What follows belongs to an exercise in optimizing a design on an open flow for small area, a short achievable clock period and few clock cycles per item; a production flow would make more cautious choices. Where RTL was checked, it was by simulation tests only, not by an equivalence proof against the original. Some runs may be left out. An edit can pass the tests and still lose a function that they never use. Function not checked in run 2: the RTL went through the layout flow alone.

Figure 1. M1 wires (run 1).
Scale bar: 50 microns. Supply wires on this layer in gray. Cells faint in the background.
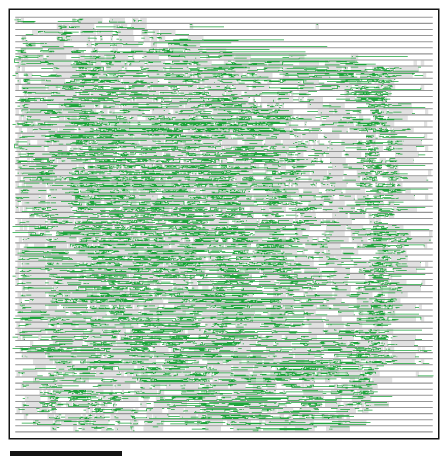
Figure 2. M2 wires (run 1).
Scale bar: 50 microns.
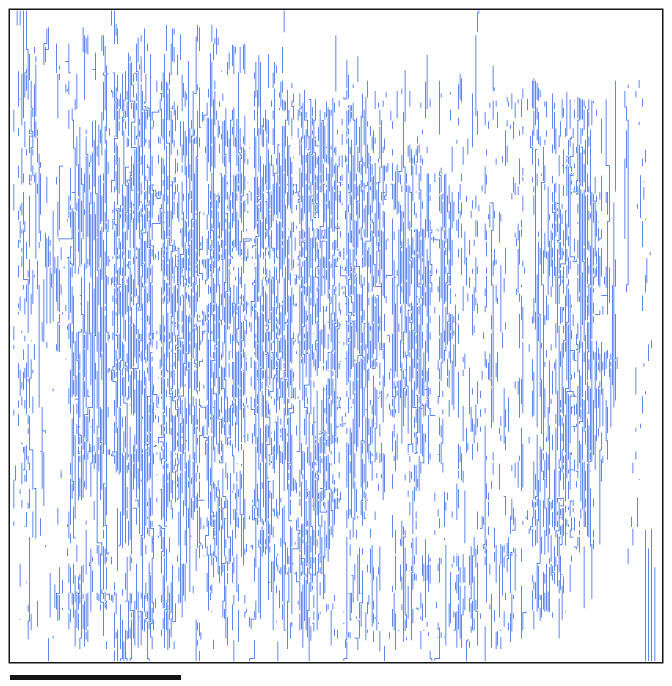
Figure 3. Met3 routing (run 1).
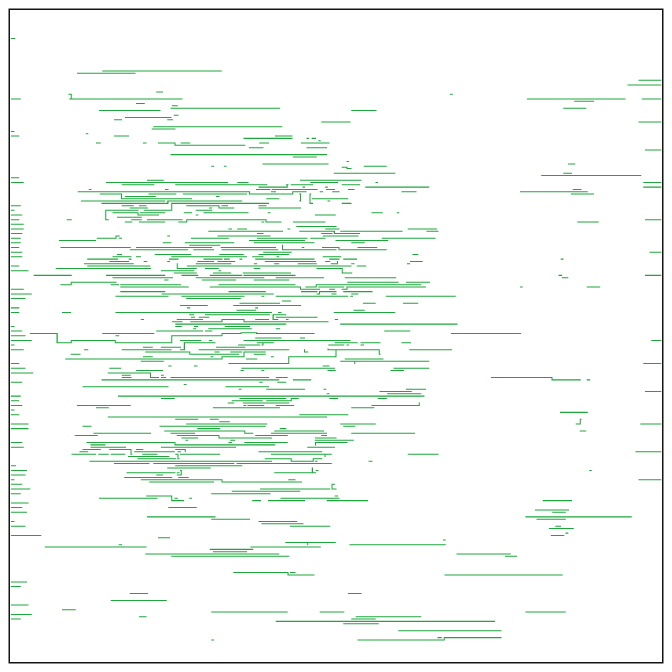
--- flow/design.v: outline only ---
// module sram22_64x32m4w8: 20 lines
// module dot_product: 1644 lines
module dot_product #(
  parameter ADDR_WIDTH = 5,
  parameter WIDTH = 32
) (
  input clk,
  input rst,
  input [ADDR_WIDTH:0] len,
  input [WIDTH-1:0] a_data,
  input a_valid,
  output reg a_ready,
  input [WIDTH-1:0] b_data,
  input b_valid,
  output reg b_ready,
  output [WIDTH-1:0] c_data,
  output reg c_valid,
  input c_ready
);
  // ...
==> flow/flow/run.sh <==
#!/bin/bash
# Own layout flow: the standard layout (standard synthesis, floorplan,
# placement, CTS, routing) run through standard.sh, with extra make settings
# read from flow/make_args.txt (one VAR=value per line). They set how hard
# timing repair works (a setup slack margin, so that repair keeps shortening
# the critical paths after the 10 ns clock is met) and which buffer cell
# buffers the ports. The design's clock and I/O constraints are unchanged.
# make's full output goes to flow_make.log here; each ORFS step also keeps
# its own log under orfs/logs/.
set -euo pipefail
cd "$(dirname "$0")/.."
args=()
while IFS= read -r line || [[ -n "$line" ]]; do
  [[ -z "$line" || "$line" == \#* ]] && continue
  args+=("$line")
done < flow/make_args.txt
bash standard.sh "${args[@]}" finish > flow_make.log 2>&1
==> flow/flow/make_args.txt <==
SETUP_SLACK_MARGIN=6.6
BUFFER_PORTS_ARGS=-buffer_cell sky130_fd_sc_hd__buf_2
==> flow/standard.sh <==
#!/bin/bash
# synth_recipe.tcl (not shown) runs the flow's synth.tcl, then flattens the netlist and writes it again
# the make line also repeats each setting of config.mk as NAME=value (left out here)
make -C /OpenROAD-flow-scripts/flow DESIGN_CONFIG=/design/flow/config.mk WORK_HOME=/design/flow/orfs CLKGATE_MAP_FILE= SYNTH_SCRIPT=/design/flow/synth_recipe.tcl "${@:-finish}"
==> flow/config.mk <==
export PLATFORM = sky130hd
export DESIGN_NAME = dot_product
export DESIGN_NICKNAME = dot_product
export VERILOG_FILES = /design/flow/design.v
export SDC_FILE = /design/flow/constraint.sdc
export NUM_CORES = 4
export LEC_CHECK = 0
export CAP_MARGIN = 20
export CORE_MARGIN = 2
export CORE_UTILIZATION = 55
export PLACE_DENSITY = 0.7
export SLEW_MARGIN = 20
==> flow/constraint.sdc <==
create_clock -name core_clock -period 10.0 [get_ports {clk}]
set_input_delay 2.0000 -clock core_clock [delete_from_list [all_inputs] [get_ports {clk}]]
set_output_delay 2.0000 -clock core_clock [all_outputs]
set_load 0.01 [all_outputs]
==> impl_metrics.json, run 1 <==
{
  "drc_errors": 0,
  "wl_per_cell_microns": 23.2,
  "first_global_vias": 15413,
  "cts_root_buf": "clkbuf_16",
  "cp_top_family": "adder cells",
  "worst_pin_slew_ns": 1.11,
  "synthAdderAreaFrac_pct": 26.9,
  "dieHeight_microns": 191,
  "met3_usage_pct": 6.22,
  "start_util_pct": 55.8,
  "clock_path_buffers": 3,
  "synth_commonest_cells": "a22oi_1, fa_1, xnor2_1",
  "fp.dieW_microns": 191,
  "n_antenna_cell": 0,
  "grtUsageTotal_pct": 31.2,
  "area_delta_synth_final_pct": 22.8,
  "ys_warn_count": 1,
  "ff2ff_path_depth": 10,
  "synthTopCellsByArea": "fa_1, edfxtp_1, dfxtp_1, a22oi_1, xnor2_1",
  "min_period_ns": 3.53,
  "crit_type": "flop to flop",
  "setup_viol": 0,
  "critical_path_buf_inv_count": 2,
  "async_flop_share_pct": 0,
  "fin_hold_ws_ns": 0.514,
  "hpwl_microns": 35500,
  "preCtsSetupSlack_ns": 5.75,
  "crit_arrival_ns": 3.98,
  "slowest_delay_ns": 0.54,
  "seq_cells": 236,
  "final_common_cell": "a22oi_1",
  "synth.most_common_cell": "a22oi_1",
  "drt.antenna.violating_nets": 0,
  "design_area_sq_um": 23600,
  "wl_met3_microns": 5630,
  "rows": 68,
  "die_area_sq_um": 36500,
  "ys_seq_area_share_pct": 30.4,
  "htree_levels": 1,
  "yosysUniqueCellTypes": 58,
  "numPortBuffers": 109,
  "nMultiInputCombCells": 1226,
  "antenna_found_initial": 0,
  "instances_no_fill": 2497,
  "area_dominant_class": "multi-input gates",
  "inv_count": 187,
  "syn_inst": 1790,
  "synth_xor_area_share_pct": 16.2,
  "status": "finished clean",
  "cp.depth": 10,
  "dpl_cell_area_sq_um": 20000,
  "path_cells": "buf_4, a22oi_1, xnor2_1, fa_1, fa_2, fa_2, fa_2, inv_1, ha_2, ha_4",
  "synth_top_area_cell": "fa_1",
  "slowest_stage": "fa_2",
  "holdBufCountCts": 0,
  "reg2reg_slack_ns": 6.47,
  "bufAreaShareNonClock_pct": 11.9,
  "syn_area_sq_um": 19200,
  "synth_mux_area_share_pct": 0.286,
  "wl_met1_microns": 22700,
  "synth_top_family_by_area": "adder cells",
  "synth_simple_gate_area_share_pct": 5.49,
  "slew_viol_final": 0,
  "place_congestion": 0.940,
  "io_pins": 110,
  "timing.fmax_mhz": 284,
  "fin_ws_ns": 6.47,
  "multi_input_area_share_pct": 54.3,
  "cap_viol_max_count": 0,
  "grt_max_degree": 49,
  "hold_path_depth": 2,
  "clk_share_pct": 3.61,
  "synth_compound_area_share_pct": 14.3,
  "mostFrequentLayoutCells": "a22oi_1, xnor2_1, fa_1",
  "critPathRequiredTime_ns": 10.46,
  "numCtsBuffers": 26,
  "synth_edf_count": 112,
  "avgSynthCellArea_sq_um": 10.7,
  "clk_pin_slew_ns": 0.06
}
Testbench counts for the RTL of run 1, summed over its fixed seeds: cycles 10,109, items 512.
Back to the opening pictures, Figure 1:
main direction: horizontal
wire length on this layer: 22.7 mm
nets with wire on the layer: 2169
routed vias: 14998
met1 Resource Use GR: 41.5%
Routed WL: 57900 microns

Back to the opening pictures, Figure 2:
wire length on this layer: 25.9 mm
nets with wire on the layer: 2046
longest straight run: 74.6 microns
met2 GRT Util: 48.2%

Back to the opening pictures, Figure 3:
nets with wire on the layer: 353
share of all routed wire: 9.7%
longest straight run: 89.5 microns
wire length on this layer: 5630 microns
main direction: horizontal

Figure 4. Metal 4 (run 1).
Supply wires on this layer in gray.
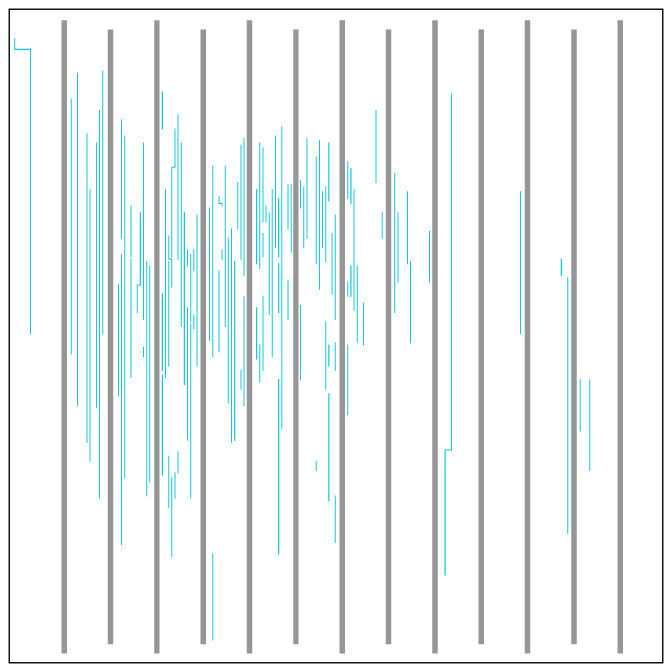

==> run 2: too many edits to list; what changed since run 1 <==
flow/design.v: 1664 -> 1559 lines; modules unchanged: 1
  dot_product: edited, 1644 -> 1539 lines
--- a/flow/config.mk
+++ b/flow/config.mk
@@ -8,5 +8,5 @@
 export CAP_MARGIN = 20
 export CORE_MARGIN = 2
-export CORE_UTILIZATION = 55
-export PLACE_DENSITY = 0.7
+export CORE_UTILIZATION = 40
+export PLACE_DENSITY = 0.6
 export SLEW_MARGIN = 20
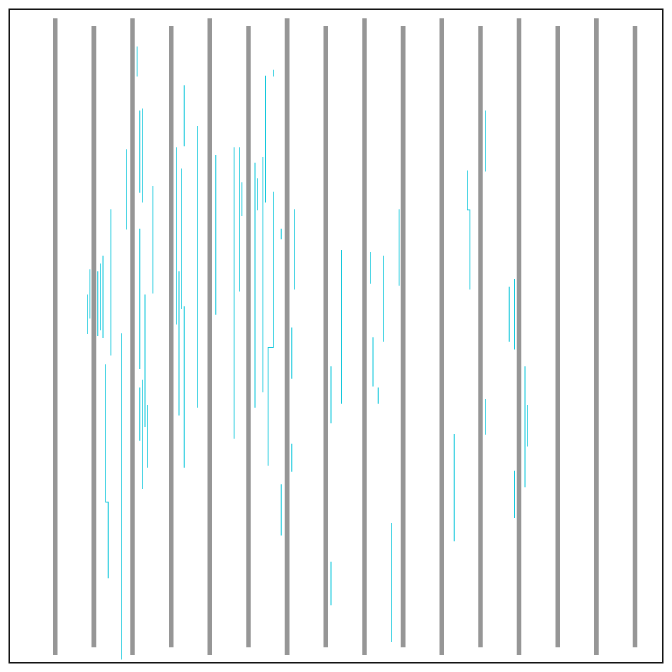
Figure 5: run 2, metal 4.
Supply wires on this layer in gray.
share of all routed wire: 3.7%
nets with wire on the layer: 43
wire length on this layer: 2060 microns

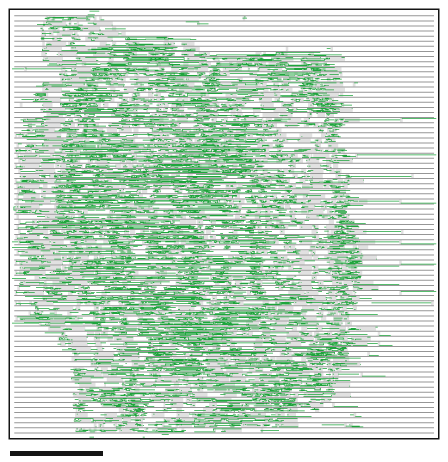
Figure 6: run 2, M1 wires.
Scale bar: 50 microns. Supply wires on this layer in gray. Cells faint in the background.
nets with wire on the layer: 2216
main direction: horizontal
longest straight run: 49.7 microns
wire length on this layer: 23.7 mm

==> run 2 against run 1 <==
Compared with the run above:
- still clean on timing, DRC and antenna
- die area grew 44%
- critical path depth rose by 8
- sequential share of layout area is 0.20 points lower
==> impl_metrics.json, run 2 <==
{
  "slowest_delay_ns": 0.37,
  "dieHeight_microns": 229,
  "hold_viol_final": 0,
  "drt.antenna.violating_nets": 0,
  "dpl_cell_area_sq_um": 21200,
  "buffers": 255,
  "seq_cells": 236,
  "synth-main-ff-cell": "dfxtp_1",
  "preCtsSetupSlack_ns": 5.69,
  "use_met1_pct": 26.5,
  "synth_compound_area_share_pct": 14.5,
  "crit_type": "flop to flop",
  "crit_arrival_ns": 3.80,
  "first_global_vias": 15535,
  "final_common_cell": "xnor2_1",
  "multi_input_area_share_pct": 59.5,
  "use_met2_pct": 34.3,
  "nMultiInputCombCells": 1692,
  "syn_inst": 2087,
  "hpwl_microns": 37200,
  "antenna_found_initial": 0,
  "mostFrequentLayoutCells": "xnor2_1, a22oi_1, xor2_1",
  "numPortBuffers": 109,
  "area_delta_synth_final_pct": 17.6,
  "clock_path_buffers": 3,
  "synth_simple_gate_area_share_pct": 6.78,
  "met3_usage_pct": 1.81,
  "holdBufCountCts": 0,
  "place_congestion": 0.904,
  "drtIter0Drc": 1209,
  "slew_viol_final": 0,
  "grtUsageTotal_pct": 20.2,
  "async_flop_share_pct": 0,
  "timing.fmax_mhz": 286,
  "numCtsBuffers": 28,
  "drc_errors": 0,
  "ys_warn_count": 1,
  "fin_ws_ns": 6.50,
  "cp.depth": 18,
  "hold_path_depth": 2,
  "ys_seq_area_share_pct": 28.9,
  "rows": 82,
  "syn_area_sq_um": 20200,
  "setup_viol": 0,
  "area_dominant_class": "multi-input gates",
  "critPathLaunchType": "flop",
  "wl_met1_microns": 23700,
  "avgSynthCellArea_sq_um": 9.69,
  "start_util_pct": 40.4,
  "reg2reg_slack_ns": 6.50,
  "instances_no_fill": 2928,
  "status": "finished clean",
  "inv_count": 21,
  "grt_setup_unrepaired": "yes",
  "ff2ff_path_depth": 18,
  "yosysUniqueCellTypes": 57,
  "n_fill_cell": 4730,
  "critical_path_buf_inv_count": 4,
  "n_antenna_cell": 0,
  "synth_commonest_cells": "xnor2_1, a22oi_1, maj3_1",
  "wl_met3_microns": 2800,
  "synth_xor_area_share_pct": 33.0,
  "fp.dieW_microns": 229,
  "io_pins": 110,
  "vias_per_cell": 5.38,
  "die_area_sq_um": 52400,
  "clk_pin_slew_ns": 0.06,
  "synth_mux_area_share_pct": 0.823,
  "wl_per_cell_microns": 18.8,
  "fin_hold_ws_ns": 0.528,
  "cap_viol_max_count": 0,
  "synth_top_family_by_area": "XOR/XNOR gates",
  "synth_top_area_cell": "xnor2_1",
  "cp_top_family": "compound AO/OA/AOI/OAI gates",
  "htree_levels": 1,
  "design_area_sq_um": 23800,
  "synthAdderAreaFrac_pct": 12.4,
  "bufAreaShareNonClock_pct": 8.25,
  "grt_max_degree": 44,
  "synthTopCellsByArea": "xnor2_1, edfxtp_1, dfxtp_1, a22oi_1, maj3_1",
  "cts_root_buf": "clkbuf_16",
  "path_cells": "buf_12, nand2b_4, fa_2, nor2_2, a21oi_1, inv_1, ha_4, o21ai_2, nand2b_1, nand3_1, o21ai_4, o21ai_4, a31o_4, buf_4, o211ai_1, a31oi_2, buf_4, xnor2_1",
  "grt-busiest-layer": "met2",
  "min_period_ns": 3.50,
  "cts_resized": 51,
  "wl_microns": 55100,
  "synth.most_common_cell": "xnor2_1",
  "clk_share_pct": 3.78,
  "vias": 15738,
  "synth_edf_count": 112,
  "worst_pin_slew_ns": 0.890,
  "slowest_stage": "dfxtp_4",
  "synth_seq_cells": 236,
  "critPathRequiredTime_ns": 10.30
}
Figure 7. M2 wires (run 2).
Scale bar: 50 microns.
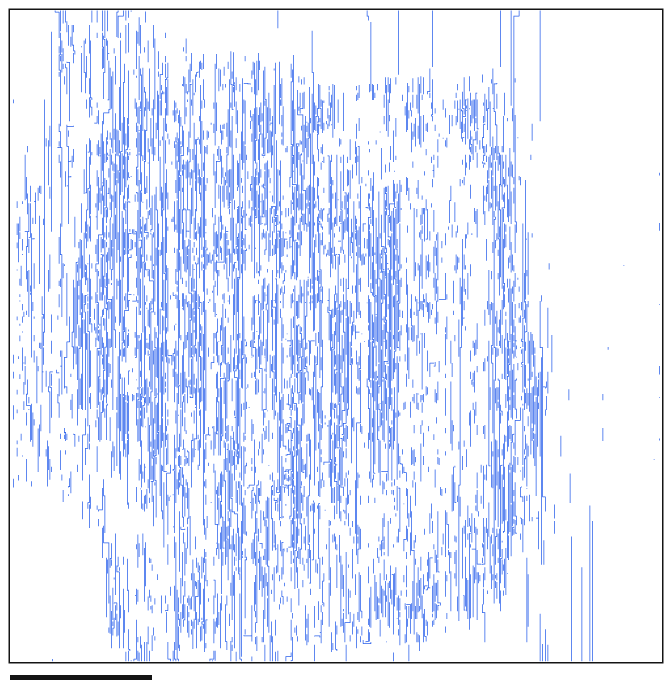

==> inputs of run 3 (changes only) <==
--- a/flow/design.v
+++ b/flow/design.v
@@ -1281,7 +1281,7 @@
   m_31_13 <= xc546;
   m_31_14 <= xc548;
 end
-wire [WIDTH-1:0] accg = m_first ? {WIDTH{1'b0}} : acc;
+wire [WIDTH-1:0] accg = acc;
 wire ys564;
 wire yc565;
 assign ys564 = m_0_0 ^ m_0_1;
@@ -1554,6 +1554,7 @@
     if (c_valid && c_ready) c_valid <= 1'b0;
     else if (m_v && m_last) c_valid <= 1'b1;
   end
-  if (m_v) acc <= acc_nx;
+  if (rst || (c_valid && c_ready)) acc <= 0;
+  else if (m_v) acc <= acc_nx;
 end
 endmodule
==> flow/flow/make_args.txt (replaced) <==
SETUP_SLACK_MARGIN=6.9
BUFFER_PORTS_ARGS=-buffer_cell sky130_fd_sc_hd__buf_2
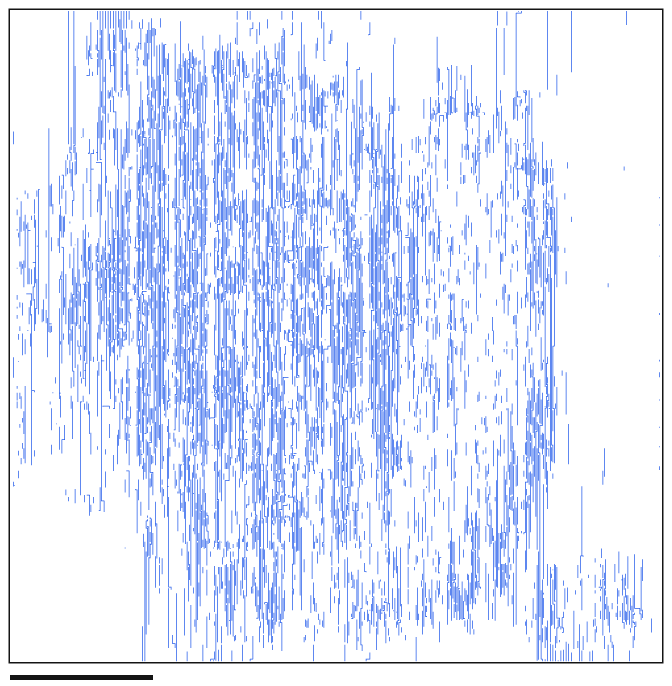
Figure 8: run 3, M2 wires.
Scale bar: 50 microns.
nets with wire on the layer: 2197
wire length on this layer: 28.4 mm
share of all routed wire: 48%
met2 GRT Util: 35.8%
Routed WL: 59100 microns
routed vias: 16599

==> run 3 against run 2 <==
Compared with the run above:
- fmax is 2.4% higher
- cell count increased by 4.3%
- worst hold slack worse by 0.059 ns
- highest routed layer unchanged
==> impl_metrics.json, run 3 <==
{
  "fin_ws_ns": 6.58,
  "dpl_cell_area_sq_um": 21000,
  "reg2reg_slack_ns": 6.58,
  "vias_per_cell": 5.44,
  "timing.fmax_mhz": 292,
  "cts_root_buf": "clkbuf_16",
  "synth_xor_area_share_pct": 32.9,
  "crit_type": "flop to flop",
  "clock_path_buffers": 3,
  "min_period_ns": 3.42,
  "status": "finished clean",
  "slew_viol_final": 0,
  "numCtsBuffers": 27,
  "ys_seq_area_share_pct": 27.5,
  "drt.antenna.violating_nets": 0,
  "first_global_vias": 16314,
  "place_congestion": 0.831,
  "design_area_sq_um": 25800,
  "cts_resized": 165,
  "final_common_cell": "xnor2_1",
  "multi_input_area_share_pct": 59.0,
  "htree_levels": 1,
  "synth_seq_cells": 235,
  "synth_simple_gate_area_share_pct": 6.65,
  "syn_inst": 2113,
  "area_delta_synth_final_pct": 28.8,
  "start_util_pct": 40.2,
  "buffers": 365,
  "critPathLaunchType": "flop",
  "met3_usage_pct": 3.86,
  "critical_path_buf_inv_count": 0,
  "cap_viol_max_count": 0,
  "grt_setup_unrepaired": "yes",
  "wl_met3_microns": 3100,
  "path_cells": "fa_2, xnor2_2, xnor2_1, ha_1, nand2_2, o21ai_4, a311oi_4, o32a_1, o221ai_4, a21o_1, a21oi_2, or4b_4, nand3_2",
  "drive_gt1_share_pct": 29.4,
  "drc_errors": 0,
  "grt-busiest-layer": "met2",
  "worst_pin_slew_ns": 1.06,
  "hpwl_microns": 37900,
  "cp_top_family": "compound AO/OA/AOI/OAI gates",
  "synth.most_common_cell": "xnor2_1",
  "hold_class": "flop to flop",
  "nMultiInputCombCells": 1710,
  "async_flop_share_pct": 0,
  "dieHeight_microns": 228,
  "avgSynthCellArea_sq_um": 9.49,
  "n_antenna_cell": 0,
  "slowest_delay_ns": 0.48,
  "synth.top_cell.area_share_pct": 27.0,
  "slowest_stage": "or4b_4",
  "clk_share_pct": 3.39,
  "synth_commonest_cells": "xnor2_1, a22oi_1, dfxtp_1",
  "fin_nets": 2518,
  "synth_mux_area_share_pct": 1.55,
  "die_area_sq_um": 51900,
  "antenna_found_initial": 0,
  "synth_edf_count": 80,
  "fp.dieW_microns": 228,
  "synthTopCellsByArea": "xnor2_1, dfxtp_1, edfxtp_1, a22oi_1, maj3_1",
  "fin_hold_ws_ns": 0.468,
  "seq_cells": 235,
  "area_dominant_class": "multi-input gates",
  "mostFrequentLayoutCells": "xnor2_1, a22oi_1, buf_4",
  "synth-main-ff-cell": "dfxtp_1",
  "rows": 82,
  "syn_area_sq_um": 20000,
  "synthAdderAreaFrac_pct": 13.0,
  "bufAreaShareNonClock_pct": 12.4,
  "hold_path_depth": 2,
  "synth_compound_area_share_pct": 14.7,
  "yosysUniqueCellTypes": 59,
  "n_fill_cell": 4485,
  "grt_max_degree": 54,
  "hold_viol_final": 0,
  "holdBufCountCts": 0,
  "instances_no_fill": 3054,
  "wl_per_cell_microns": 19.4,
  "synth_top_area_cell": "xnor2_1",
  "io_pins": 110,
  "preCtsSetupSlack_ns": 6.11,
  "setup_viol": 0,
  "ff2ff_path_depth": 13,
  "synth_fp_nets": 2270,
  "inv_count": 22,
  "numPortBuffers": 109
}
Testbench counts for the RTL of run 3, summed over its fixed seeds: cycles 10,109, items 512.
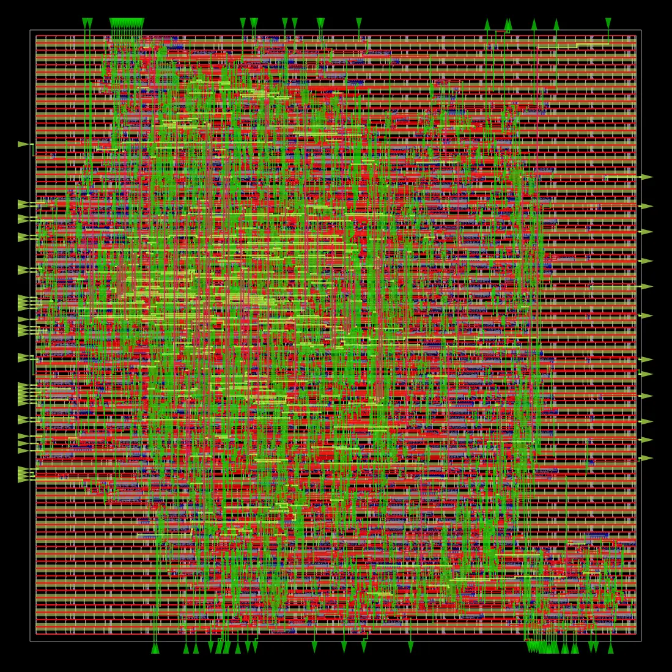
Figure 9: run 3, wires after detailed routing.
met1 WL: 24900 microns
uppermost layer routed: met4
GRT Util Overall: 21.2%
metal2 WL: 28400 microns

Figure 10. M1 wires (run 3).
Scale bar: 50 microns. Supply wires on this layer in gray. Cells faint in the background.
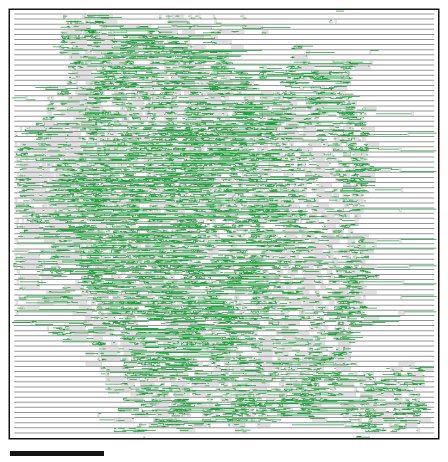

==> inputs of run 4 (changes only) <==
==> flow/flow/make_args.txt (replaced) <==
SETUP_SLACK_MARGIN=7.2
BUFFER_PORTS_ARGS=-buffer_cell sky130_fd_sc_hd__buf_2
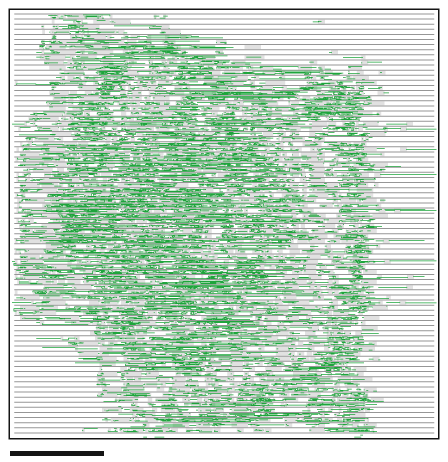
Figure 11: run 4, M1 wires.
Scale bar: 50 microns. Supply wires on this layer in gray. Cells faint in the background.
nets with wire on the layer: 2386
main direction: horizontal
share of all routed wire: 42%

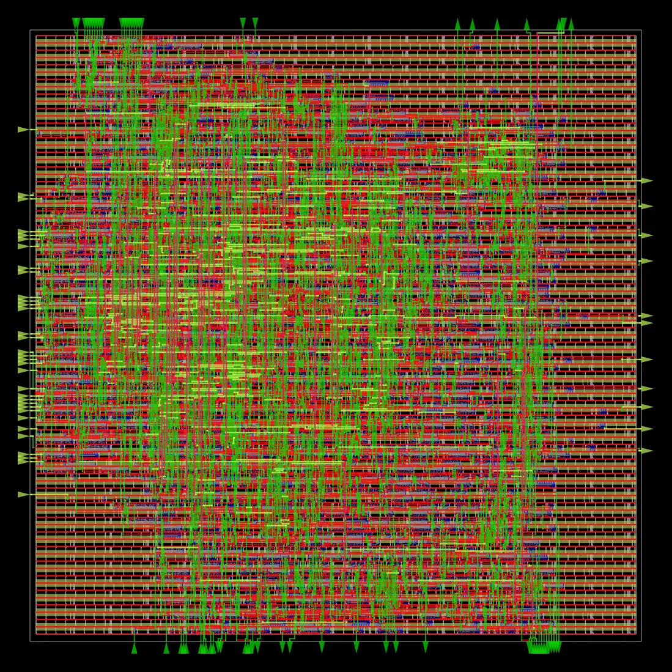
Figure 12: run 4, wires after detailed routing.
routed len/inst: 19.0 microns
GRT Util Overall: 21.5%

==> run 4 against run 3 <==
Compared with the run above:
- critical path type unchanged
- register-to-register slack improved by 0.10 ns
- die area is the same
==> impl_metrics.json, run 4 <==
{
  "status": "finished clean",
  "synth_commonest_cells": "xnor2_1, a22oi_1, dfxtp_1",
  "synth-main-ff-cell": "dfxtp_1",
  "fin_hold_ws_ns": 0.465,
  "drt.antenna.violating_nets": 0,
  "place_congestion": 0.870,
  "use_met2_pct": 36.6,
  "path_cells": "fa_2, xnor2_2, xnor2_1, ha_1, nand2_2, o21ai_4, a311oi_4, o32a_1, o221ai_4, a21o_1, a21oi_2, or4b_4, nand3_2",
  "hold_path_depth": 2,
  "first_global_vias": 16749,
  "hold_viol_final": 0,
  "grt_setup_unrepaired": "yes",
  "critical_path_buf_inv_count": 0,
  "reg2reg_slack_ns": 6.68,
  "met2_length_microns": 28400,
  "antenna_found_initial": 0,
  "grt-busiest-layer": "met2",
  "preCtsSetupSlack_ns": 6.46,
  "vias": 17030,
  "wl_met3_microns": 3320,
  "buffers": 429,
  "cts_root_buf": "clkbuf_16",
  "dieHeight_microns": 228,
  "fp.dieW_microns": 228,
  "nMultiInputCombCells": 1710,
  "rows": 82,
  "design_area_sq_um": 27100,
  "htree_levels": 1,
  "die_area_sq_um": 51900,
  "met3_usage_pct": 2.85,
  "numPortBuffers": 109,
  "numCtsBuffers": 27,
  "cap_viol_max_count": 0,
  "n_fill_cell": 4321,
  "synth_top_area_cell": "xnor2_1",
  "synth.most_common_cell": "xnor2_1",
  "syn_area_sq_um": 20000,
  "fin_ws_ns": 6.68,
  "async_flop_share_pct": 0,
  "final_common_cell": "xnor2_1",
  "multi_input_area_share_pct": 58.8,
  "synth_compound_area_share_pct": 14.7,
  "clk_share_pct": 3.29,
  "inv_count": 22,
  "ys_seq_area_share_pct": 27.5,
  "slowest_delay_ns": 0.48,
  "fin_nets": 2582,
  "synth_simple_gate_area_share_pct": 6.65,
  "slowest_stage": "or4b_4",
  "min_period_ns": 3.32,
  "wl_microns": 59300,
  "grt_max_degree": 50,
  "drive_gt1_share_pct": 36.3,
  "timing.fmax_mhz": 301,
  "start_util_pct": 40.2,
  "ff2ff_path_depth": 13,
  "vias_per_cell": 5.46,
  "synth.top_cell.area_share_pct": 27.0,
  "seq_cells": 235,
  "io_pins": 110,
  "slew_viol_final": 0,
  "synth_edf_count": 80,
  "synthTopCellsByArea": "xnor2_1, dfxtp_1, edfxtp_1, a22oi_1, maj3_1",
  "critPathLaunchType": "flop",
  "syn_inst": 2113,
  "worst_pin_slew_ns": 0.913,
  "hold_class": "flop to flop",
  "yosysUniqueCellTypes": 59,
  "synth_mux_area_share_pct": 1.55
}
Figure 13. Met3 routing (run 4).
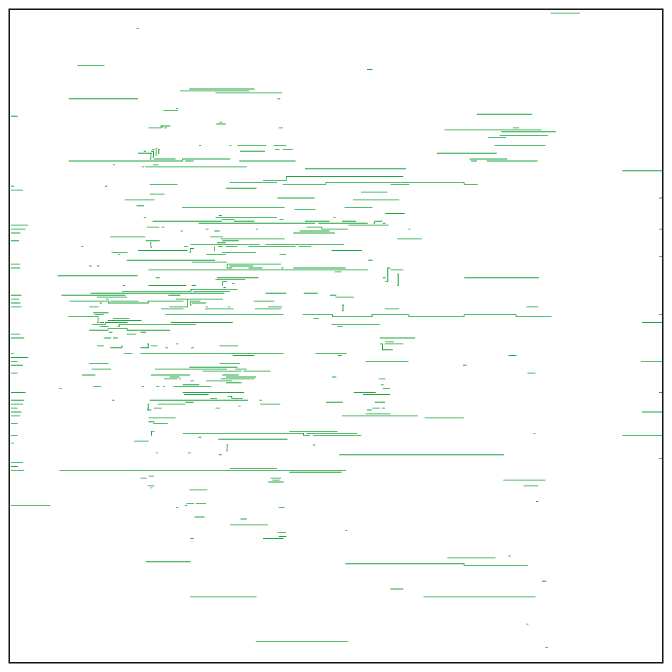

==> inputs of run 5 (changes only) <==
==> flow/flow/make_args.txt (replaced) <==
SETUP_SLACK_MARGIN=6.3
BUFFER_PORTS_ARGS=-buffer_cell sky130_fd_sc_hd__buf_2
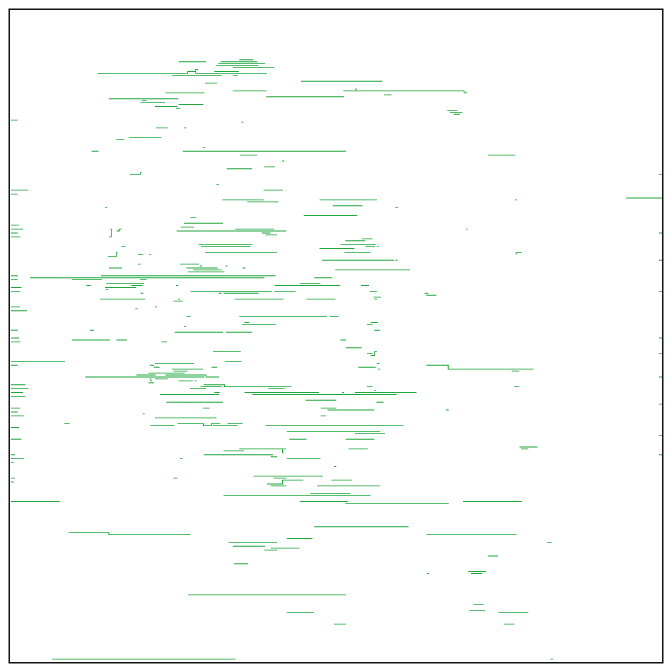
Figure 14: run 5, met3 routing.
longest straight run: 81.7 microns
nets with wire on the layer: 161

==> run 5 against run 4 <==
Compared with the run above:
- still clean on timing, DRC and antenna
- synthesized area is the same
- routed wire length down 11%
- first-iteration DRC count fell by 11%
- worst setup slack worse by 0.25 ns
- design area fell by 17%
- cell count down 8.2%
- critical endpoint unchanged
==> impl_metrics.json, run 5 <==
{
  "status": "finished clean",
  "clk_share_pct": 4.39,
  "cts_root_buf": "clkbuf_16",
  "fp.dieW_microns": 228,
  "place_congestion": 0.866,
  "critical_path_buf_inv_count": 0,
  "ys_seq_area_share_pct": 27.5,
  "synth_commonest_cells": "xnor2_1, a22oi_1, dfxtp_1",
  "fin_ws_ns": 6.43,
  "multi_input_area_share_pct": 61.9,
  "seq_cells": 235,
  "io_pins": 110,
  "synth_top_area_cell": "xnor2_1",
  "timing.fmax_mhz": 280,
  "slowest_stage": "or4b_2",
  "buffers": 172,
  "drive_gt1_share_pct": 11.8,
  "synth_mux_area_share_pct": 1.55,
  "met3_usage_pct": 2.19,
  "hold_class": "flop to flop",
  "grt_max_degree": 54,
  "reg2reg_slack_ns": 6.43,
  "start_util_pct": 40.2,
  "vias_per_cell": 5.43,
  "synth.most_common_cell": "xnor2_1",
  "wl_per_cell_microns": 18.5,
  "path_cells": "fa_2, xnor2_2, xnor2_1, ha_1, nand2_1, o21ai_4, a311oi_2, o32a_1, o221ai_4, a21o_1, a21oi_1, or4b_2, nand3_1",
  "final_common_cell": "xnor2_1",
  "n_fill_cell": 4758,
  "grt_setup_unrepaired": "no",
  "met2_length_microns": 24800,
  "design_area_sq_um": 22400,
  "drt.antenna.violating_nets": 0,
  "yosysUniqueCellTypes": 59,
  "numCtsBuffers": 27,
  "synth_edf_count": 80,
  "worst_pin_slew_ns": 1.03,
  "slowest_delay_ns": 0.63,
  "first_global_vias": 15152,
  "grt-busiest-layer": "met2",
  "synth_simple_gate_area_share_pct": 6.65,
  "syn_area_sq_um": 20000,
  "cap_viol_max_count": 0,
  "htree_levels": 1,
  "syn_inst": 2113,
  "use_met2_pct": 32.7,
  "synth.top_cell.area_share_pct": 27.0,
  "min_period_ns": 3.57,
  "hold_viol_final": 0,
  "fin_nets": 2325,
  "fin_hold_ws_ns": 0.478,
  "slew_viol_final": 0
}
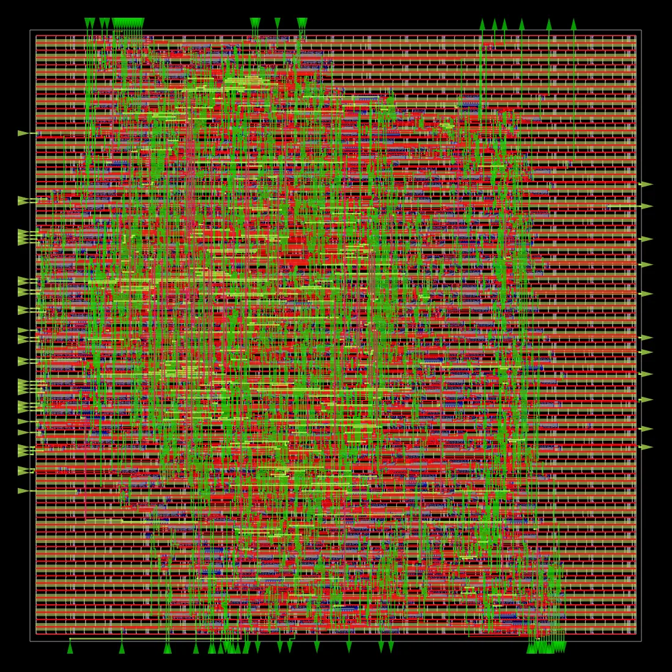
Figure 15: run 5, wires after detailed routing.
met1 WL: 23400 microns
routed vias: 15536
WL met3: 2620 microns

Figure 16. M1 wires (run 5).
Scale bar: 50 microns. Supply wires on this layer in gray. Cells faint in the background.
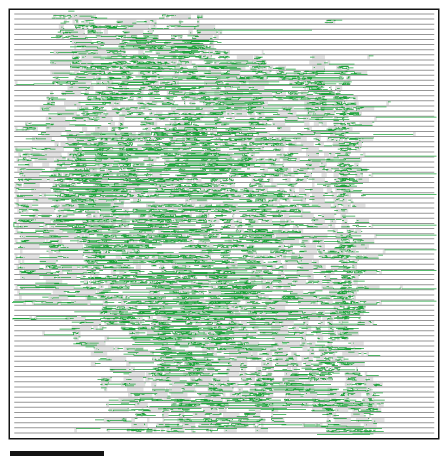

==> inputs of run 6 (changes only) <==
==> flow/flow/make_args.txt (replaced) <==
SETUP_SLACK_MARGIN=6.45
BUFFER_PORTS_ARGS=-buffer_cell sky130_fd_sc_hd__buf_2
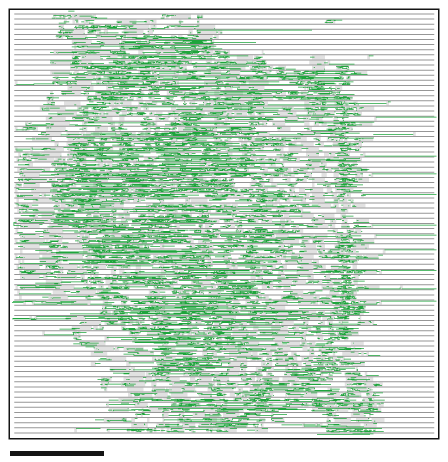
Figure 17: run 6, M1 wires.
Scale bar: 50 microns. Supply wires on this layer in gray. Cells faint in the background.
nets with wire on the layer: 2189
share of all routed wire: 44%
longest straight run: 61.2 microns
wire length on this layer: 23.6 mm

==> run 6 against run 5 <==
Compared with the run above:
- still clean
- worst hold slack about the same
- routed wire length up 1.0%
- global-route usage up 0.42 points
- die area unchanged
==> impl_metrics.json, run 6 <==
{
  "syn_area_sq_um": 20000,
  "wl_met3_microns": 2750,
  "place_congestion": 0.866,
  "n_fill_cell": 4727,
  "grt-busiest-layer": "met2",
  "design_area_sq_um": 22800,
  "fp.dieW_microns": 228,
  "synth_simple_gate_area_share_pct": 6.65,
  "synth_mux_area_share_pct": 1.55,
  "synth_edf_count": 80,
  "hold_class": "flop to flop",
  "numCtsBuffers": 27,
  "synth_top_area_cell": "xnor2_1",
  "path_cells": "fa_2, maj3_1, ha_1, a21o_1, a21oi_1, nor2b_1, a311oi_2, o32a_1, o221ai_4, a21oi_2, o21ai_1, or3_1, o311ai_1",
  "met3_usage_pct": 2.64,
  "met2_length_microns": 25000,
  "critical_path_buf_inv_count": 0,
  "vias_per_cell": 5.40,
  "worst_pin_slew_ns": 0.928,
  "fin_hold_ws_ns": 0.478,
  "drive_gt1_share_pct": 13.6,
  "drt.antenna.violating_nets": 0,
  "grt_setup_unrepaired": "yes",
  "io_pins": 110,
  "fin_ws_ns": 6.57,
  "fin_nets": 2355,
  "final_common_cell": "xnor2_1",
  "status": "finished clean",
  "slowest_stage": "fa_2",
  "synth.most_common_cell": "xnor2_1",
  "reg2reg_slack_ns": 6.57,
  "multi_input_area_share_pct": 61.4,
  "cap_viol_max_count": 0,
  "slowest_delay_ns": 0.41,
  "ys_seq_area_share_pct": 27.5,
  "min_period_ns": 3.43,
  "yosysUniqueCellTypes": 59,
  "timing.fmax_mhz": 291,
  "clk_share_pct": 4.32,
  "synth.top_cell.area_share_pct": 27.0,
  "hold_viol_final": 0,
  "use_met2_pct": 33.4
}
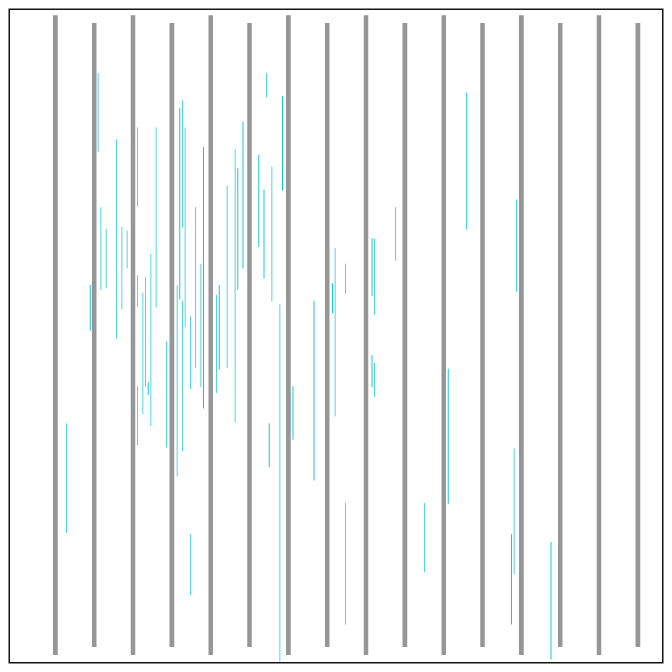
Figure 18: run 6, metal 4.
Supply wires on this layer in gray.
nets with wire on the layer: 43
main direction: vertical
wire length on this layer: 2240 microns
share of all routed wire: 4.2%
routed vias: 15625
Routed WL: 53500 microns

Figure 19. Wires after detailed routing (run 6).
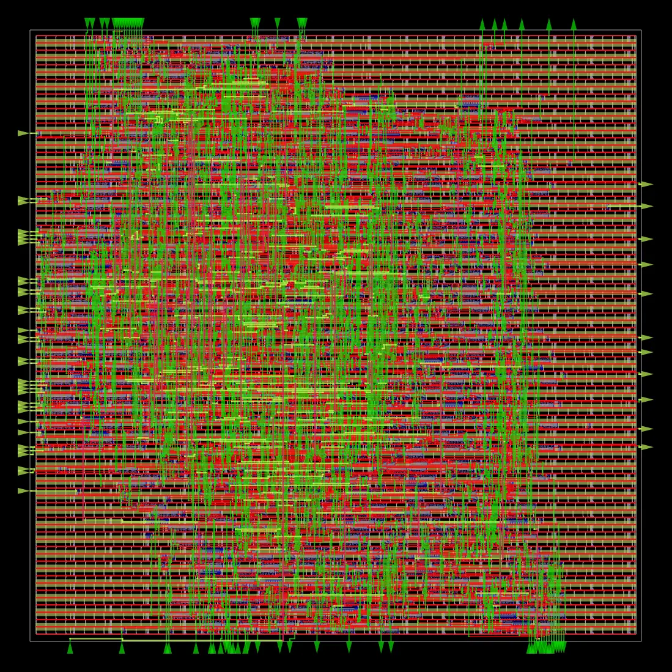

==> inputs of run 7 (changes only) <==
==> flow/flow/make_args.txt (replaced) <==
SETUP_SLACK_MARGIN=6.6
BUFFER_PORTS_ARGS=-buffer_cell sky130_fd_sc_hd__buf_2
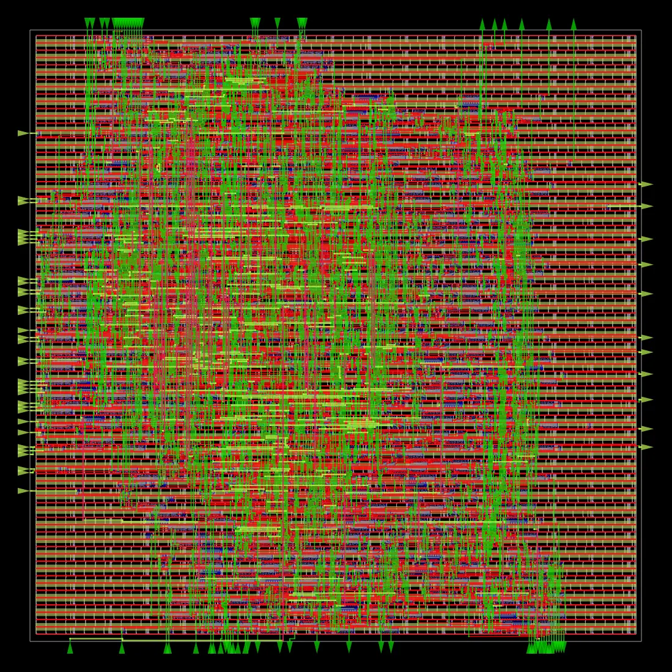
Figure 20: run 7, wires after detailed routing.
GRT Util Overall: 20.4%
metal2 WL: 25400 microns
met1 WL: 24100 microns
routed len/inst: 18.6 microns

==> run 7 against run 6 <==
Compared with the run above:
- first-iteration DRC count increased by 6.9%
- count of clock-buffer cells in the layout unchanged
- synthesized area unchanged
- register-to-register slack gained 0.07 ns
- fmax grew 2.2%
- sequential share of layout area is 0.55 points lower
- die area did not move
- worst hold slack is essentially flat
==> impl_metrics.json, run 7 <==
{
  "synth_edf_count": 80,
  "hold_path_depth": 2,
  "hold_class": "flop to flop",
  "met3_usage_pct": 2.45,
  "hold_viol_final": 0,
  "async_flop_share_pct": 0,
  "synth_simple_gate_area_share_pct": 6.65,
  "fin_hold_ws_ns": 0.478,
  "wl_met3_microns": 2840,
  "synth.top_cell.area_share_pct": 27.0,
  "fin_ws_ns": 6.64,
  "synth.most_common_cell": "xnor2_1",
  "grt_pass1_wl_microns": 85800,
  "fin_nets": 2394,
  "status": "finished clean",
  "slowest_stage": "or4b_4",
  "min_period_ns": 3.36,
  "synth_xor_area_share_pct": 32.9,
  "synth_top_area_cell": "xnor2_1",
  "timing.fmax_mhz": 298,
  "grt-busiest-layer": "met2",
  "synth_compound_area_share_pct": 14.7,
  "synth_mux_area_share_pct": 1.55,
  "syn_area_sq_um": 20000,
  "design_area_sq_um": 23300,
  "final_common_cell": "xnor2_1",
  "synth_commonest_cells": "xnor2_1, a22oi_1, dfxtp_1",
  "fp.dieW_microns": 228,
  "die_area_sq_um": 51900,
  "drt.antenna.violating_nets": 0,
  "preCtsSetupSlack_ns": 5.96,
  "io_pins": 110,
  "worst_pin_slew_ns": 0.937,
  "grt_setup_unrepaired": "yes",
  "drive_gt1_share_pct": 16.3,
  "cts_setup_buffers": 63,
  "ys_seq_area_share_pct": 27.5,
  "numCtsBuffers": 27,
  "slowest_delay_ns": 0.50,
  "wl_microns": 54600,
  "path_cells": "fa_2, xnor2_2, xnor2_1, ha_1, nand2_1, o21ai_2, a311oi_2, o32a_1, o221ai_4, a21o_1, a21oi_1, or4b_4, nand3_2",
  "cp.depth": 13,
  "nClkBuffers": 34,
  "critical_path_buf_inv_count": 0,
  "multi_input_area_share_pct": 60.8,
  "n_fill_cell": 4675,
  "nMultiInputCombCells": 1710,
  "cap_viol_max_count": 0,
  "clk_share_pct": 4.22,
  "yosysUniqueCellTypes": 59,
  "inv_count": 22,
  "place_congestion": 0.866
}
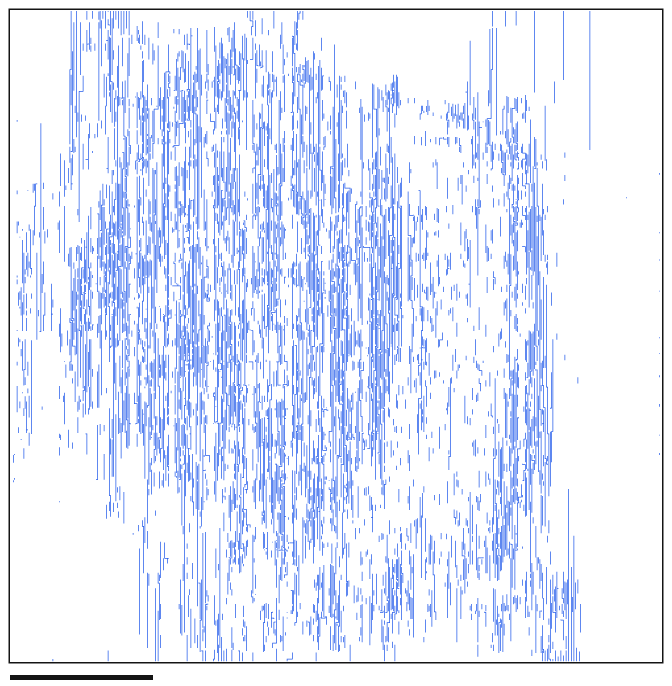
Figure 21: run 7, M2 wires.
Scale bar: 50 microns.
met2 GRT Util: 33.9%
routed vias: 15855

Figure 22. Met3 routing (run 7).
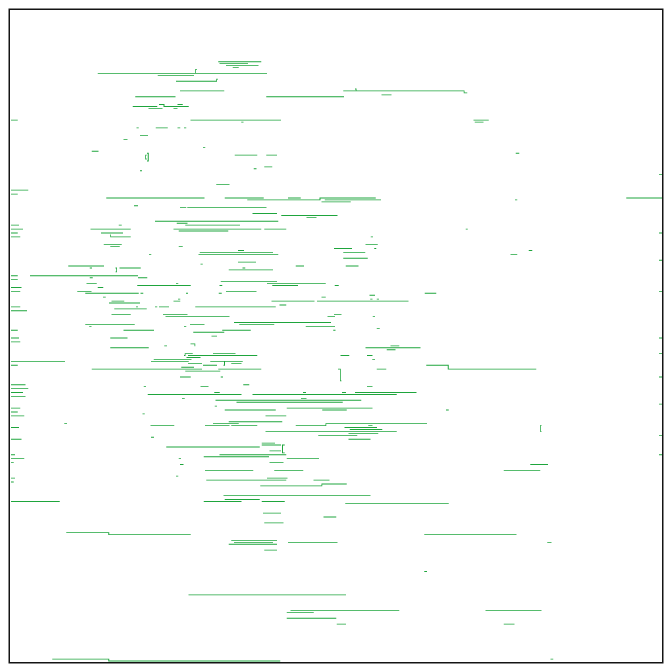

==> inputs of run 8 (changes only) <==
--- a/flow/design.v
+++ b/flow/design.v
@@ -41,6 +41,7 @@
 reg [ADDR_WIDTH:0] n;
 reg m_v, m_first, m_last;
 reg [WIDTH-1:0] acc;
+reg rst_d;
 wire a_en = !a_full || b_full;
 wire b_en = !b_full || a_full;
 wire a_fire = a_valid && a_en;
@@ -50,7 +51,7 @@
 wire a_full_nx = a_fire || (a_full && !pair);
 wire b_full_nx = b_fire || (b_full && !pair);
 assign c_data = acc;
-always @(posedge clk) if (a_en) a_r <= a_data;
+always @(posedge clk) if (a_en || rst) a_r <= (a_valid && !rst) ? a_data : {WIDTH{1'b0}};
 reg [15:0] b_one, b_two, b_neg;
 wire [32:0] bx = {b_data, 1'b0};
 wire [15:0] e_one, e_two, e_neg;
@@ -60,8 +61,10 @@
   assign e_two[gi] = (bx[2*gi+2] & ~bx[2*gi+1] & ~bx[2*gi]) | (~bx[2*gi+2] & bx[2*gi+1] & bx[2*gi]);
   assign e_neg[gi] = bx[2*gi+2];
 end endgenerate
-always @(posedge clk) if (b_en) begin
-  b_one <= e_one; b_two <= e_two; b_neg <= e_neg;
+always @(posedge clk) if (b_en || rst) begin
+  b_one <= (b_valid && !rst) ? e_one : 16'd0;
+  b_two <= (b_valid && !rst) ? e_two : 16'd0;
+  b_neg <= e_neg;
 end
 wire pp0_0 = (b_one[0] & a_r[0]) ^ b_neg[0];
 wire pp0_1 = ((b_one[0] & a_r[1]) | (b_two[0] & a_r[0])) ^ b_neg[0];
@@ -1554,7 +1557,8 @@
     if (c_valid && c_ready) c_valid <= 1'b0;
     else if (m_v && m_last) c_valid <= 1'b1;
   end
-  if (rst || (c_valid && c_ready)) acc <= 0;
-  else if (m_v) acc <= acc_nx;
+  rst_d <= rst;
+  if (rst || rst_d || (c_valid && c_ready)) acc <= 0;
+  else acc <= acc_nx;
 end
 endmodule
==> flow/flow/make_args.txt (replaced) <==
SETUP_SLACK_MARGIN=6.75
BUFFER_PORTS_ARGS=-buffer_cell sky130_fd_sc_hd__buf_2
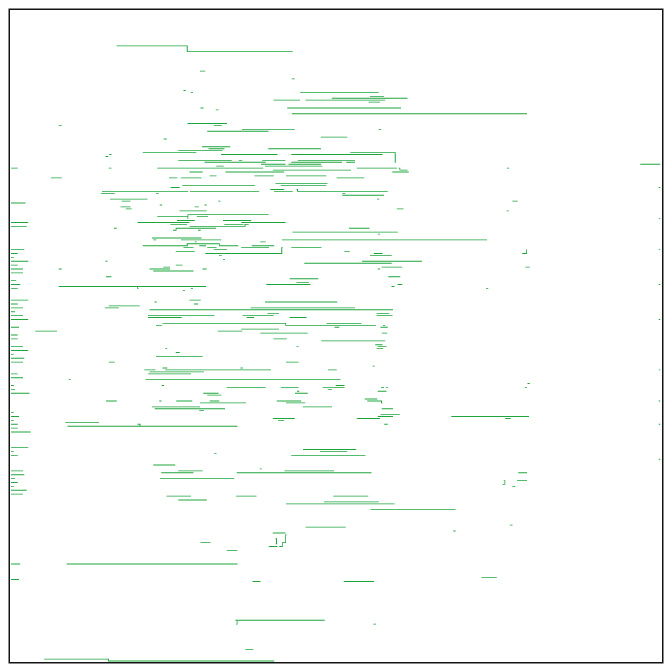
Figure 23: run 8, met3 routing.
longest straight run: 85.1 microns
wire length on this layer: 3150 microns
nets with wire on the layer: 205
share of all routed wire: 5.6%
Routed WL: 56500 microns
met3 Use GR: 2.54%
routed vias: 16080

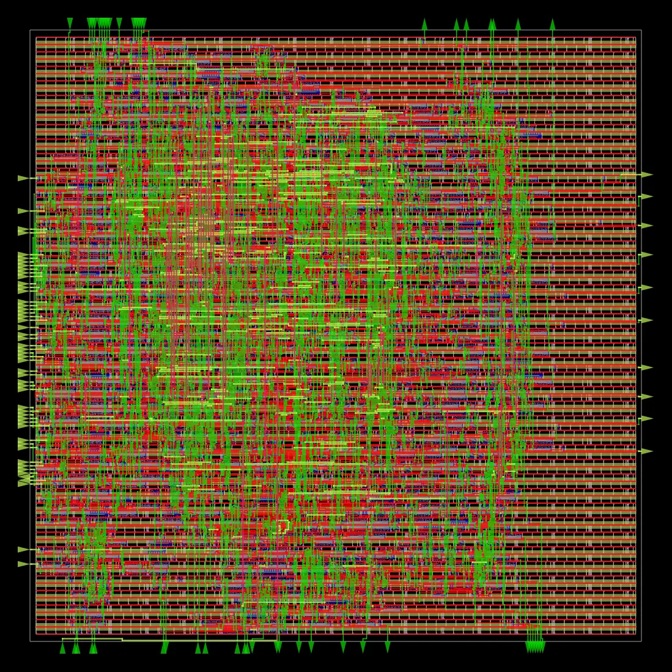
Figure 24: run 8, wires after detailed routing.
GRT Util Overall: 20.5%
metal2 WL: 27100 microns
routed len/inst: 19.0 microns
met1 WL: 23900 microns
WL met3: 3150 microns

==> run 8 against run 7 <==
Compared with the run above:
- routed wire length is 3.4% higher
- utilization rose by 1.7 points
- worst hold slack gained 0.046 ns
- global-route usage grew 0.14 points
- critical path type unchanged
- critical endpoint is now m_27_2$_DFF_P_
- largest cell class unchanged
==> impl_metrics.json, run 8 <==
{
  "clock_path_buffers": 3,
  "synth_compound_area_share_pct": 14.6,
  "preCtsSetupSlack_ns": 5.98,
  "drive_gt1_share_pct": 22.9,
  "rows": 82,
  "cts_resized": 48,
  "design_area_sq_um": 24200,
  "nMultiInputCombCells": 1714,
  "bufAreaShareNonClock_pct": 8.61,
  "multi_input_area_share_pct": 60.7,
  "setup_viol": 0,
  "fin_ws_ns": 6.74,
  "numCtsBuffers": 28,
  "grt_pass1_wl_microns": 86500,
  "cts_root_buf": "clkbuf_16",
  "synth_xor_area_share_pct": 33.2,
  "place_congestion": 0.887,
  "synth_mux_area_share_pct": 1.40,
  "hold_class": "flop to flop",
  "maxUsedRoutingLayer": "met4",
  "drt.antenna.violating_nets": 0,
  "critical_path_buf_inv_count": 1,
  "n_fill_cell": 4603,
  "seq_share_pct": 22.8,
  "holdBufCountCts": 0,
  "skew_ns": 0.0108,
  "async_flop_share_pct": 0,
  "min_period_ns": 3.26,
  "fin_nets": 2442,
  "dpl_cell_area_sq_um": 21100,
  "fin_util_pct": 48.5,
  "synth.top_cell.area_share_pct": 28.3,
  "relSlewSlack_pct": 58.5,
  "syn_area_sq_um": 20200,
  "grt-busiest-layer": "met2",
  "yosysUniqueCellTypes": 54,
  "cp-end-kind": "flop",
  "synthTopCellsByArea": "xnor2_1, dfxtp_1, edfxtp_1, a22oi_1, maj3_1",
  "status": "finished clean",
  "setup_tns_ns": 0,
  "hold_viol_final": 0,
  "path_cells": "buf_6, a22oi_1, xnor2_1, xor2_1, xnor2_2, a21oi_2, xnor2_1, xnor2_1, mux2_4, fa_1, ha_1",
  "synthAdderAreaFrac_pct": 12.6,
  "reg2reg_slack_ns": 6.74,
  "inv_count": 23,
  "cts_setup_buffers": 93,
  "io_pins": 110,
  "buffers": 282,
  "synth_simple_gate_area_share_pct": 7.06,
  "critPathMaxFanout": 27,
  "cap_viol_max_count": 0,
  "fp.dieW_microns": 228,
  "instances_no_fill": 2979,
  "use_met2_pct": 34.9,
  "crit_type": "flop to flop",
  "seq_cells": 236,
  "grt_max_degree": 49,
  "nClkBuffers": 36,
  "cp_top_family": "XOR/XNOR gates",
  "timing.fmax_mhz": 307,
  "cp.depth": 11,
  "worst_pin_slew_ns": 0.620,
  "slowest_stage": "edfxtp_1",
  "die_area_sq_um": 52200,
  "hold_path_depth": 2,
  "synth_edf_count": 80,
  "ys_seq_area_share_pct": 27.4,
  "grt_setup_unrepaired": "yes",
  "synth_top_area_cell": "xnor2_1",
  "drtIter0Drc": 1005,
  "clk_share_pct": 4.00,
  "period_share_pct": 32.6,
  "synth_commonest_cells": "xnor2_1, a22oi_1, dfxtp_1",
  "slowest_delay_ns": 0.39,
  "use_met1_pct": 26.1,
  "fin_hold_ws_ns": 0.524,
  "final_common_cell": "xnor2_1",
  "ys_warn_count": 1,
  "synth.most_common_cell": "xnor2_1"
}
Testbench counts for the RTL of run 8, summed over its fixed seeds: cycles 10,109, items 512.
Figure 25. M1 wires (run 8).
Scale bar: 50 microns. Supply wires on this layer in gray. Cells faint in the background.
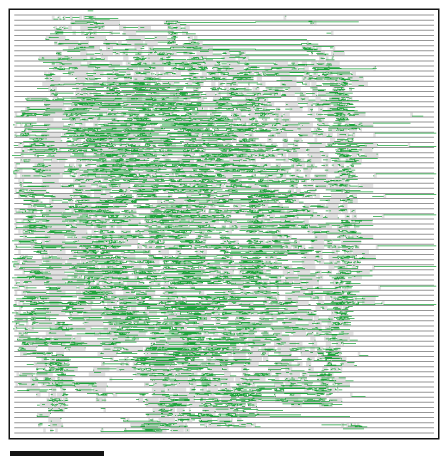

==> inputs of run 9 (changes only) <==
==> flow/flow/make_args.txt (replaced) <==
SETUP_SLACK_MARGIN=6.5
BUFFER_PORTS_ARGS=-buffer_cell sky130_fd_sc_hd__buf_2
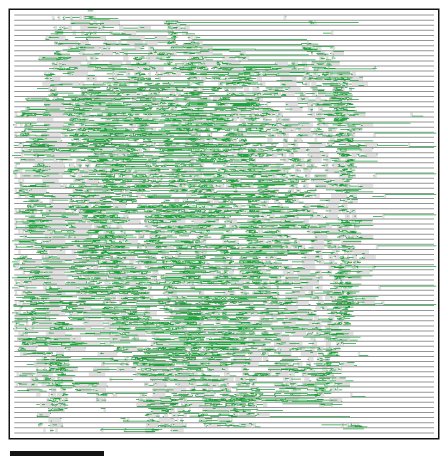
Figure 26: run 9, M1 wires.
Scale bar: 50 microns. Supply wires on this layer in gray. Cells faint in the background.
main direction: horizontal
longest straight run: 96.6 microns
share of all routed wire: 44%
wire length on this layer: 23.7 mm
nets with wire on the layer: 2212

==> run 9 against run 8 <==
Compared with the run above:
- via count shrank 2.6%
- register-to-register slack lost 0.09 ns
- critical endpoint is now acc[14]$_SDFF_PP0_
- highest routed layer unchanged
==> impl_metrics.json, run 9 <==
{
  "grt_pass1_wl_microns": 84200,
  "ys_warn_count": 1,
  "synth_top_family_by_area": "XOR/XNOR gates",
  "drive_gt1_share_pct": 15.9,
  "synth_top_area_cell": "xnor2_1",
  "synth_xor_area_share_pct": 33.2,
  "use_met1_pct": 25.9,
  "min_period_ns": 3.35,
  "first_global_vias": 15171,
  "slowest_delay_ns": 0.43,
  "worst_pin_slew_ns": 0.720,
  "crit_type": "flop to flop",
  "synth.most_common_cell": "xnor2_1",
  "fp.dieW_microns": 228,
  "preCtsSetupSlack_ns": 5.98,
  "async_flop_share_pct": 0,
  "cp_top_family": "compound AO/OA/AOI/OAI gates",
  "relSlewSlack_pct": 52.0,
  "path_common_cell": "a21o_1",
  "drtIter0Drc": 960,
  "yosysUniqueCellTypes": 54,
  "skew_ns": 0.0164,
  "grtUsageTotal_pct": 20.0,
  "cp-end-kind": "flop",
  "synthAdderAreaFrac_pct": 12.6,
  "bufAreaShareNonClock_pct": 6.46,
  "nClkBuffers": 36,
  "dpl_cell_area_sq_um": 21100,
  "buffers": 223,
  "use_met2_pct": 34.1,
  "fin_util_pct": 45.9,
  "drt.antenna.violating_nets": 0,
  "slowest_stage": "a2111o_1",
  "instances_no_fill": 2920,
  "nMultiInputCombCells": 1714,
  "timing.fmax_mhz": 299,
  "grt_setup_unrepaired": "no",
  "seq_cells": 236,
  "synth_commonest_cells": "xnor2_1, a22oi_1, dfxtp_1",
  "cts_setup_buffers": 27,
  "synth_simple_gate_area_share_pct": 7.06,
  "hold_class": "flop to flop",
  "synth_compound_area_share_pct": 14.6,
  "path_cells": "ha_1, ha_2, fa_2, a21o_1, a21oi_2, o21bai_1, a2111o_1, buf_4, a31o_2, a21o_1, a21o_1, a21oi_1, xnor2_1, nor2_1",
  "design_area_sq_um": 22900,
  "fin_nets": 2383,
  "numCtsBuffers": 28,
  "critPathMaxFanout": 2,
  "fin_hold_ws_ns": 0.524,
  "cts_root_buf": "clkbuf_16",
  "synth_edf_count": 80,
  "wl_met3_microns": 2830,
  "io_pins": 110,
  "rows": 82,
  "maxUsedRoutingLayer": "met4",
  "cp.depth": 14,
  "period_share_pct": 33.5,
  "grt_max_degree": 49,
  "critical_path_buf_inv_count": 1,
  "grt-busiest-layer": "met2",
  "fin_ws_ns": 6.65,
  "holdBufCountCts": 0,
  "hold_path_depth": 2,
  "placed_cells": 2788,
  "place_congestion": 0.887,
  "ys_seq_area_share_pct": 27.4,
  "met2_length_microns": 25700,
  "setup_tns_ns": 0,
  "wl_met1_microns": 23700,
  "syn_area_sq_um": 20200,
  "drc_errors": 0,
  "inv_count": 23,
  "multi_input_area_share_pct": 61.2,
  "clk_share_pct": 4.23,
  "cts_resized": 10,
  "status": "finished clean",
  "n_fill_cell": 4768,
  "hold_viol_final": 0,
  "final_common_cell": "xnor2_1",
  "seq_share_pct": 24.1
}
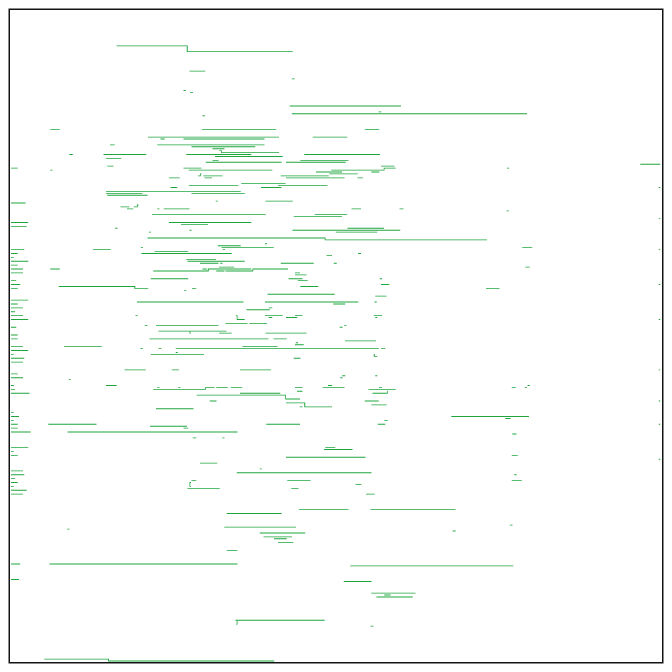
Figure 27: run 9, met3 routing.
longest straight run: 82.1 microns
nets with wire on the layer: 179
main direction: horizontal
Routed WL: 54300 microns
met3 Use GR: 2.16%
routed vias: 15655

Figure 28. M2 wires (run 9).
Scale bar: 50 microns.
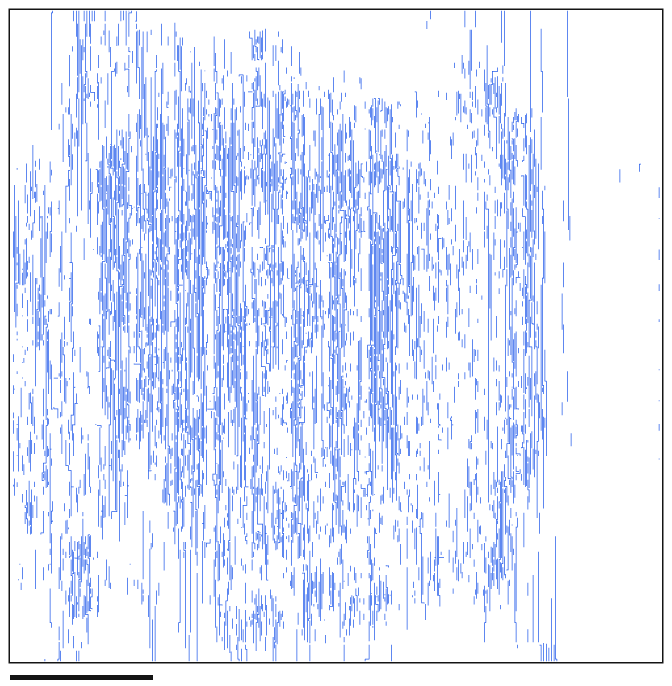

==> inputs of run 10 (changes only) <==
==> flow/flow/make_args.txt (replaced) <==
SETUP_SLACK_MARGIN=6.6
BUFFER_PORTS_ARGS=-buffer_cell sky130_fd_sc_hd__buf_2
--- a/flow/config.mk
+++ b/flow/config.mk
@@ -8,5 +8,7 @@
 export CAP_MARGIN = 20
 export CORE_MARGIN = 2
 export CORE_UTILIZATION = 40
+export CTS_CLUSTER_DIAMETER = 80
+export CTS_CLUSTER_SIZE = 20
 export PLACE_DENSITY = 0.6
 export SLEW_MARGIN = 20
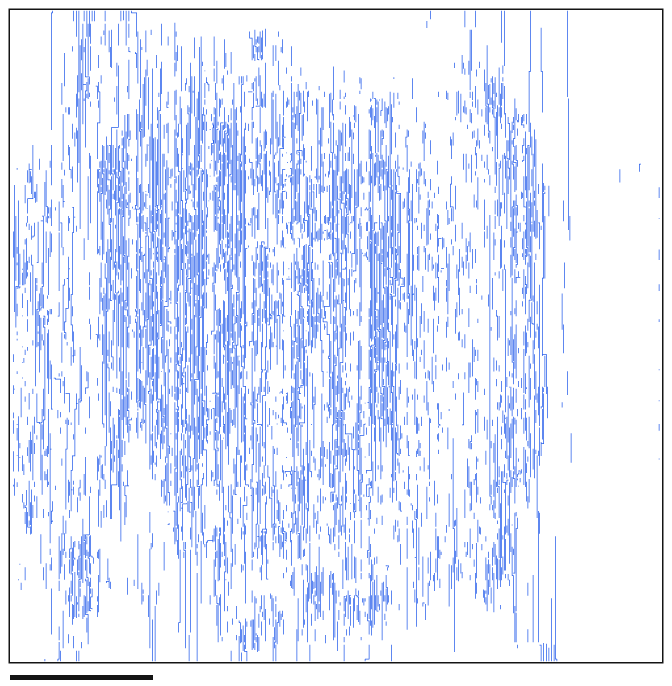
Figure 29: run 10, M2 wires.
Scale bar: 50 microns.
main direction: vertical
longest straight run: 98.4 microns
nets with wire on the layer: 2007
wire length on this layer: 26.1 mm
share of all routed wire: 48%
Routed WL: 54700 microns
met2 GRT Util: 34.3%
routed vias: 15667

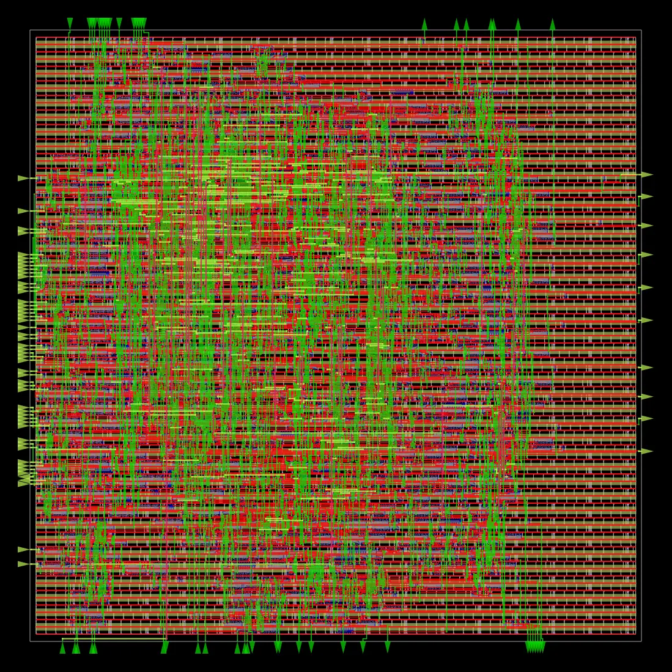
Figure 30: run 10, wires after detailed routing.
metal2 WL: 26100 microns
met1 WL: 24000 microns
routed len/inst: 18.8 microns
GRT Util Overall: 20.0%
WL met3: 2520 microns

==> run 10 against run 9 <==
Compared with the run above:
- count of clock-buffer cells in the layout decreased by 14
- highest routed layer unchanged
- critical path type unchanged
- largest cell class unchanged
- utilization is 0.26 points lower
- still clean
==> impl_metrics.json, run 10 <==
{
  "synth_simple_gate_area_share_pct": 7.06,
  "placed_cells": 2788,
  "status": "finished clean",
  "synthAdderAreaFrac_pct": 12.6,
  "n_fill_cell": 4777,
  "drt.antenna.violating_nets": 0,
  "grt_setup_unrepaired": "yes",
  "slowest_delay_ns": 0.39,
  "io_pins": 110,
  "skew_ns": 0.0322,
  "seq_cells": 236,
  "synth_compound_area_share_pct": 14.6,
  "fin_ws_ns": 6.66,
  "use_met1_pct": 26.0,
  "preCtsSetupSlack_ns": 5.98,
  "path_cells": "buf_8, a22oi_1, xnor2_1, xor2_1, xnor2_2, a21oi_2, xnor2_1, xnor2_2, mux2_2, fa_1, ha_1",
  "critical_path_buf_inv_count": 1,
  "critPathMaxFanout": 32,
  "cp_top_family": "XOR/XNOR gates",
  "critPathRequiredTime_ns": 10.41,
  "fin_hold_ws_ns": 0.526,
  "buffers": 231,
  "cts_resized": 26,
  "relSlewSlack_pct": 51.8,
  "rows": 82,
  "dpl_cell_area_sq_um": 21100,
  "period_share_pct": 33.4,
  "design_area_sq_um": 22800,
  "maxUsedRoutingLayer": "met4",
  "syn_area_sq_um": 20200,
  "synth_xor_area_share_pct": 33.2,
  "synth-main-ff-cell": "dfxtp_1",
  "seq_share_pct": 24.2,
  "ys_warn_count": 1,
  "hold_viol_final": 0,
  "synth_top_family_by_area": "XOR/XNOR gates",
  "grt-busiest-layer": "met2",
  "cp-end-kind": "flop",
  "first_global_vias": 15218,
  "synth_commonest_cells": "xnor2_1, a22oi_1, dfxtp_1",
  "cts_setup_buffers": 43,
  "synth_edf_count": 80,
  "synth.top_cell.area_share_pct": 28.3,
  "drtIter0Drc": 985,
  "final_common_cell": "xnor2_1",
  "cts_root_buf": "clkbuf_16",
  "async_flop_share_pct": 0,
  "timing.fmax_mhz": 299,
  "clk_share_pct": 2.61,
  "instances_no_fill": 2908,
  "holdBufCountCts": 0,
  "bufAreaShareNonClock_pct": 6.82,
  "fin_nets": 2381,
  "crit_type": "flop to flop",
  "synth_top_area_cell": "xnor2_1",
  "drc_errors": 0,
  "hold_path_depth": 2,
  "cp.depth": 11,
  "worst_pin_slew_ns": 0.722,
  "nMultiInputCombCells": 1714,
  "ys_seq_area_share_pct": 27.4,
  "min_period_ns": 3.34,
  "grt_pass1_wl_microns": 84300,
  "critPathLaunchType": "flop",
  "setup_tns_ns": 0,
  "fin_util_pct": 45.6,
  "yosysUniqueCellTypes": 54,
  "multi_input_area_share_pct": 62.3,
  "grt_max_degree": 49,
  "synth.most_common_cell": "xnor2_1"
}
Figure 31. Metal 4 (run 10).
Supply wires on this layer in gray.
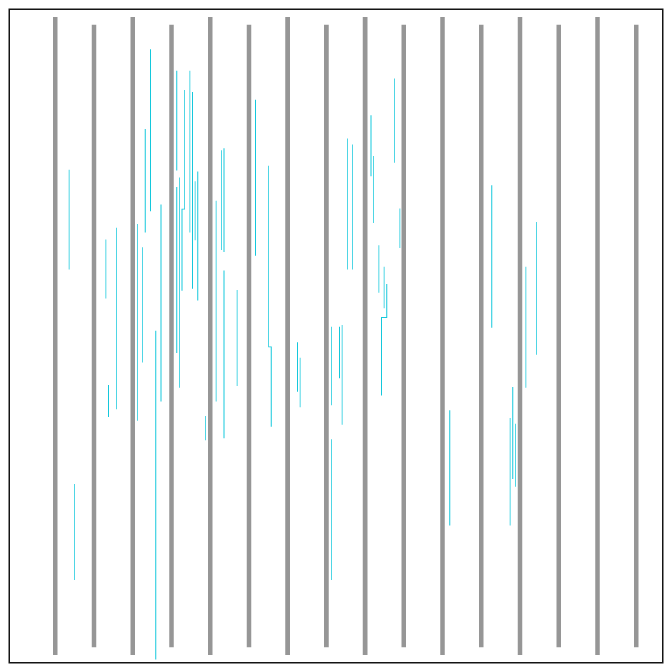

==> inputs of run 11 (changes only) <==
--- a/flow/config.mk
+++ b/flow/config.mk
@@ -8,7 +8,6 @@
 export CAP_MARGIN = 20
 export CORE_MARGIN = 2
 export CORE_UTILIZATION = 40
-export CTS_CLUSTER_DIAMETER = 80
-export CTS_CLUSTER_SIZE = 20
 export PLACE_DENSITY = 0.6
 export SLEW_MARGIN = 20
+export TNS_END_PERCENT = 30
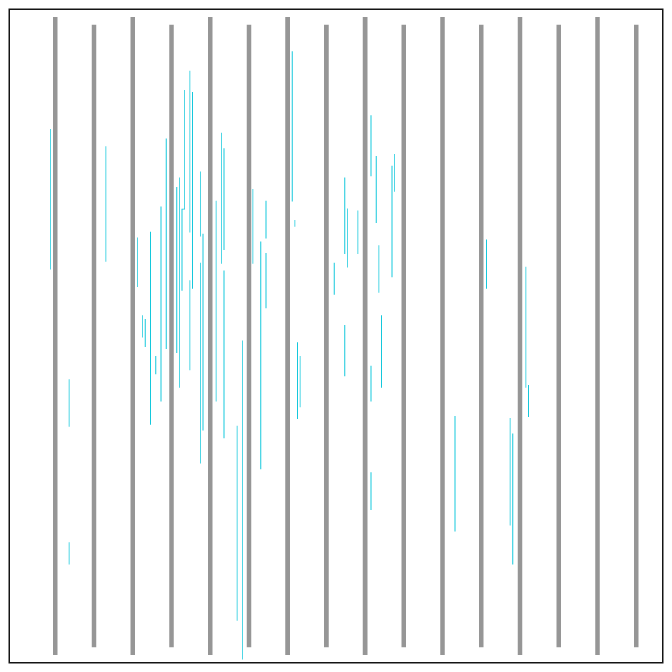
Figure 32: run 11, metal 4.
Supply wires on this layer in gray.
routed vias: 15748
Routed WL: 54500 microns

==> run 11 against run 10 <==
Compared with the run above:
- still clean
- first-iteration DRC count increased by 17%
- register-to-register slack improved by 0.05 ns
- via count increased by 0.52%
- sequential share of layout area decreased by 0.25 points
- fmax increased by 1.4%
==> impl_metrics.json, run 11 <==
{
  "status": "finished clean",
  "min_period_ns": 3.30,
  "design_area_sq_um": 23000,
  "grt_pass1_wl_microns": 84700,
  "synth_top_family_by_area": "XOR/XNOR gates",
  "final_common_cell": "xnor2_1",
  "fin_nets": 2386,
  "fin_ws_ns": 6.70,
  "syn_area_sq_um": 20200,
  "synthTopCellsByArea": "xnor2_1, dfxtp_1, edfxtp_1, a22oi_1, maj3_1",
  "multi_input_area_share_pct": 61.3,
  "drt.antenna.violating_nets": 0,
  "preCtsSetupSlack_ns": 5.98,
  "reg2reg_slack_ns": 6.70,
  "critical_path_buf_inv_count": 2,
  "synthAdderAreaFrac_pct": 12.6,
  "drc_errors": 0,
  "relSlewSlack_pct": 52.2,
  "wl_met3_microns": 2870,
  "seq_share_pct": 24.0,
  "fin_hold_ws_ns": 0.524,
  "ys_seq_area_share_pct": 27.4,
  "grt-busiest-layer": "met2",
  "crit_type": "flop to flop",
  "synth-main-ff-cell": "dfxtp_1",
  "nMultiInputCombCells": 1714,
  "first_global_vias": 15306,
  "cp-end-kind": "flop",
  "critPathLaunchType": "flop",
  "cp.depth": 12,
  "grtUsageTotal_pct": 20.1,
  "buffers": 226,
  "skew_ns": 0.0149,
  "cp_top_family": "XOR/XNOR gates",
  "cts_setup_buffers": 46,
  "synth_commonest_cells": "xnor2_1, a22oi_1, dfxtp_1",
  "dpl_cell_area_sq_um": 21100,
  "instances_no_fill": 2923,
  "timing.fmax_mhz": 303,
  "use_met2_pct": 34.4,
  "period_share_pct": 33.0,
  "worst_pin_slew_ns": 0.717,
  "rows": 82,
  "drive_gt1_share_pct": 16.7,
  "slowest_delay_ns": 0.43,
  "use_met1_pct": 26.0,
  "drtIter0Drc": 1150,
  "holdBufCountCts": 0,
  "cts_root_buf": "clkbuf_16",
  "synth.most_common_cell": "xnor2_1",
  "io_pins": 110,
  "path_cells": "buf_4, buf_4, a22oi_1, xnor2_1, xor2_1, xnor2_2, xnor2_1, xnor2_1, xnor2_1, maj3_2, maj3_1, ha_1",
  "fin_util_pct": 46.1,
  "synth_top_area_cell": "xnor2_1",
  "grt_max_degree": 49,
  "synth_compound_area_share_pct": 14.6,
  "critPathMaxFanout": 9,
  "seq_cells": 236,
  "bufAreaShareNonClock_pct": 6.50,
  "wl_per_cell_microns": 18.7,
  "hold_viol_final": 0,
  "cts_resized": 26,
  "synth_edf_count": 80,
  "maxUsedRoutingLayer": "met4",
  "hold_class": "flop to flop",
  "yosysUniqueCellTypes": 54,
  "synth.top_cell.area_share_pct": 28.3,
  "synth_xor_area_share_pct": 33.2,
  "synth_simple_gate_area_share_pct": 7.06,
  "async_flop_share_pct": 0,
  "grt_setup_unrepaired": "yes",
  "setup_tns_ns": 0,
  "hold_path_depth": 2,
  "placed_cells": 2788,
  "n_fill_cell": 4760,
  "ys_warn_count": 1
}
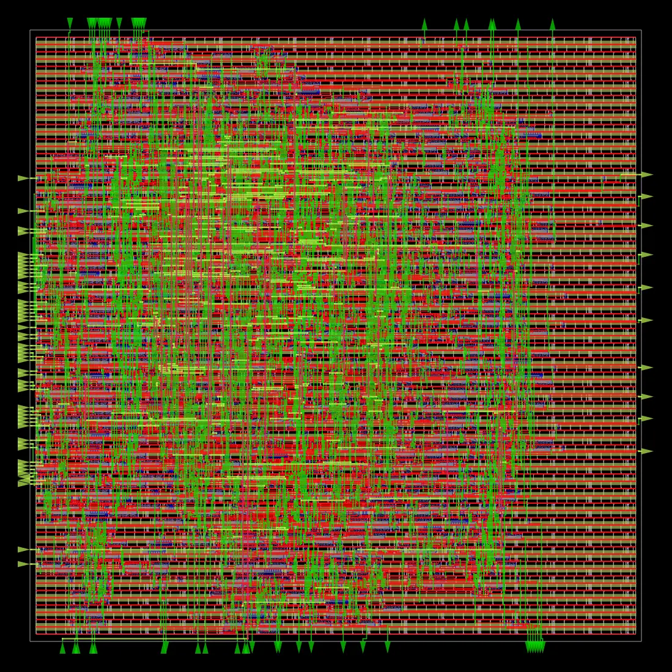
Figure 33: run 11, wires after detailed routing.
metal2 WL: 26000 microns
met1 WL: 23700 microns

Figure 34. Met3 routing (run 11).
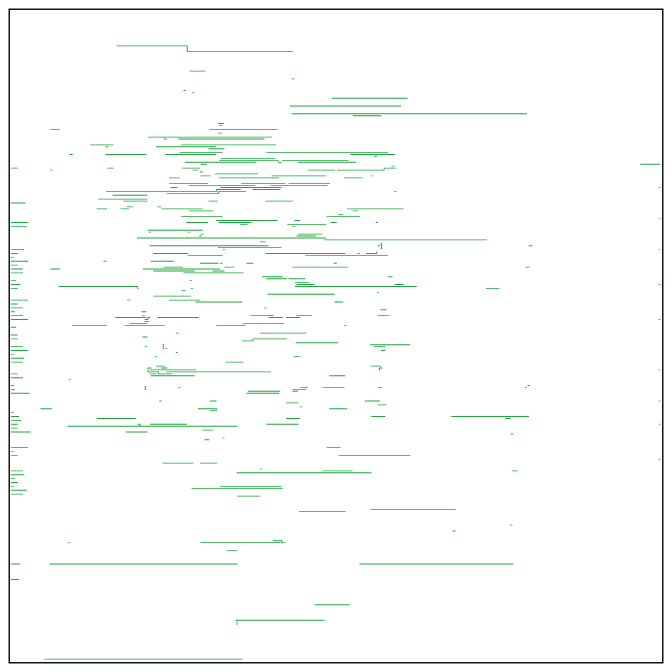

==> inputs of run 12 (changes only) <==
--- a/flow/config.mk
+++ b/flow/config.mk
@@ -10,4 +10,3 @@
 export CORE_UTILIZATION = 40
 export PLACE_DENSITY = 0.6
 export SLEW_MARGIN = 20
-export TNS_END_PERCENT = 30
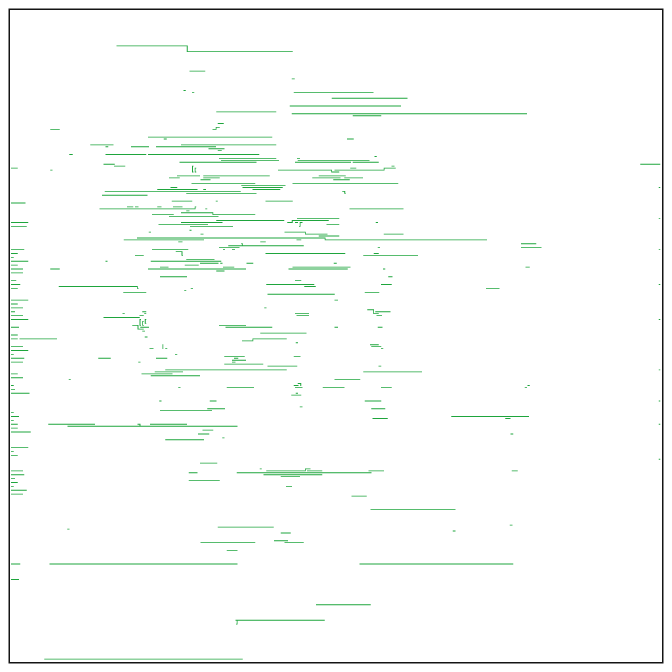
Figure 35: run 12, met3 routing.
met3 Use GR: 2.17%
Routed WL: 54700 microns
routed vias: 15784

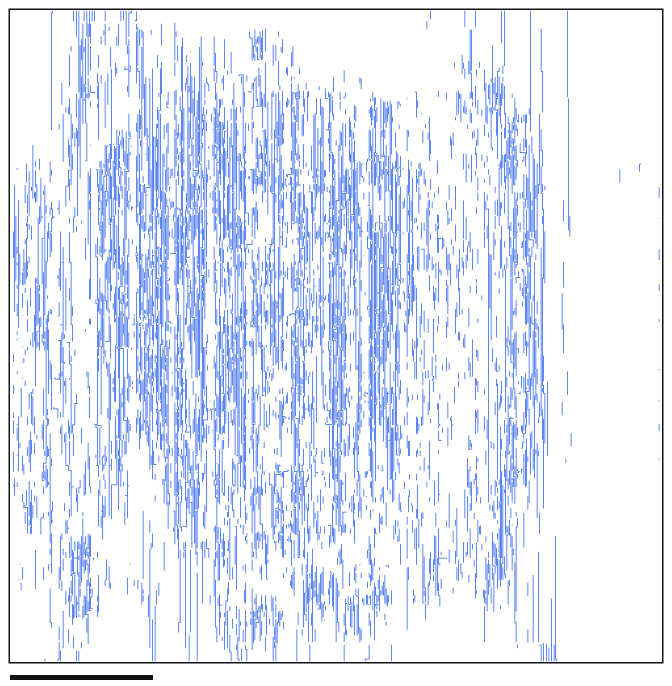
Figure 36: run 12, M2 wires.
Scale bar: 50 microns.
longest straight run: 103 microns
share of all routed wire: 47%
nets with wire on the layer: 2013
main direction: vertical
wire length on this layer: 25.9 mm

==> run 12 against run 11 <==
Compared with the run above:
- register-to-register slack about the same
- design area up 0.11%
- count of clock-buffer cells in the layout unchanged
- synthesized cell count unchanged
- worst setup slack better by 0.00061 ns
- cell count unchanged
- utilization up 0.053 points
- still clean on timing, DRC and antenna
- fmax about the same
- clock skew down 0.0017 ns
- sequential cell count unchanged
==> impl_metrics.json, run 12 <==
{
  "preCtsSetupSlack_ns": 5.98,
  "ys_seq_area_share_pct": 27.4,
  "drive_gt1_share_pct": 16.9,
  "crit_type": "flop to flop",
  "setup_tns_ns": 0,
  "synth_fp_nets": 2273,
  "grtUsageTotal_pct": 20.1,
  "cts_resized": 28,
  "critical_path_buf_inv_count": 2,
  "synth_simple_gate_area_share_pct": 7.06,
  "wl_met1_microns": 23900,
  "worst_pin_slew_ns": 0.715,
  "n_fill_cell": 4756,
  "syn_area_sq_um": 20200,
  "bufAreaShareNonClock_pct": 6.49,
  "cp.depth": 12,
  "hold_class": "flop to flop",
  "multi_input_area_share_pct": 61.3,
  "design_area_sq_um": 23100,
  "numPortBuffers": 109,
  "wl_met3_microns": 2810,
  "timing.fmax_mhz": 303,
  "cp_top_family": "XOR/XNOR gates",
  "fin_ws_ns": 6.70,
  "synthTopCellsByArea": "xnor2_1, dfxtp_1, edfxtp_1, a22oi_1, maj3_1",
  "period_share_pct": 33.0,
  "buffers": 226,
  "clkSinkCount": 236,
  "ff2ff_path_depth": 12,
  "dpl_cell_area_sq_um": 21100,
  "placed_cells": 2788,
  "synth_xor_area_share_pct": 33.2,
  "synth_compound_area_share_pct": 14.6,
  "min_period_ns": 3.30,
  "yosysUniqueCellTypes": 54,
  "cp-end-kind": "flop",
  "synth.most_common_cell": "xnor2_1",
  "slowest_delay_ns": 0.39,
  "seq_share_pct": 23.9,
  "critPathRequiredTime_ns": 10.46,
  "nMultiInputCombCells": 1714,
  "instances_no_fill": 2923,
  "met2_length_microns": 25900,
  "grt_setup_unrepaired": "yes",
  "synth_commonest_cells": "xnor2_1, a22oi_1, dfxtp_1",
  "synth_top_area_cell": "xnor2_1",
  "critPathLaunchType": "flop",
  "drc_errors": 0,
  "ys_warn_count": 1,
  "fin_util_pct": 46.2,
  "htree_levels": 1,
  "synth_top_family_by_area": "XOR/XNOR gates",
  "synth.top_cell.area_share_pct": 28.3,
  "maxUsedRoutingLayer": "met4",
  "synthAdderAreaFrac_pct": 12.6,
  "critPathMaxFanout": 9,
  "io_pins": 110,
  "avgSynthCellArea_sq_um": 9.52,
  "async_flop_share_pct": 0,
  "relSlewSlack_pct": 52.3,
  "hold_path_depth": 2,
  "cts_setup_buffers": 46,
  "reg2reg_slack_ns": 6.70,
  "holdBufCountCts": 0,
  "fin_nets": 2386,
  "hold_viol_final": 0,
  "fin_hold_ws_ns": 0.524,
  "cts_root_buf": "clkbuf_16",
  "grt-busiest-layer": "met2",
  "final_common_cell": "xnor2_1",
  "grt_max_degree": 49,
  "synth_seq_cells": 236,
  "wl_per_cell_microns": 18.7,
  "grt_pass1_wl_microns": 84700,
  "use_met1_pct": 26.0,
  "first_global_vias": 15322,
  "numCtsBuffers": 28,
  "drt.antenna.violating_nets": 0,
  "skew_ns": 0.0132,
  "status": "finished clean",
  "path_cells": "buf_4, buf_4, a22oi_1, xnor2_1, xor2_1, xnor2_2, a21oi_2, xnor2_1, xnor2_2, mux2_2, fa_1, ha_1",
  "start_util_pct": 40.3,
  "use_met2_pct": 34.4,
  "cts_tree": "built",
  "synth-main-ff-cell": "dfxtp_1",
  "synth_edf_count": 80
}
Figure 37. M1 wires (run 12).
Scale bar: 50 microns. Supply wires on this layer in gray. Cells faint in the background.
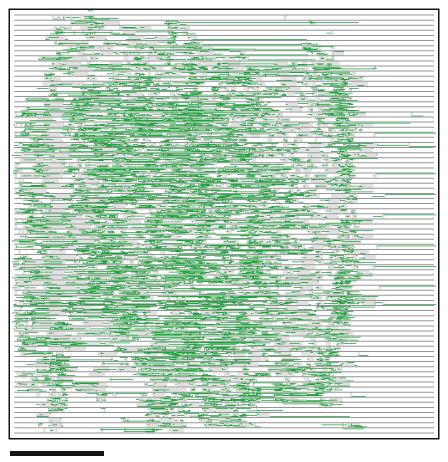

==> inputs of run 13 (changes only) <==
--- a/flow/config.mk
+++ b/flow/config.mk
@@ -5,8 +5,8 @@
 export SDC_FILE = /design/flow/constraint.sdc
 export NUM_CORES = 4
 export LEC_CHECK = 0
-export CAP_MARGIN = 20
+export CAP_MARGIN = 0
 export CORE_MARGIN = 2
 export CORE_UTILIZATION = 40
 export PLACE_DENSITY = 0.6
-export SLEW_MARGIN = 20
+export SLEW_MARGIN = 0
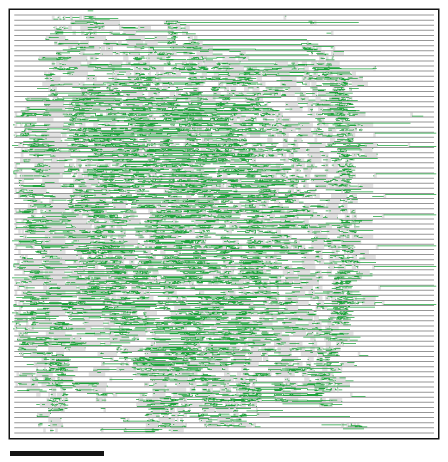
Figure 38: run 13, M1 wires.
Scale bar: 50 microns. Supply wires on this layer in gray. Cells faint in the background.
longest straight run: 96.6 microns
wire length on this layer: 23.9 mm

==> run 13 against run 12 <==
Compared with the run above:
- synthesized cell count unchanged
- fmax up 0.26%
- register-to-register slack about the same
- critical path depth unchanged
- via count down 0.43%
- non-clock buffer count unchanged
- sequential cell count unchanged
- sequential share of layout area about the same
- first-iteration DRC count down 0.29%
- critical path type unchanged
- global-route usage unchanged
- still clean on timing, DRC and antenna
==> impl_metrics.json, run 13 <==
{
  "ff2ff_path_depth": 12,
  "hold_path_depth": 2,
  "synth_compound_area_share_pct": 14.6,
  "fin_util_pct": 46.2,
  "synth_xor_area_share_pct": 33.2,
  "synth_fp_nets": 2273,
  "design_area_sq_um": 23100,
  "hold_viol_final": 0,
  "period_share_pct": 32.9,
  "htree_levels": 1,
  "crit_type": "flop to flop",
  "cts_resized": 28,
  "skew_ns": 0.0151,
  "numCtsBuffers": 28,
  "fin_nets": 2386,
  "synth_top_area_cell": "xnor2_1",
  "slowest_delay_ns": 0.39,
  "clkSinkCount": 236,
  "synth_mux_area_share_pct": 1.40,
  "yosysUniqueCellTypes": 54,
  "async_flop_share_pct": 0,
  "buffers": 226,
  "grt-busiest-layer": "met2",
  "grt_setup_unrepaired": "yes",
  "cp_top_family": "XOR/XNOR gates",
  "preCtsSetupSlack_ns": 5.98,
  "synth.top_cell.area_share_pct": 28.3,
  "worst_pin_slew_ns": 1.08,
  "use_met1_pct": 26.0,
  "cp.depth": 12,
  "synth_seq_cells": 236,
  "synth_commonest_cells": "xnor2_1, a22oi_1, dfxtp_1",
  "nMultiInputCombCells": 1714,
  "synth.most_common_cell": "xnor2_1",
  "min_period_ns": 3.29,
  "drc_errors": 0,
  "cts_setup_buffers": 46,
  "setup_tns_ns": 0,
  "placed_cells": 2788,
  "drt.antenna.violating_nets": 0,
  "reg2reg_slack_ns": 6.71,
  "met3_usage_pct": 2.17,
  "bufAreaShareNonClock_pct": 6.49,
  "drive_gt1_share_pct": 16.9,
  "ys_seq_area_share_pct": 27.4,
  "synthTopCellsByArea": "xnor2_1, dfxtp_1, edfxtp_1, a22oi_1, maj3_1",
  "synth_simple_gate_area_share_pct": 7.06,
  "critical_path_buf_inv_count": 2,
  "critPathMaxFanout": 9,
  "first_global_vias": 15322,
  "vias_per_cell": 5.38,
  "grtUsageTotal_pct": 20.1,
  "n_fill_cell": 4757,
  "syn_area_sq_um": 20200,
  "cts_root_buf": "clkbuf_16",
  "holdBufCountCts": 0,
  "grt_pass1_wl_microns": 84700,
  "clk_pin_slew_ns": 0.06,
  "hold_class": "flop to flop",
  "synthAdderAreaFrac_pct": 12.6,
  "synth_edf_count": 80,
  "use_met2_pct": 34.4,
  "fin_hold_ws_ns": 0.524,
  "drtIter0Drc": 1034,
  "relSlewSlack_pct": 27.9,
  "met2_length_microns": 25900,
  "io_pins": 110,
  "instances_no_fill": 2923,
  "critPathLaunchType": "flop",
  "path_cells": "buf_4, buf_4, a22oi_1, xnor2_1, xor2_1, xnor2_2, a21oi_2, xnor2_1, xnor2_2, mux2_2, fa_1, ha_1",
  "cp-end-kind": "flop",
  "numPortBuffers": 109,
  "wl_met3_microns": 2820,
  "die_area_sq_um": 52200,
  "timing.fmax_mhz": 304,
  "start_util_pct": 40.3,
  "maxUsedRoutingLayer": "met4",
  "wl_met1_microns": 23900,
  "ys_warn_count": 1,
  "wl_per_cell_microns": 18.7,
  "cts_tree": "built",
  "synth-main-ff-cell": "dfxtp_1",
  "avgSynthCellArea_sq_um": 9.52,
  "fin_ws_ns": 6.71,
  "grt_max_degree": 49,
  "critPathRequiredTime_ns": 10.46,
  "status": "finished clean",
  "n_antenna_cell": 0,
  "final_common_cell": "xnor2_1",
  "core-area_sq_um": 50000,
  "dpl_cell_area_sq_um": 21100,
  "seq_share_pct": 23.9,
  "multi_input_area_share_pct": 61.3
}
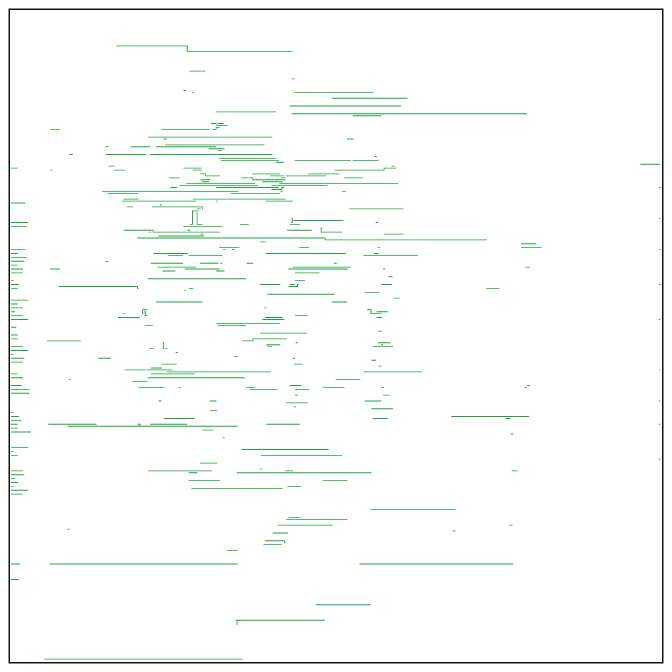
Figure 39: run 13, met3 routing.
longest straight run: 82.1 microns
wire length on this layer: 2820 microns
Routed WL: 54600 microns
routed vias: 15716

==> inputs of run 14 (changes only) <==
--- a/flow/config.mk
+++ b/flow/config.mk
@@ -5,8 +5,8 @@
 export SDC_FILE = /design/flow/constraint.sdc
 export NUM_CORES = 4
 export LEC_CHECK = 0
-export CAP_MARGIN = 0
+export CAP_MARGIN = 5
 export CORE_MARGIN = 2
 export CORE_UTILIZATION = 40
 export PLACE_DENSITY = 0.6
-export SLEW_MARGIN = 0
+export SLEW_MARGIN = 5
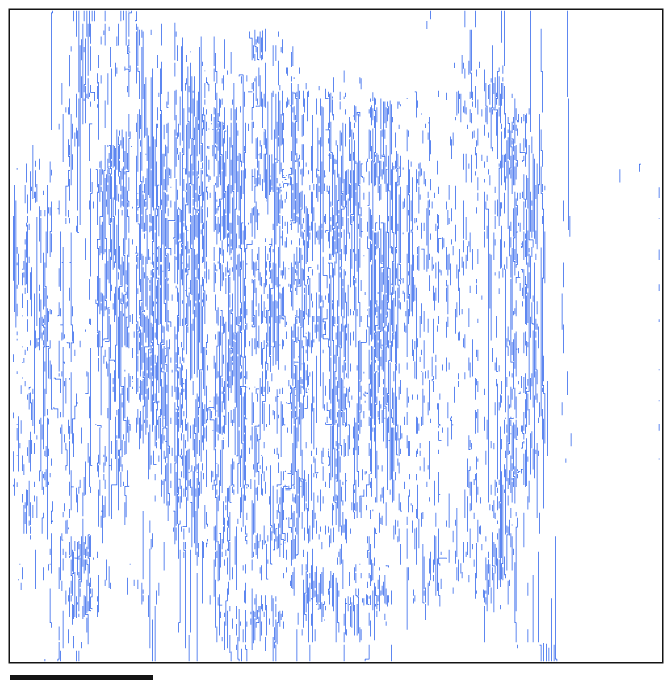
Figure 40: run 14, M2 wires.
Scale bar: 50 microns.
wire length on this layer: 25.9 mm
nets with wire on the layer: 2012
share of all routed wire: 47%
longest straight run: 103 microns
main direction: vertical
met2 GRT Util: 34.4%

==> run 14 against run 13 <==
Compared with the run above:
- still clean
- synthesized cell count unchanged
- design area is the same
- worst setup slack unchanged
- first-iteration DRC count is the same
==> impl_metrics.json, run 14 <==
{
  "crit_type": "flop to flop",
  "relSlewSlack_pct": 27.9,
  "async_flop_share_pct": 0,
  "yosysUniqueCellTypes": 54,
  "io_pins": 110,
  "critical_path_buf_inv_count": 2,
  "setup_tns_ns": 0,
  "numPortBuffers": 109,
  "status": "finished clean",
  "nMultiInputCombCells": 1714,
  "design_area_sq_um": 23100,
  "cp-end-kind": "flop",
  "synth_simple_gate_area_share_pct": 7.06,
  "holdBufCountCts": 0,
  "ys_seq_area_share_pct": 27.4,
  "clkSinkCount": 236,
  "drtIter0Drc": 1034,
  "met3_usage_pct": 2.17,
  "dpl_cell_area_sq_um": 21100,
  "vias": 15716,
  "slowest_delay_ns": 0.39,
  "grt_pass1_wl_microns": 84700,
  "wl_microns": 54600,
  "synth.most_common_cell": "xnor2_1",
  "critPathRequiredTime_ns": 10.46,
  "synth_seq_cells": 236,
  "synth.top_cell.area_share_pct": 28.3,
  "timing.fmax_mhz": 304,
  "grt-busiest-layer": "met2",
  "critPathLaunchType": "flop",
  "synth_commonest_cells": "xnor2_1, a22oi_1, dfxtp_1",
  "avgSynthCellArea_sq_um": 9.52,
  "synth-main-ff-cell": "dfxtp_1",
  "use_met1_pct": 26.0,
  "n_antenna_cell": 0,
  "synth_compound_area_share_pct": 14.6,
  "skew_ns": 0.0151,
  "placed_cells": 2788,
  "worst_pin_slew_ns": 1.08,
  "ys_warn_count": 1,
  "final_common_cell": "xnor2_1",
  "buffers": 226,
  "cts_setup_buffers": 46,
  "core-area_sq_um": 50000,
  "ff2ff_path_depth": 12,
  "cts_tree": "built",
  "hold_path_depth": 2,
  "path_cells": "buf_4, buf_4, a22oi_1, xnor2_1, xor2_1, xnor2_2, a21oi_2, xnor2_1, xnor2_2, mux2_2, fa_1, ha_1",
  "die_area_sq_um": 52200,
  "instances_no_fill": 2923,
  "period_share_pct": 32.9,
  "grt_setup_unrepaired": "yes",
  "first_global_vias": 15322,
  "drc_errors": 0,
  "cp_top_family": "XOR/XNOR gates"
}
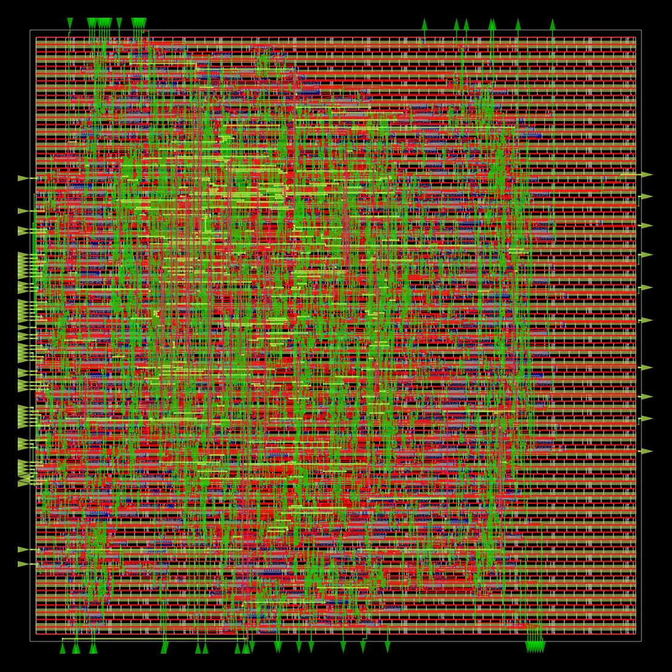
Figure 41: run 14, wires after detailed routing.
GRT Util Overall: 20.1%
WL met3: 2820 microns
metal2 WL: 25900 microns
routed len/inst: 18.7 microns
met1 WL: 23900 microns

Figure 42. Metal 4 (run 14).
Supply wires on this layer in gray.
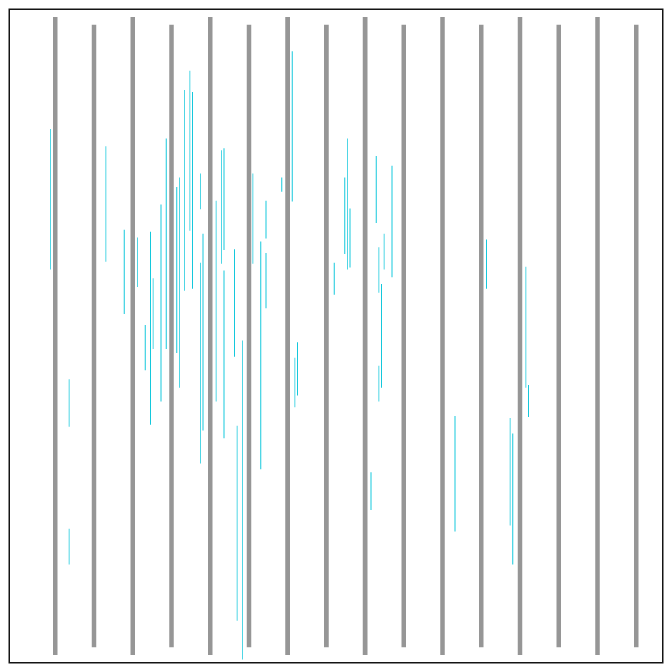

==> inputs of run 15 (changes only) <==
--- a/flow/config.mk
+++ b/flow/config.mk
@@ -8,5 +8,5 @@
 export CAP_MARGIN = 5
 export CORE_MARGIN = 2
 export CORE_UTILIZATION = 40
-export PLACE_DENSITY = 0.6
+export PLACE_DENSITY = 0.65
 export SLEW_MARGIN = 5
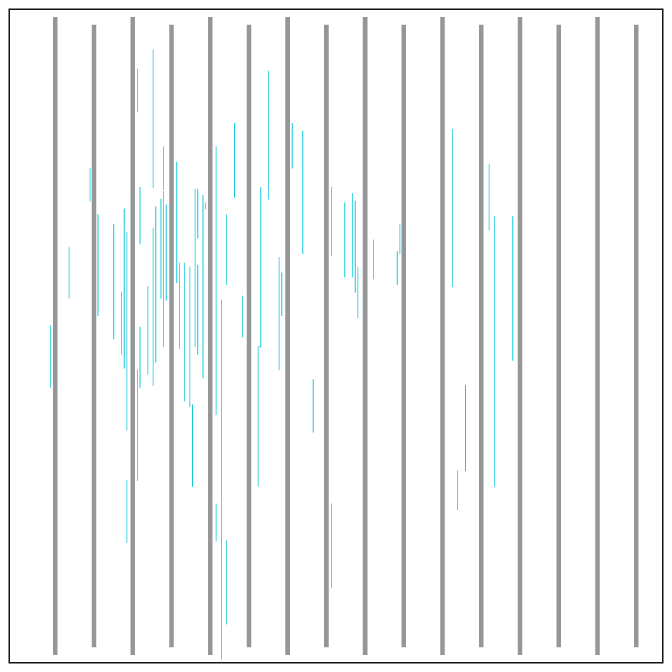
Figure 43: run 15, metal 4.
Supply wires on this layer in gray.
main direction: vertical
share of all routed wire: 3.9%
nets with wire on the layer: 46
Routed WL: 55000 microns
routed vias: 15923

==> run 15 against run 14 <==
Compared with the run above:
- synthesized area unchanged
- first-iteration DRC count is 20% higher
- critical path depth did not move
- clock skew up 0.00060 ns
- die area stayed put
- still clean
==> impl_metrics.json, run 15 <==
{
  "drc_errors": 0,
  "cp-end-kind": "flop",
  "ff2ff_path_depth": 12,
  "synth_compound_area_share_pct": 14.6,
  "first_global_vias": 15485,
  "hold_viol_final": 0,
  "io_pins": 110,
  "synth_commonest_cells": "xnor2_1, a22oi_1, dfxtp_1",
  "avgSynthCellArea_sq_um": 9.52,
  "ys_seq_area_share_pct": 27.4,
  "setup_tns_ns": 0,
  "status": "finished clean",
  "period_share_pct": 33.1,
  "n_antenna_cell": 0,
  "use_met2_pct": 34.9,
  "slowest_delay_ns": 0.47,
  "critical_path_buf_inv_count": 1,
  "timing.fmax_mhz": 302,
  "relSlewSlack_pct": 32.9,
  "grt_setup_unrepaired": "yes",
  "cp_top_family": "XOR/XNOR gates",
  "grt-busiest-layer": "met2",
  "cts_setup_buffers": 61,
  "synth_seq_cells": 236,
  "yosysUniqueCellTypes": 54,
  "instances_no_fill": 2929,
  "synth-main-ff-cell": "dfxtp_1",
  "core-area_sq_um": 50000,
  "cts_tree": "built",
  "wl_met3_microns": 3320,
  "wl_per_cell_microns": 18.8,
  "design_area_sq_um": 23200,
  "use_met1_pct": 25.2,
  "nMultiInputCombCells": 1714,
  "buffers": 236,
  "drtIter0Drc": 1239,
  "placed_cells": 2786,
  "holdBufCountCts": 0,
  "crit_type": "flop to flop",
  "async_flop_share_pct": 0,
  "wl_met1_microns": 23000,
  "grtUsageTotal_pct": 20.2,
  "critPathLaunchType": "flop",
  "grt_pass1_wl_microns": 84800
}
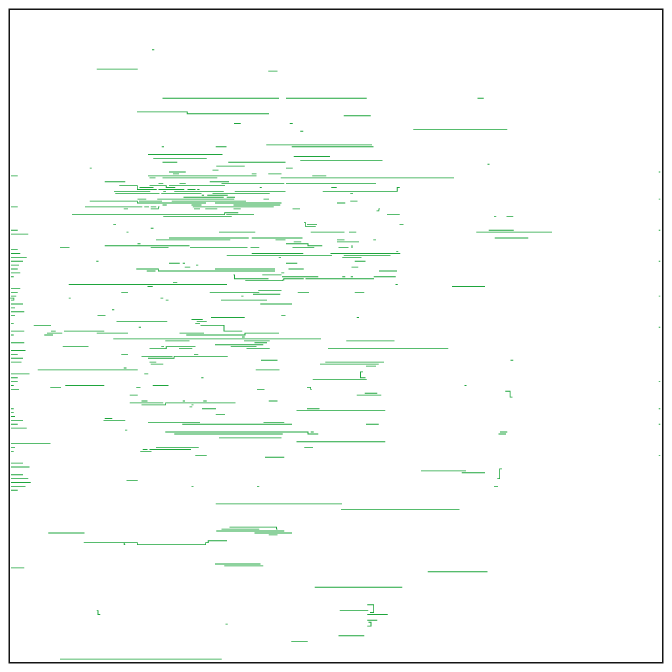
Figure 44: run 15, met3 routing.
share of all routed wire: 6.0%
nets with wire on the layer: 218
longest straight run: 72.5 microns
wire length on this layer: 3320 microns
main direction: horizontal
met3 Use GR: 2.67%

Figure 45. M1 wires (run 15).
Scale bar: 50 microns. Supply wires on this layer in gray. Cells faint in the background.
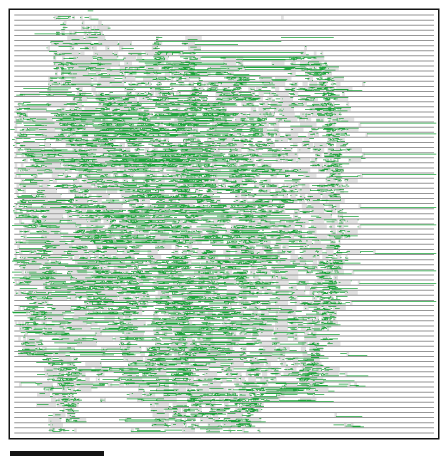

==> inputs of run 16 (changes only) <==
--- a/flow/config.mk
+++ b/flow/config.mk
@@ -8,5 +8,6 @@
 export CAP_MARGIN = 5
 export CORE_MARGIN = 2
 export CORE_UTILIZATION = 40
-export PLACE_DENSITY = 0.65
+export CTS_BUF_LIST = sky130_fd_sc_hd__clkbuf_4 sky130_fd_sc_hd__clkbuf_8
+export PLACE_DENSITY = 0.6
 export SLEW_MARGIN = 5
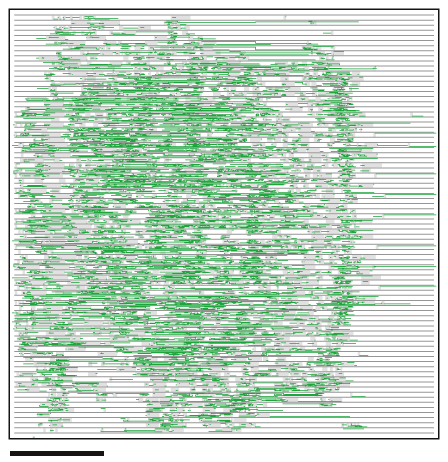
Figure 46: run 16, M1 wires.
Scale bar: 50 microns. Supply wires on this layer in gray. Cells faint in the background.
met1 Resource Use GR: 25.6%
Routed WL: 55000 microns
routed vias: 15812

==> run 16 against run 15 <==
Compared with the run above:
- clock skew up 0.010 ns
- highest routed layer unchanged
- first-iteration DRC count down 23%
- critical endpoint is now acc[14]$_SDFF_PP0_
- synthesized cell count is the same
- critical path depth up 1
- via count decreased by 0.70%
==> impl_metrics.json, run 16 <==
{
  "mostFrequentLayoutCells": "xnor2_1, a22oi_1, dfxtp_1",
  "instances_no_fill": 2947,
  "hold_viol_final": 0,
  "synth_compound_area_share_pct": 14.6,
  "synth_fp_nets": 2273,
  "status": "finished clean",
  "synth_top_area_cell": "xnor2_1",
  "ys_seq_area_share_pct": 27.4,
  "syn_inst": 2116,
  "nMultiInputCombCells": 1714,
  "bufAreaShareNonClock_pct": 6.54,
  "dieHeight_microns": 228,
  "numCtsBuffers": 43,
  "synth_xor_area_share_pct": 33.2,
  "buffers": 223,
  "timing.fmax_mhz": 303,
  "n_antenna_cell": 1,
  "hpwl_microns": 38900,
  "area_dominant_class": "multi-input gates",
  "final_common_cell": "xnor2_1",
  "cts_tree": "built",
  "grt_pass1_wl_microns": 85200,
  "drtIter0Drc": 950,
  "relSlewSlack_pct": 26.9,
  "hold_class": "flop to flop",
  "holdBufCountCts": 0,
  "rows": 82,
  "htree_levels": 2,
  "preCtsSetupSlack_ns": 5.98,
  "slowest_stage": "a2111o_1",
  "slowest_delay_ns": 0.44,
  "multi_input_area_share_pct": 61.3,
  "crit_type": "flop to flop",
  "drc_errors": 0,
  "met3_usage_pct": 2.52,
  "yosysUniqueCellTypes": 54,
  "core-area_sq_um": 50000,
  "ff2ff_path_depth": 13,
  "start_util_pct": 40.3,
  "met2_length_microns": 26300,
  "design_area_sq_um": 23100,
  "cts_resized": 27,
  "cp_top_family": "compound AO/OA/AOI/OAI gates",
  "critPathRequiredTime_ns": 10.47,
  "placed_cells": 2788,
  "avgSynthCellArea_sq_um": 9.52,
  "wl_per_cell_microns": 18.7,
  "wl_met1_microns": 23700,
  "grtUsageTotal_pct": 20.4,
  "die_area_sq_um": 52200,
  "setup_viol": 0,
  "cts_setup_buffers": 44,
  "grt_max_degree": 49,
  "fin_hold_ws_ns": 0.523,
  "cap_viol_max_count": 0,
  "async_flop_share_pct": 0,
  "period_share_pct": 32.9,
  "grt-busiest-layer": "met2",
  "ys_warn_count": 1,
  "io_pins": 110,
  "wl_met3_microns": 2690,
  "cp-end-kind": "flop",
  "reg2reg_slack_ns": 6.71,
  "grt_setup_unrepaired": "yes",
  "synth_commonest_cells": "xnor2_1, a22oi_1, dfxtp_1",
  "synth_seq_cells": 236,
  "first_global_vias": 15510,
  "min_period_ns": 3.29,
  "path_common_cell": "a21o_1",
  "synth-main-ff-cell": "dfxtp_1",
  "critical_path_buf_inv_count": 0,
  "critPathLaunchType": "flop",
  "numPortBuffers": 109,
  "setup_tns_ns": 0
}
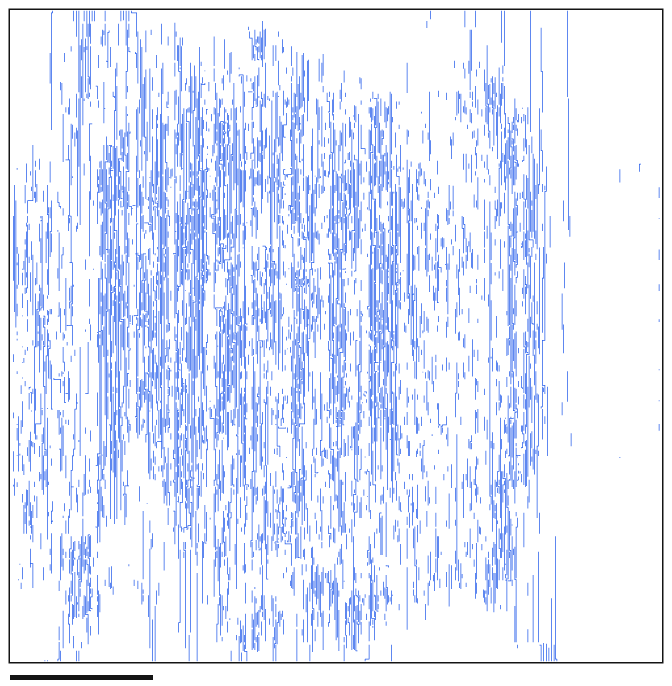
Figure 47: run 16, M2 wires.
Scale bar: 50 microns.
share of all routed wire: 48%
wire length on this layer: 26.3 mm
nets with wire on the layer: 2028
longest straight run: 103 microns
main direction: vertical
met2 GRT Util: 34.9%

Figure 48. Metal 4 (run 16).
Supply wires on this layer in gray.
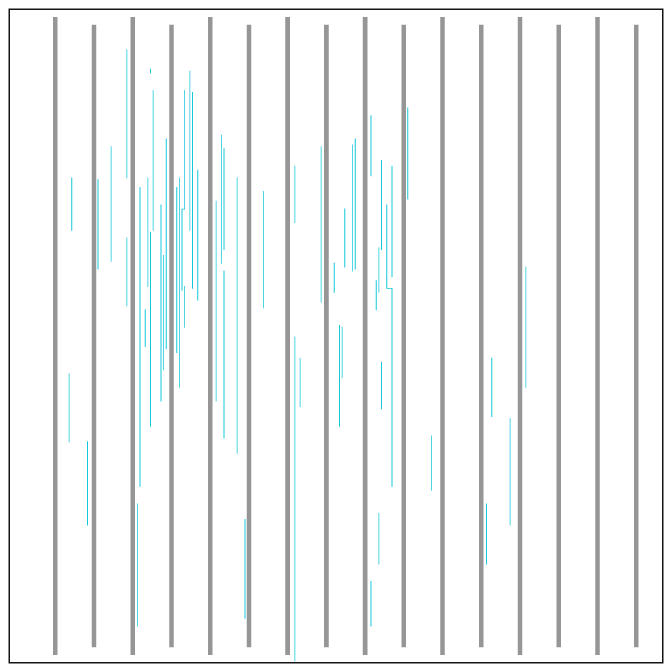

==> inputs of run 17 (changes only) <==
==> flow/flow/make_args.txt (replaced) <==
SETUP_SLACK_MARGIN=6.65
BUFFER_PORTS_ARGS=-buffer_cell sky130_fd_sc_hd__buf_2
--- a/flow/config.mk
+++ b/flow/config.mk
@@ -8,6 +8,5 @@
 export CAP_MARGIN = 5
 export CORE_MARGIN = 2
 export CORE_UTILIZATION = 40
-export CTS_BUF_LIST = sky130_fd_sc_hd__clkbuf_4 sky130_fd_sc_hd__clkbuf_8
 export PLACE_DENSITY = 0.6
 export SLEW_MARGIN = 5
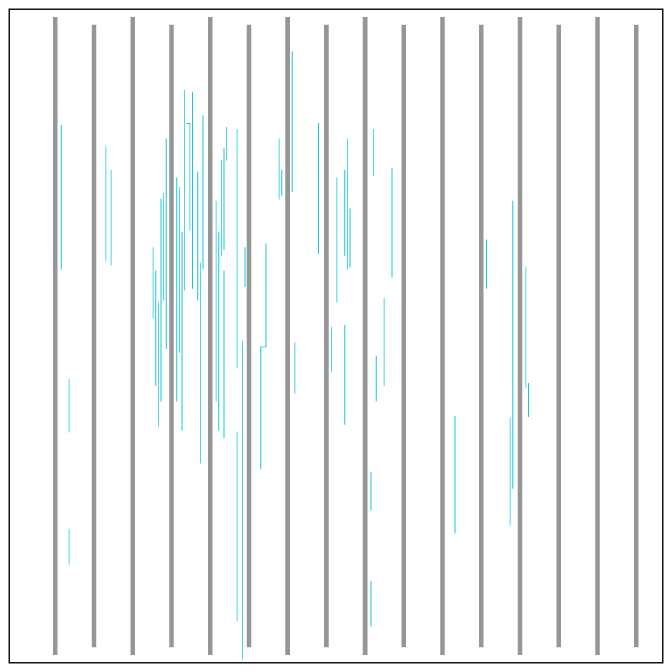
Figure 49: run 17, metal 4.
Supply wires on this layer in gray.
share of all routed wire: 4.3%
longest straight run: 112 microns
nets with wire on the layer: 44
wire length on this layer: 2340 microns
main direction: vertical
Routed WL: 55000 microns
routed vias: 15740

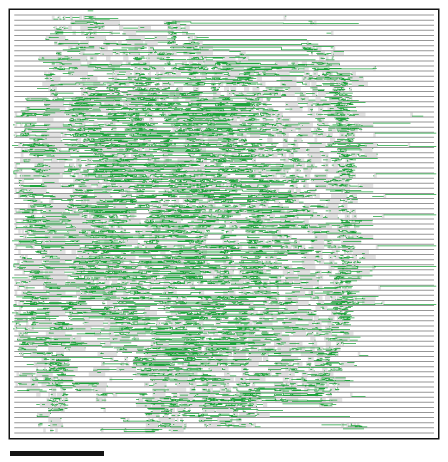
Figure 50: run 17, M1 wires.
Scale bar: 50 microns. Supply wires on this layer in gray. Cells faint in the background.
longest straight run: 61.2 microns
nets with wire on the layer: 2223
share of all routed wire: 44%
met1 Resource Use GR: 26.0%

==> run 17 against run 16 <==
Compared with the run above:
- sequential share of layout area is 0.13 points lower
- synthesized area stayed put
- utilization is 0.26 points higher
- first-iteration DRC count is 4.5% higher
- count of clock-buffer cells in the layout is 26 lower
- via count is 0.46% lower
- clock skew is 0.012 ns lower
- critical path type unchanged
- largest cell class unchanged
==> impl_metrics.json, run 17 <==
{
  "synth_fp_nets": 2273,
  "slowest_delay_ns": 0.39,
  "io_pins": 110,
  "hpwl_microns": 38900,
  "bufAreaShareNonClock_pct": 6.84,
  "fin_hold_ws_ns": 0.533,
  "grt_max_degree": 49,
  "crit_type": "flop to flop",
  "htree_levels": 1,
  "hold_class": "flop to flop",
  "ys_seq_area_share_pct": 27.4,
  "slowest_stage": "fa_1",
  "grt-busiest-layer": "met2",
  "dieHeight_microns": 228,
  "async_flop_share_pct": 0,
  "status": "finished clean",
  "placed_cells": 2788,
  "setup_viol": 0,
  "critical_path_buf_inv_count": 1,
  "core-area_sq_um": 50000,
  "critPathLaunchType": "flop",
  "cts_tree": "built",
  "multi_input_area_share_pct": 61.3,
  "preCtsSetupSlack_ns": 5.98,
  "timing.fmax_mhz": 305,
  "cts_resized": 37,
  "ff2ff_path_depth": 11,
  "met3_usage_pct": 2.43,
  "relSlewSlack_pct": 27.9,
  "cp_top_family": "XOR/XNOR gates",
  "mostFrequentLayoutCells": "xnor2_1, a22oi_1, dfxtp_1",
  "wl_met1_microns": 24100,
  "hold_viol_final": 0,
  "ys_warn_count": 1,
  "grtUsageTotal_pct": 20.3,
  "grt_pass1_wl_microns": 85400,
  "met2_length_microns": 25800,
  "wl_per_cell_microns": 18.7,
  "final_common_cell": "xnor2_1",
  "synth_top_area_cell": "xnor2_1",
  "drc_errors": 0,
  "numCtsBuffers": 28,
  "critPathRequiredTime_ns": 10.46,
  "instances_no_fill": 2933,
  "first_global_vias": 15508,
  "syn_inst": 2116,
  "nMultiInputCombCells": 1714,
  "use_met2_pct": 34.4
}

what the ideal ports hide:
No port has a modelled driver above. Below, the same layouts with a new extraction and two added sets of constraints.
Step 1: set_driving_cell puts a clkbuf_16 on clk and a buf_2 on each other input, an assumption about the parent block.
Step 2 moves the port delays by t, midway between the first and last clock arrival at a register: inputs arrive t later, outputs are due t later. That takes back most of the time a late clock gives input paths.
a / b / c = ideal / step 1 / step 2; a / b = the first two.
| run | shift t [ns] | setup slack, ns | hold WS [ns] | latest minus earliest clock arrival (ns) | worst register clock-pin slew, ns |
|---|---|---|---|---|---|
| run 1 | 0.604 | 6.473 / 6.473 / 6.473 | 0.514 / 0.514 / 0.514 | 0.030 / 0.030 | 0.07 / 0.07 |
| run 2 | 0.615 | 6.498 / 6.498 / 6.498 | 0.528 / 0.528 / 0.528 | 0.014 / 0.015 | 0.07 / 0.07 |
| run 3 | 0.611 | 6.579 / 6.579 / 6.334 | 0.468 / 0.468 / 0.468 | 0.035 / 0.035 | 0.07 / 0.07 |
| run 4 | 0.617 | 6.680 / 6.680 / 6.421 | 0.465 / 0.465 / 0.465 | 0.024 / 0.023 | 0.06 / 0.06 |
| run 5 | 0.627 | 6.430 / 6.430 / 6.272 | 0.478 / 0.478 / 0.478 | 0.026 / 0.026 | 0.07 / 0.07 |
| run 6 | 0.620 | 6.569 / 6.569 / 6.268 | 0.478 / 0.478 / 0.478 | 0.020 / 0.020 | 0.07 / 0.07 |
| run 7 | 0.622 | 6.642 / 6.642 / 6.261 | 0.478 / 0.478 / 0.478 | 0.022 / 0.022 | 0.07 / 0.07 |
| run 8 | 0.619 | 6.742 / 6.742 / 6.582 | 0.524 / 0.524 / 0.524 | 0.011 / 0.011 | 0.06 / 0.06 |
| run 9 | 0.617 | 6.652 / 6.652 / 6.584 | 0.524 / 0.524 / 0.524 | 0.017 / 0.016 | 0.06 / 0.06 |
| run 10 | 0.585 | 6.658 / 6.658 / 6.564 | 0.526 / 0.526 / 0.526 | 0.034 / 0.034 | 0.09 / 0.09 |
| run 11 | 0.621 | 6.704 / 6.685 / 6.582 | 0.524 / 0.524 / 0.524 | 0.015 / 0.015 | 0.06 / 0.06 |
| run 12 | 0.623 | 6.705 / 6.685 / 6.577 | 0.524 / 0.524 / 0.524 | 0.013 / 0.014 | 0.06 / 0.06 |
| run 13 | 0.623 | 6.713 / 6.684 / 6.490 | 0.524 / 0.524 / 0.524 | 0.016 / 0.015 | 0.06 / 0.06 |
| run 14 | 0.623 | 6.713 / 6.684 / 6.490 | 0.524 / 0.524 / 0.524 | 0.016 / 0.015 | 0.06 / 0.06 |
| run 15 | 0.615 | 6.687 / 6.650 / 6.470 | 0.525 / 0.525 / 0.525 | 0.015 / 0.016 | 0.07 / 0.07 |
| run 16 | 0.657 | 6.705 / 6.705 / 6.475 | 0.523 / 0.523 / 0.523 | 0.027 / 0.027 | 0.07 / 0.07 |
| run 17 | 0.622 | 6.726 / 6.726 / 6.486 | 0.533 / 0.533 / 0.533 | 0.014 / 0.014 | 0.06 / 0.06 |
After both steps setup and hold are still met in every run listed. For run 7, which loses most, drivers alone change the setup slack by 0.000 ns; drivers and shift together by -0.381 ns.
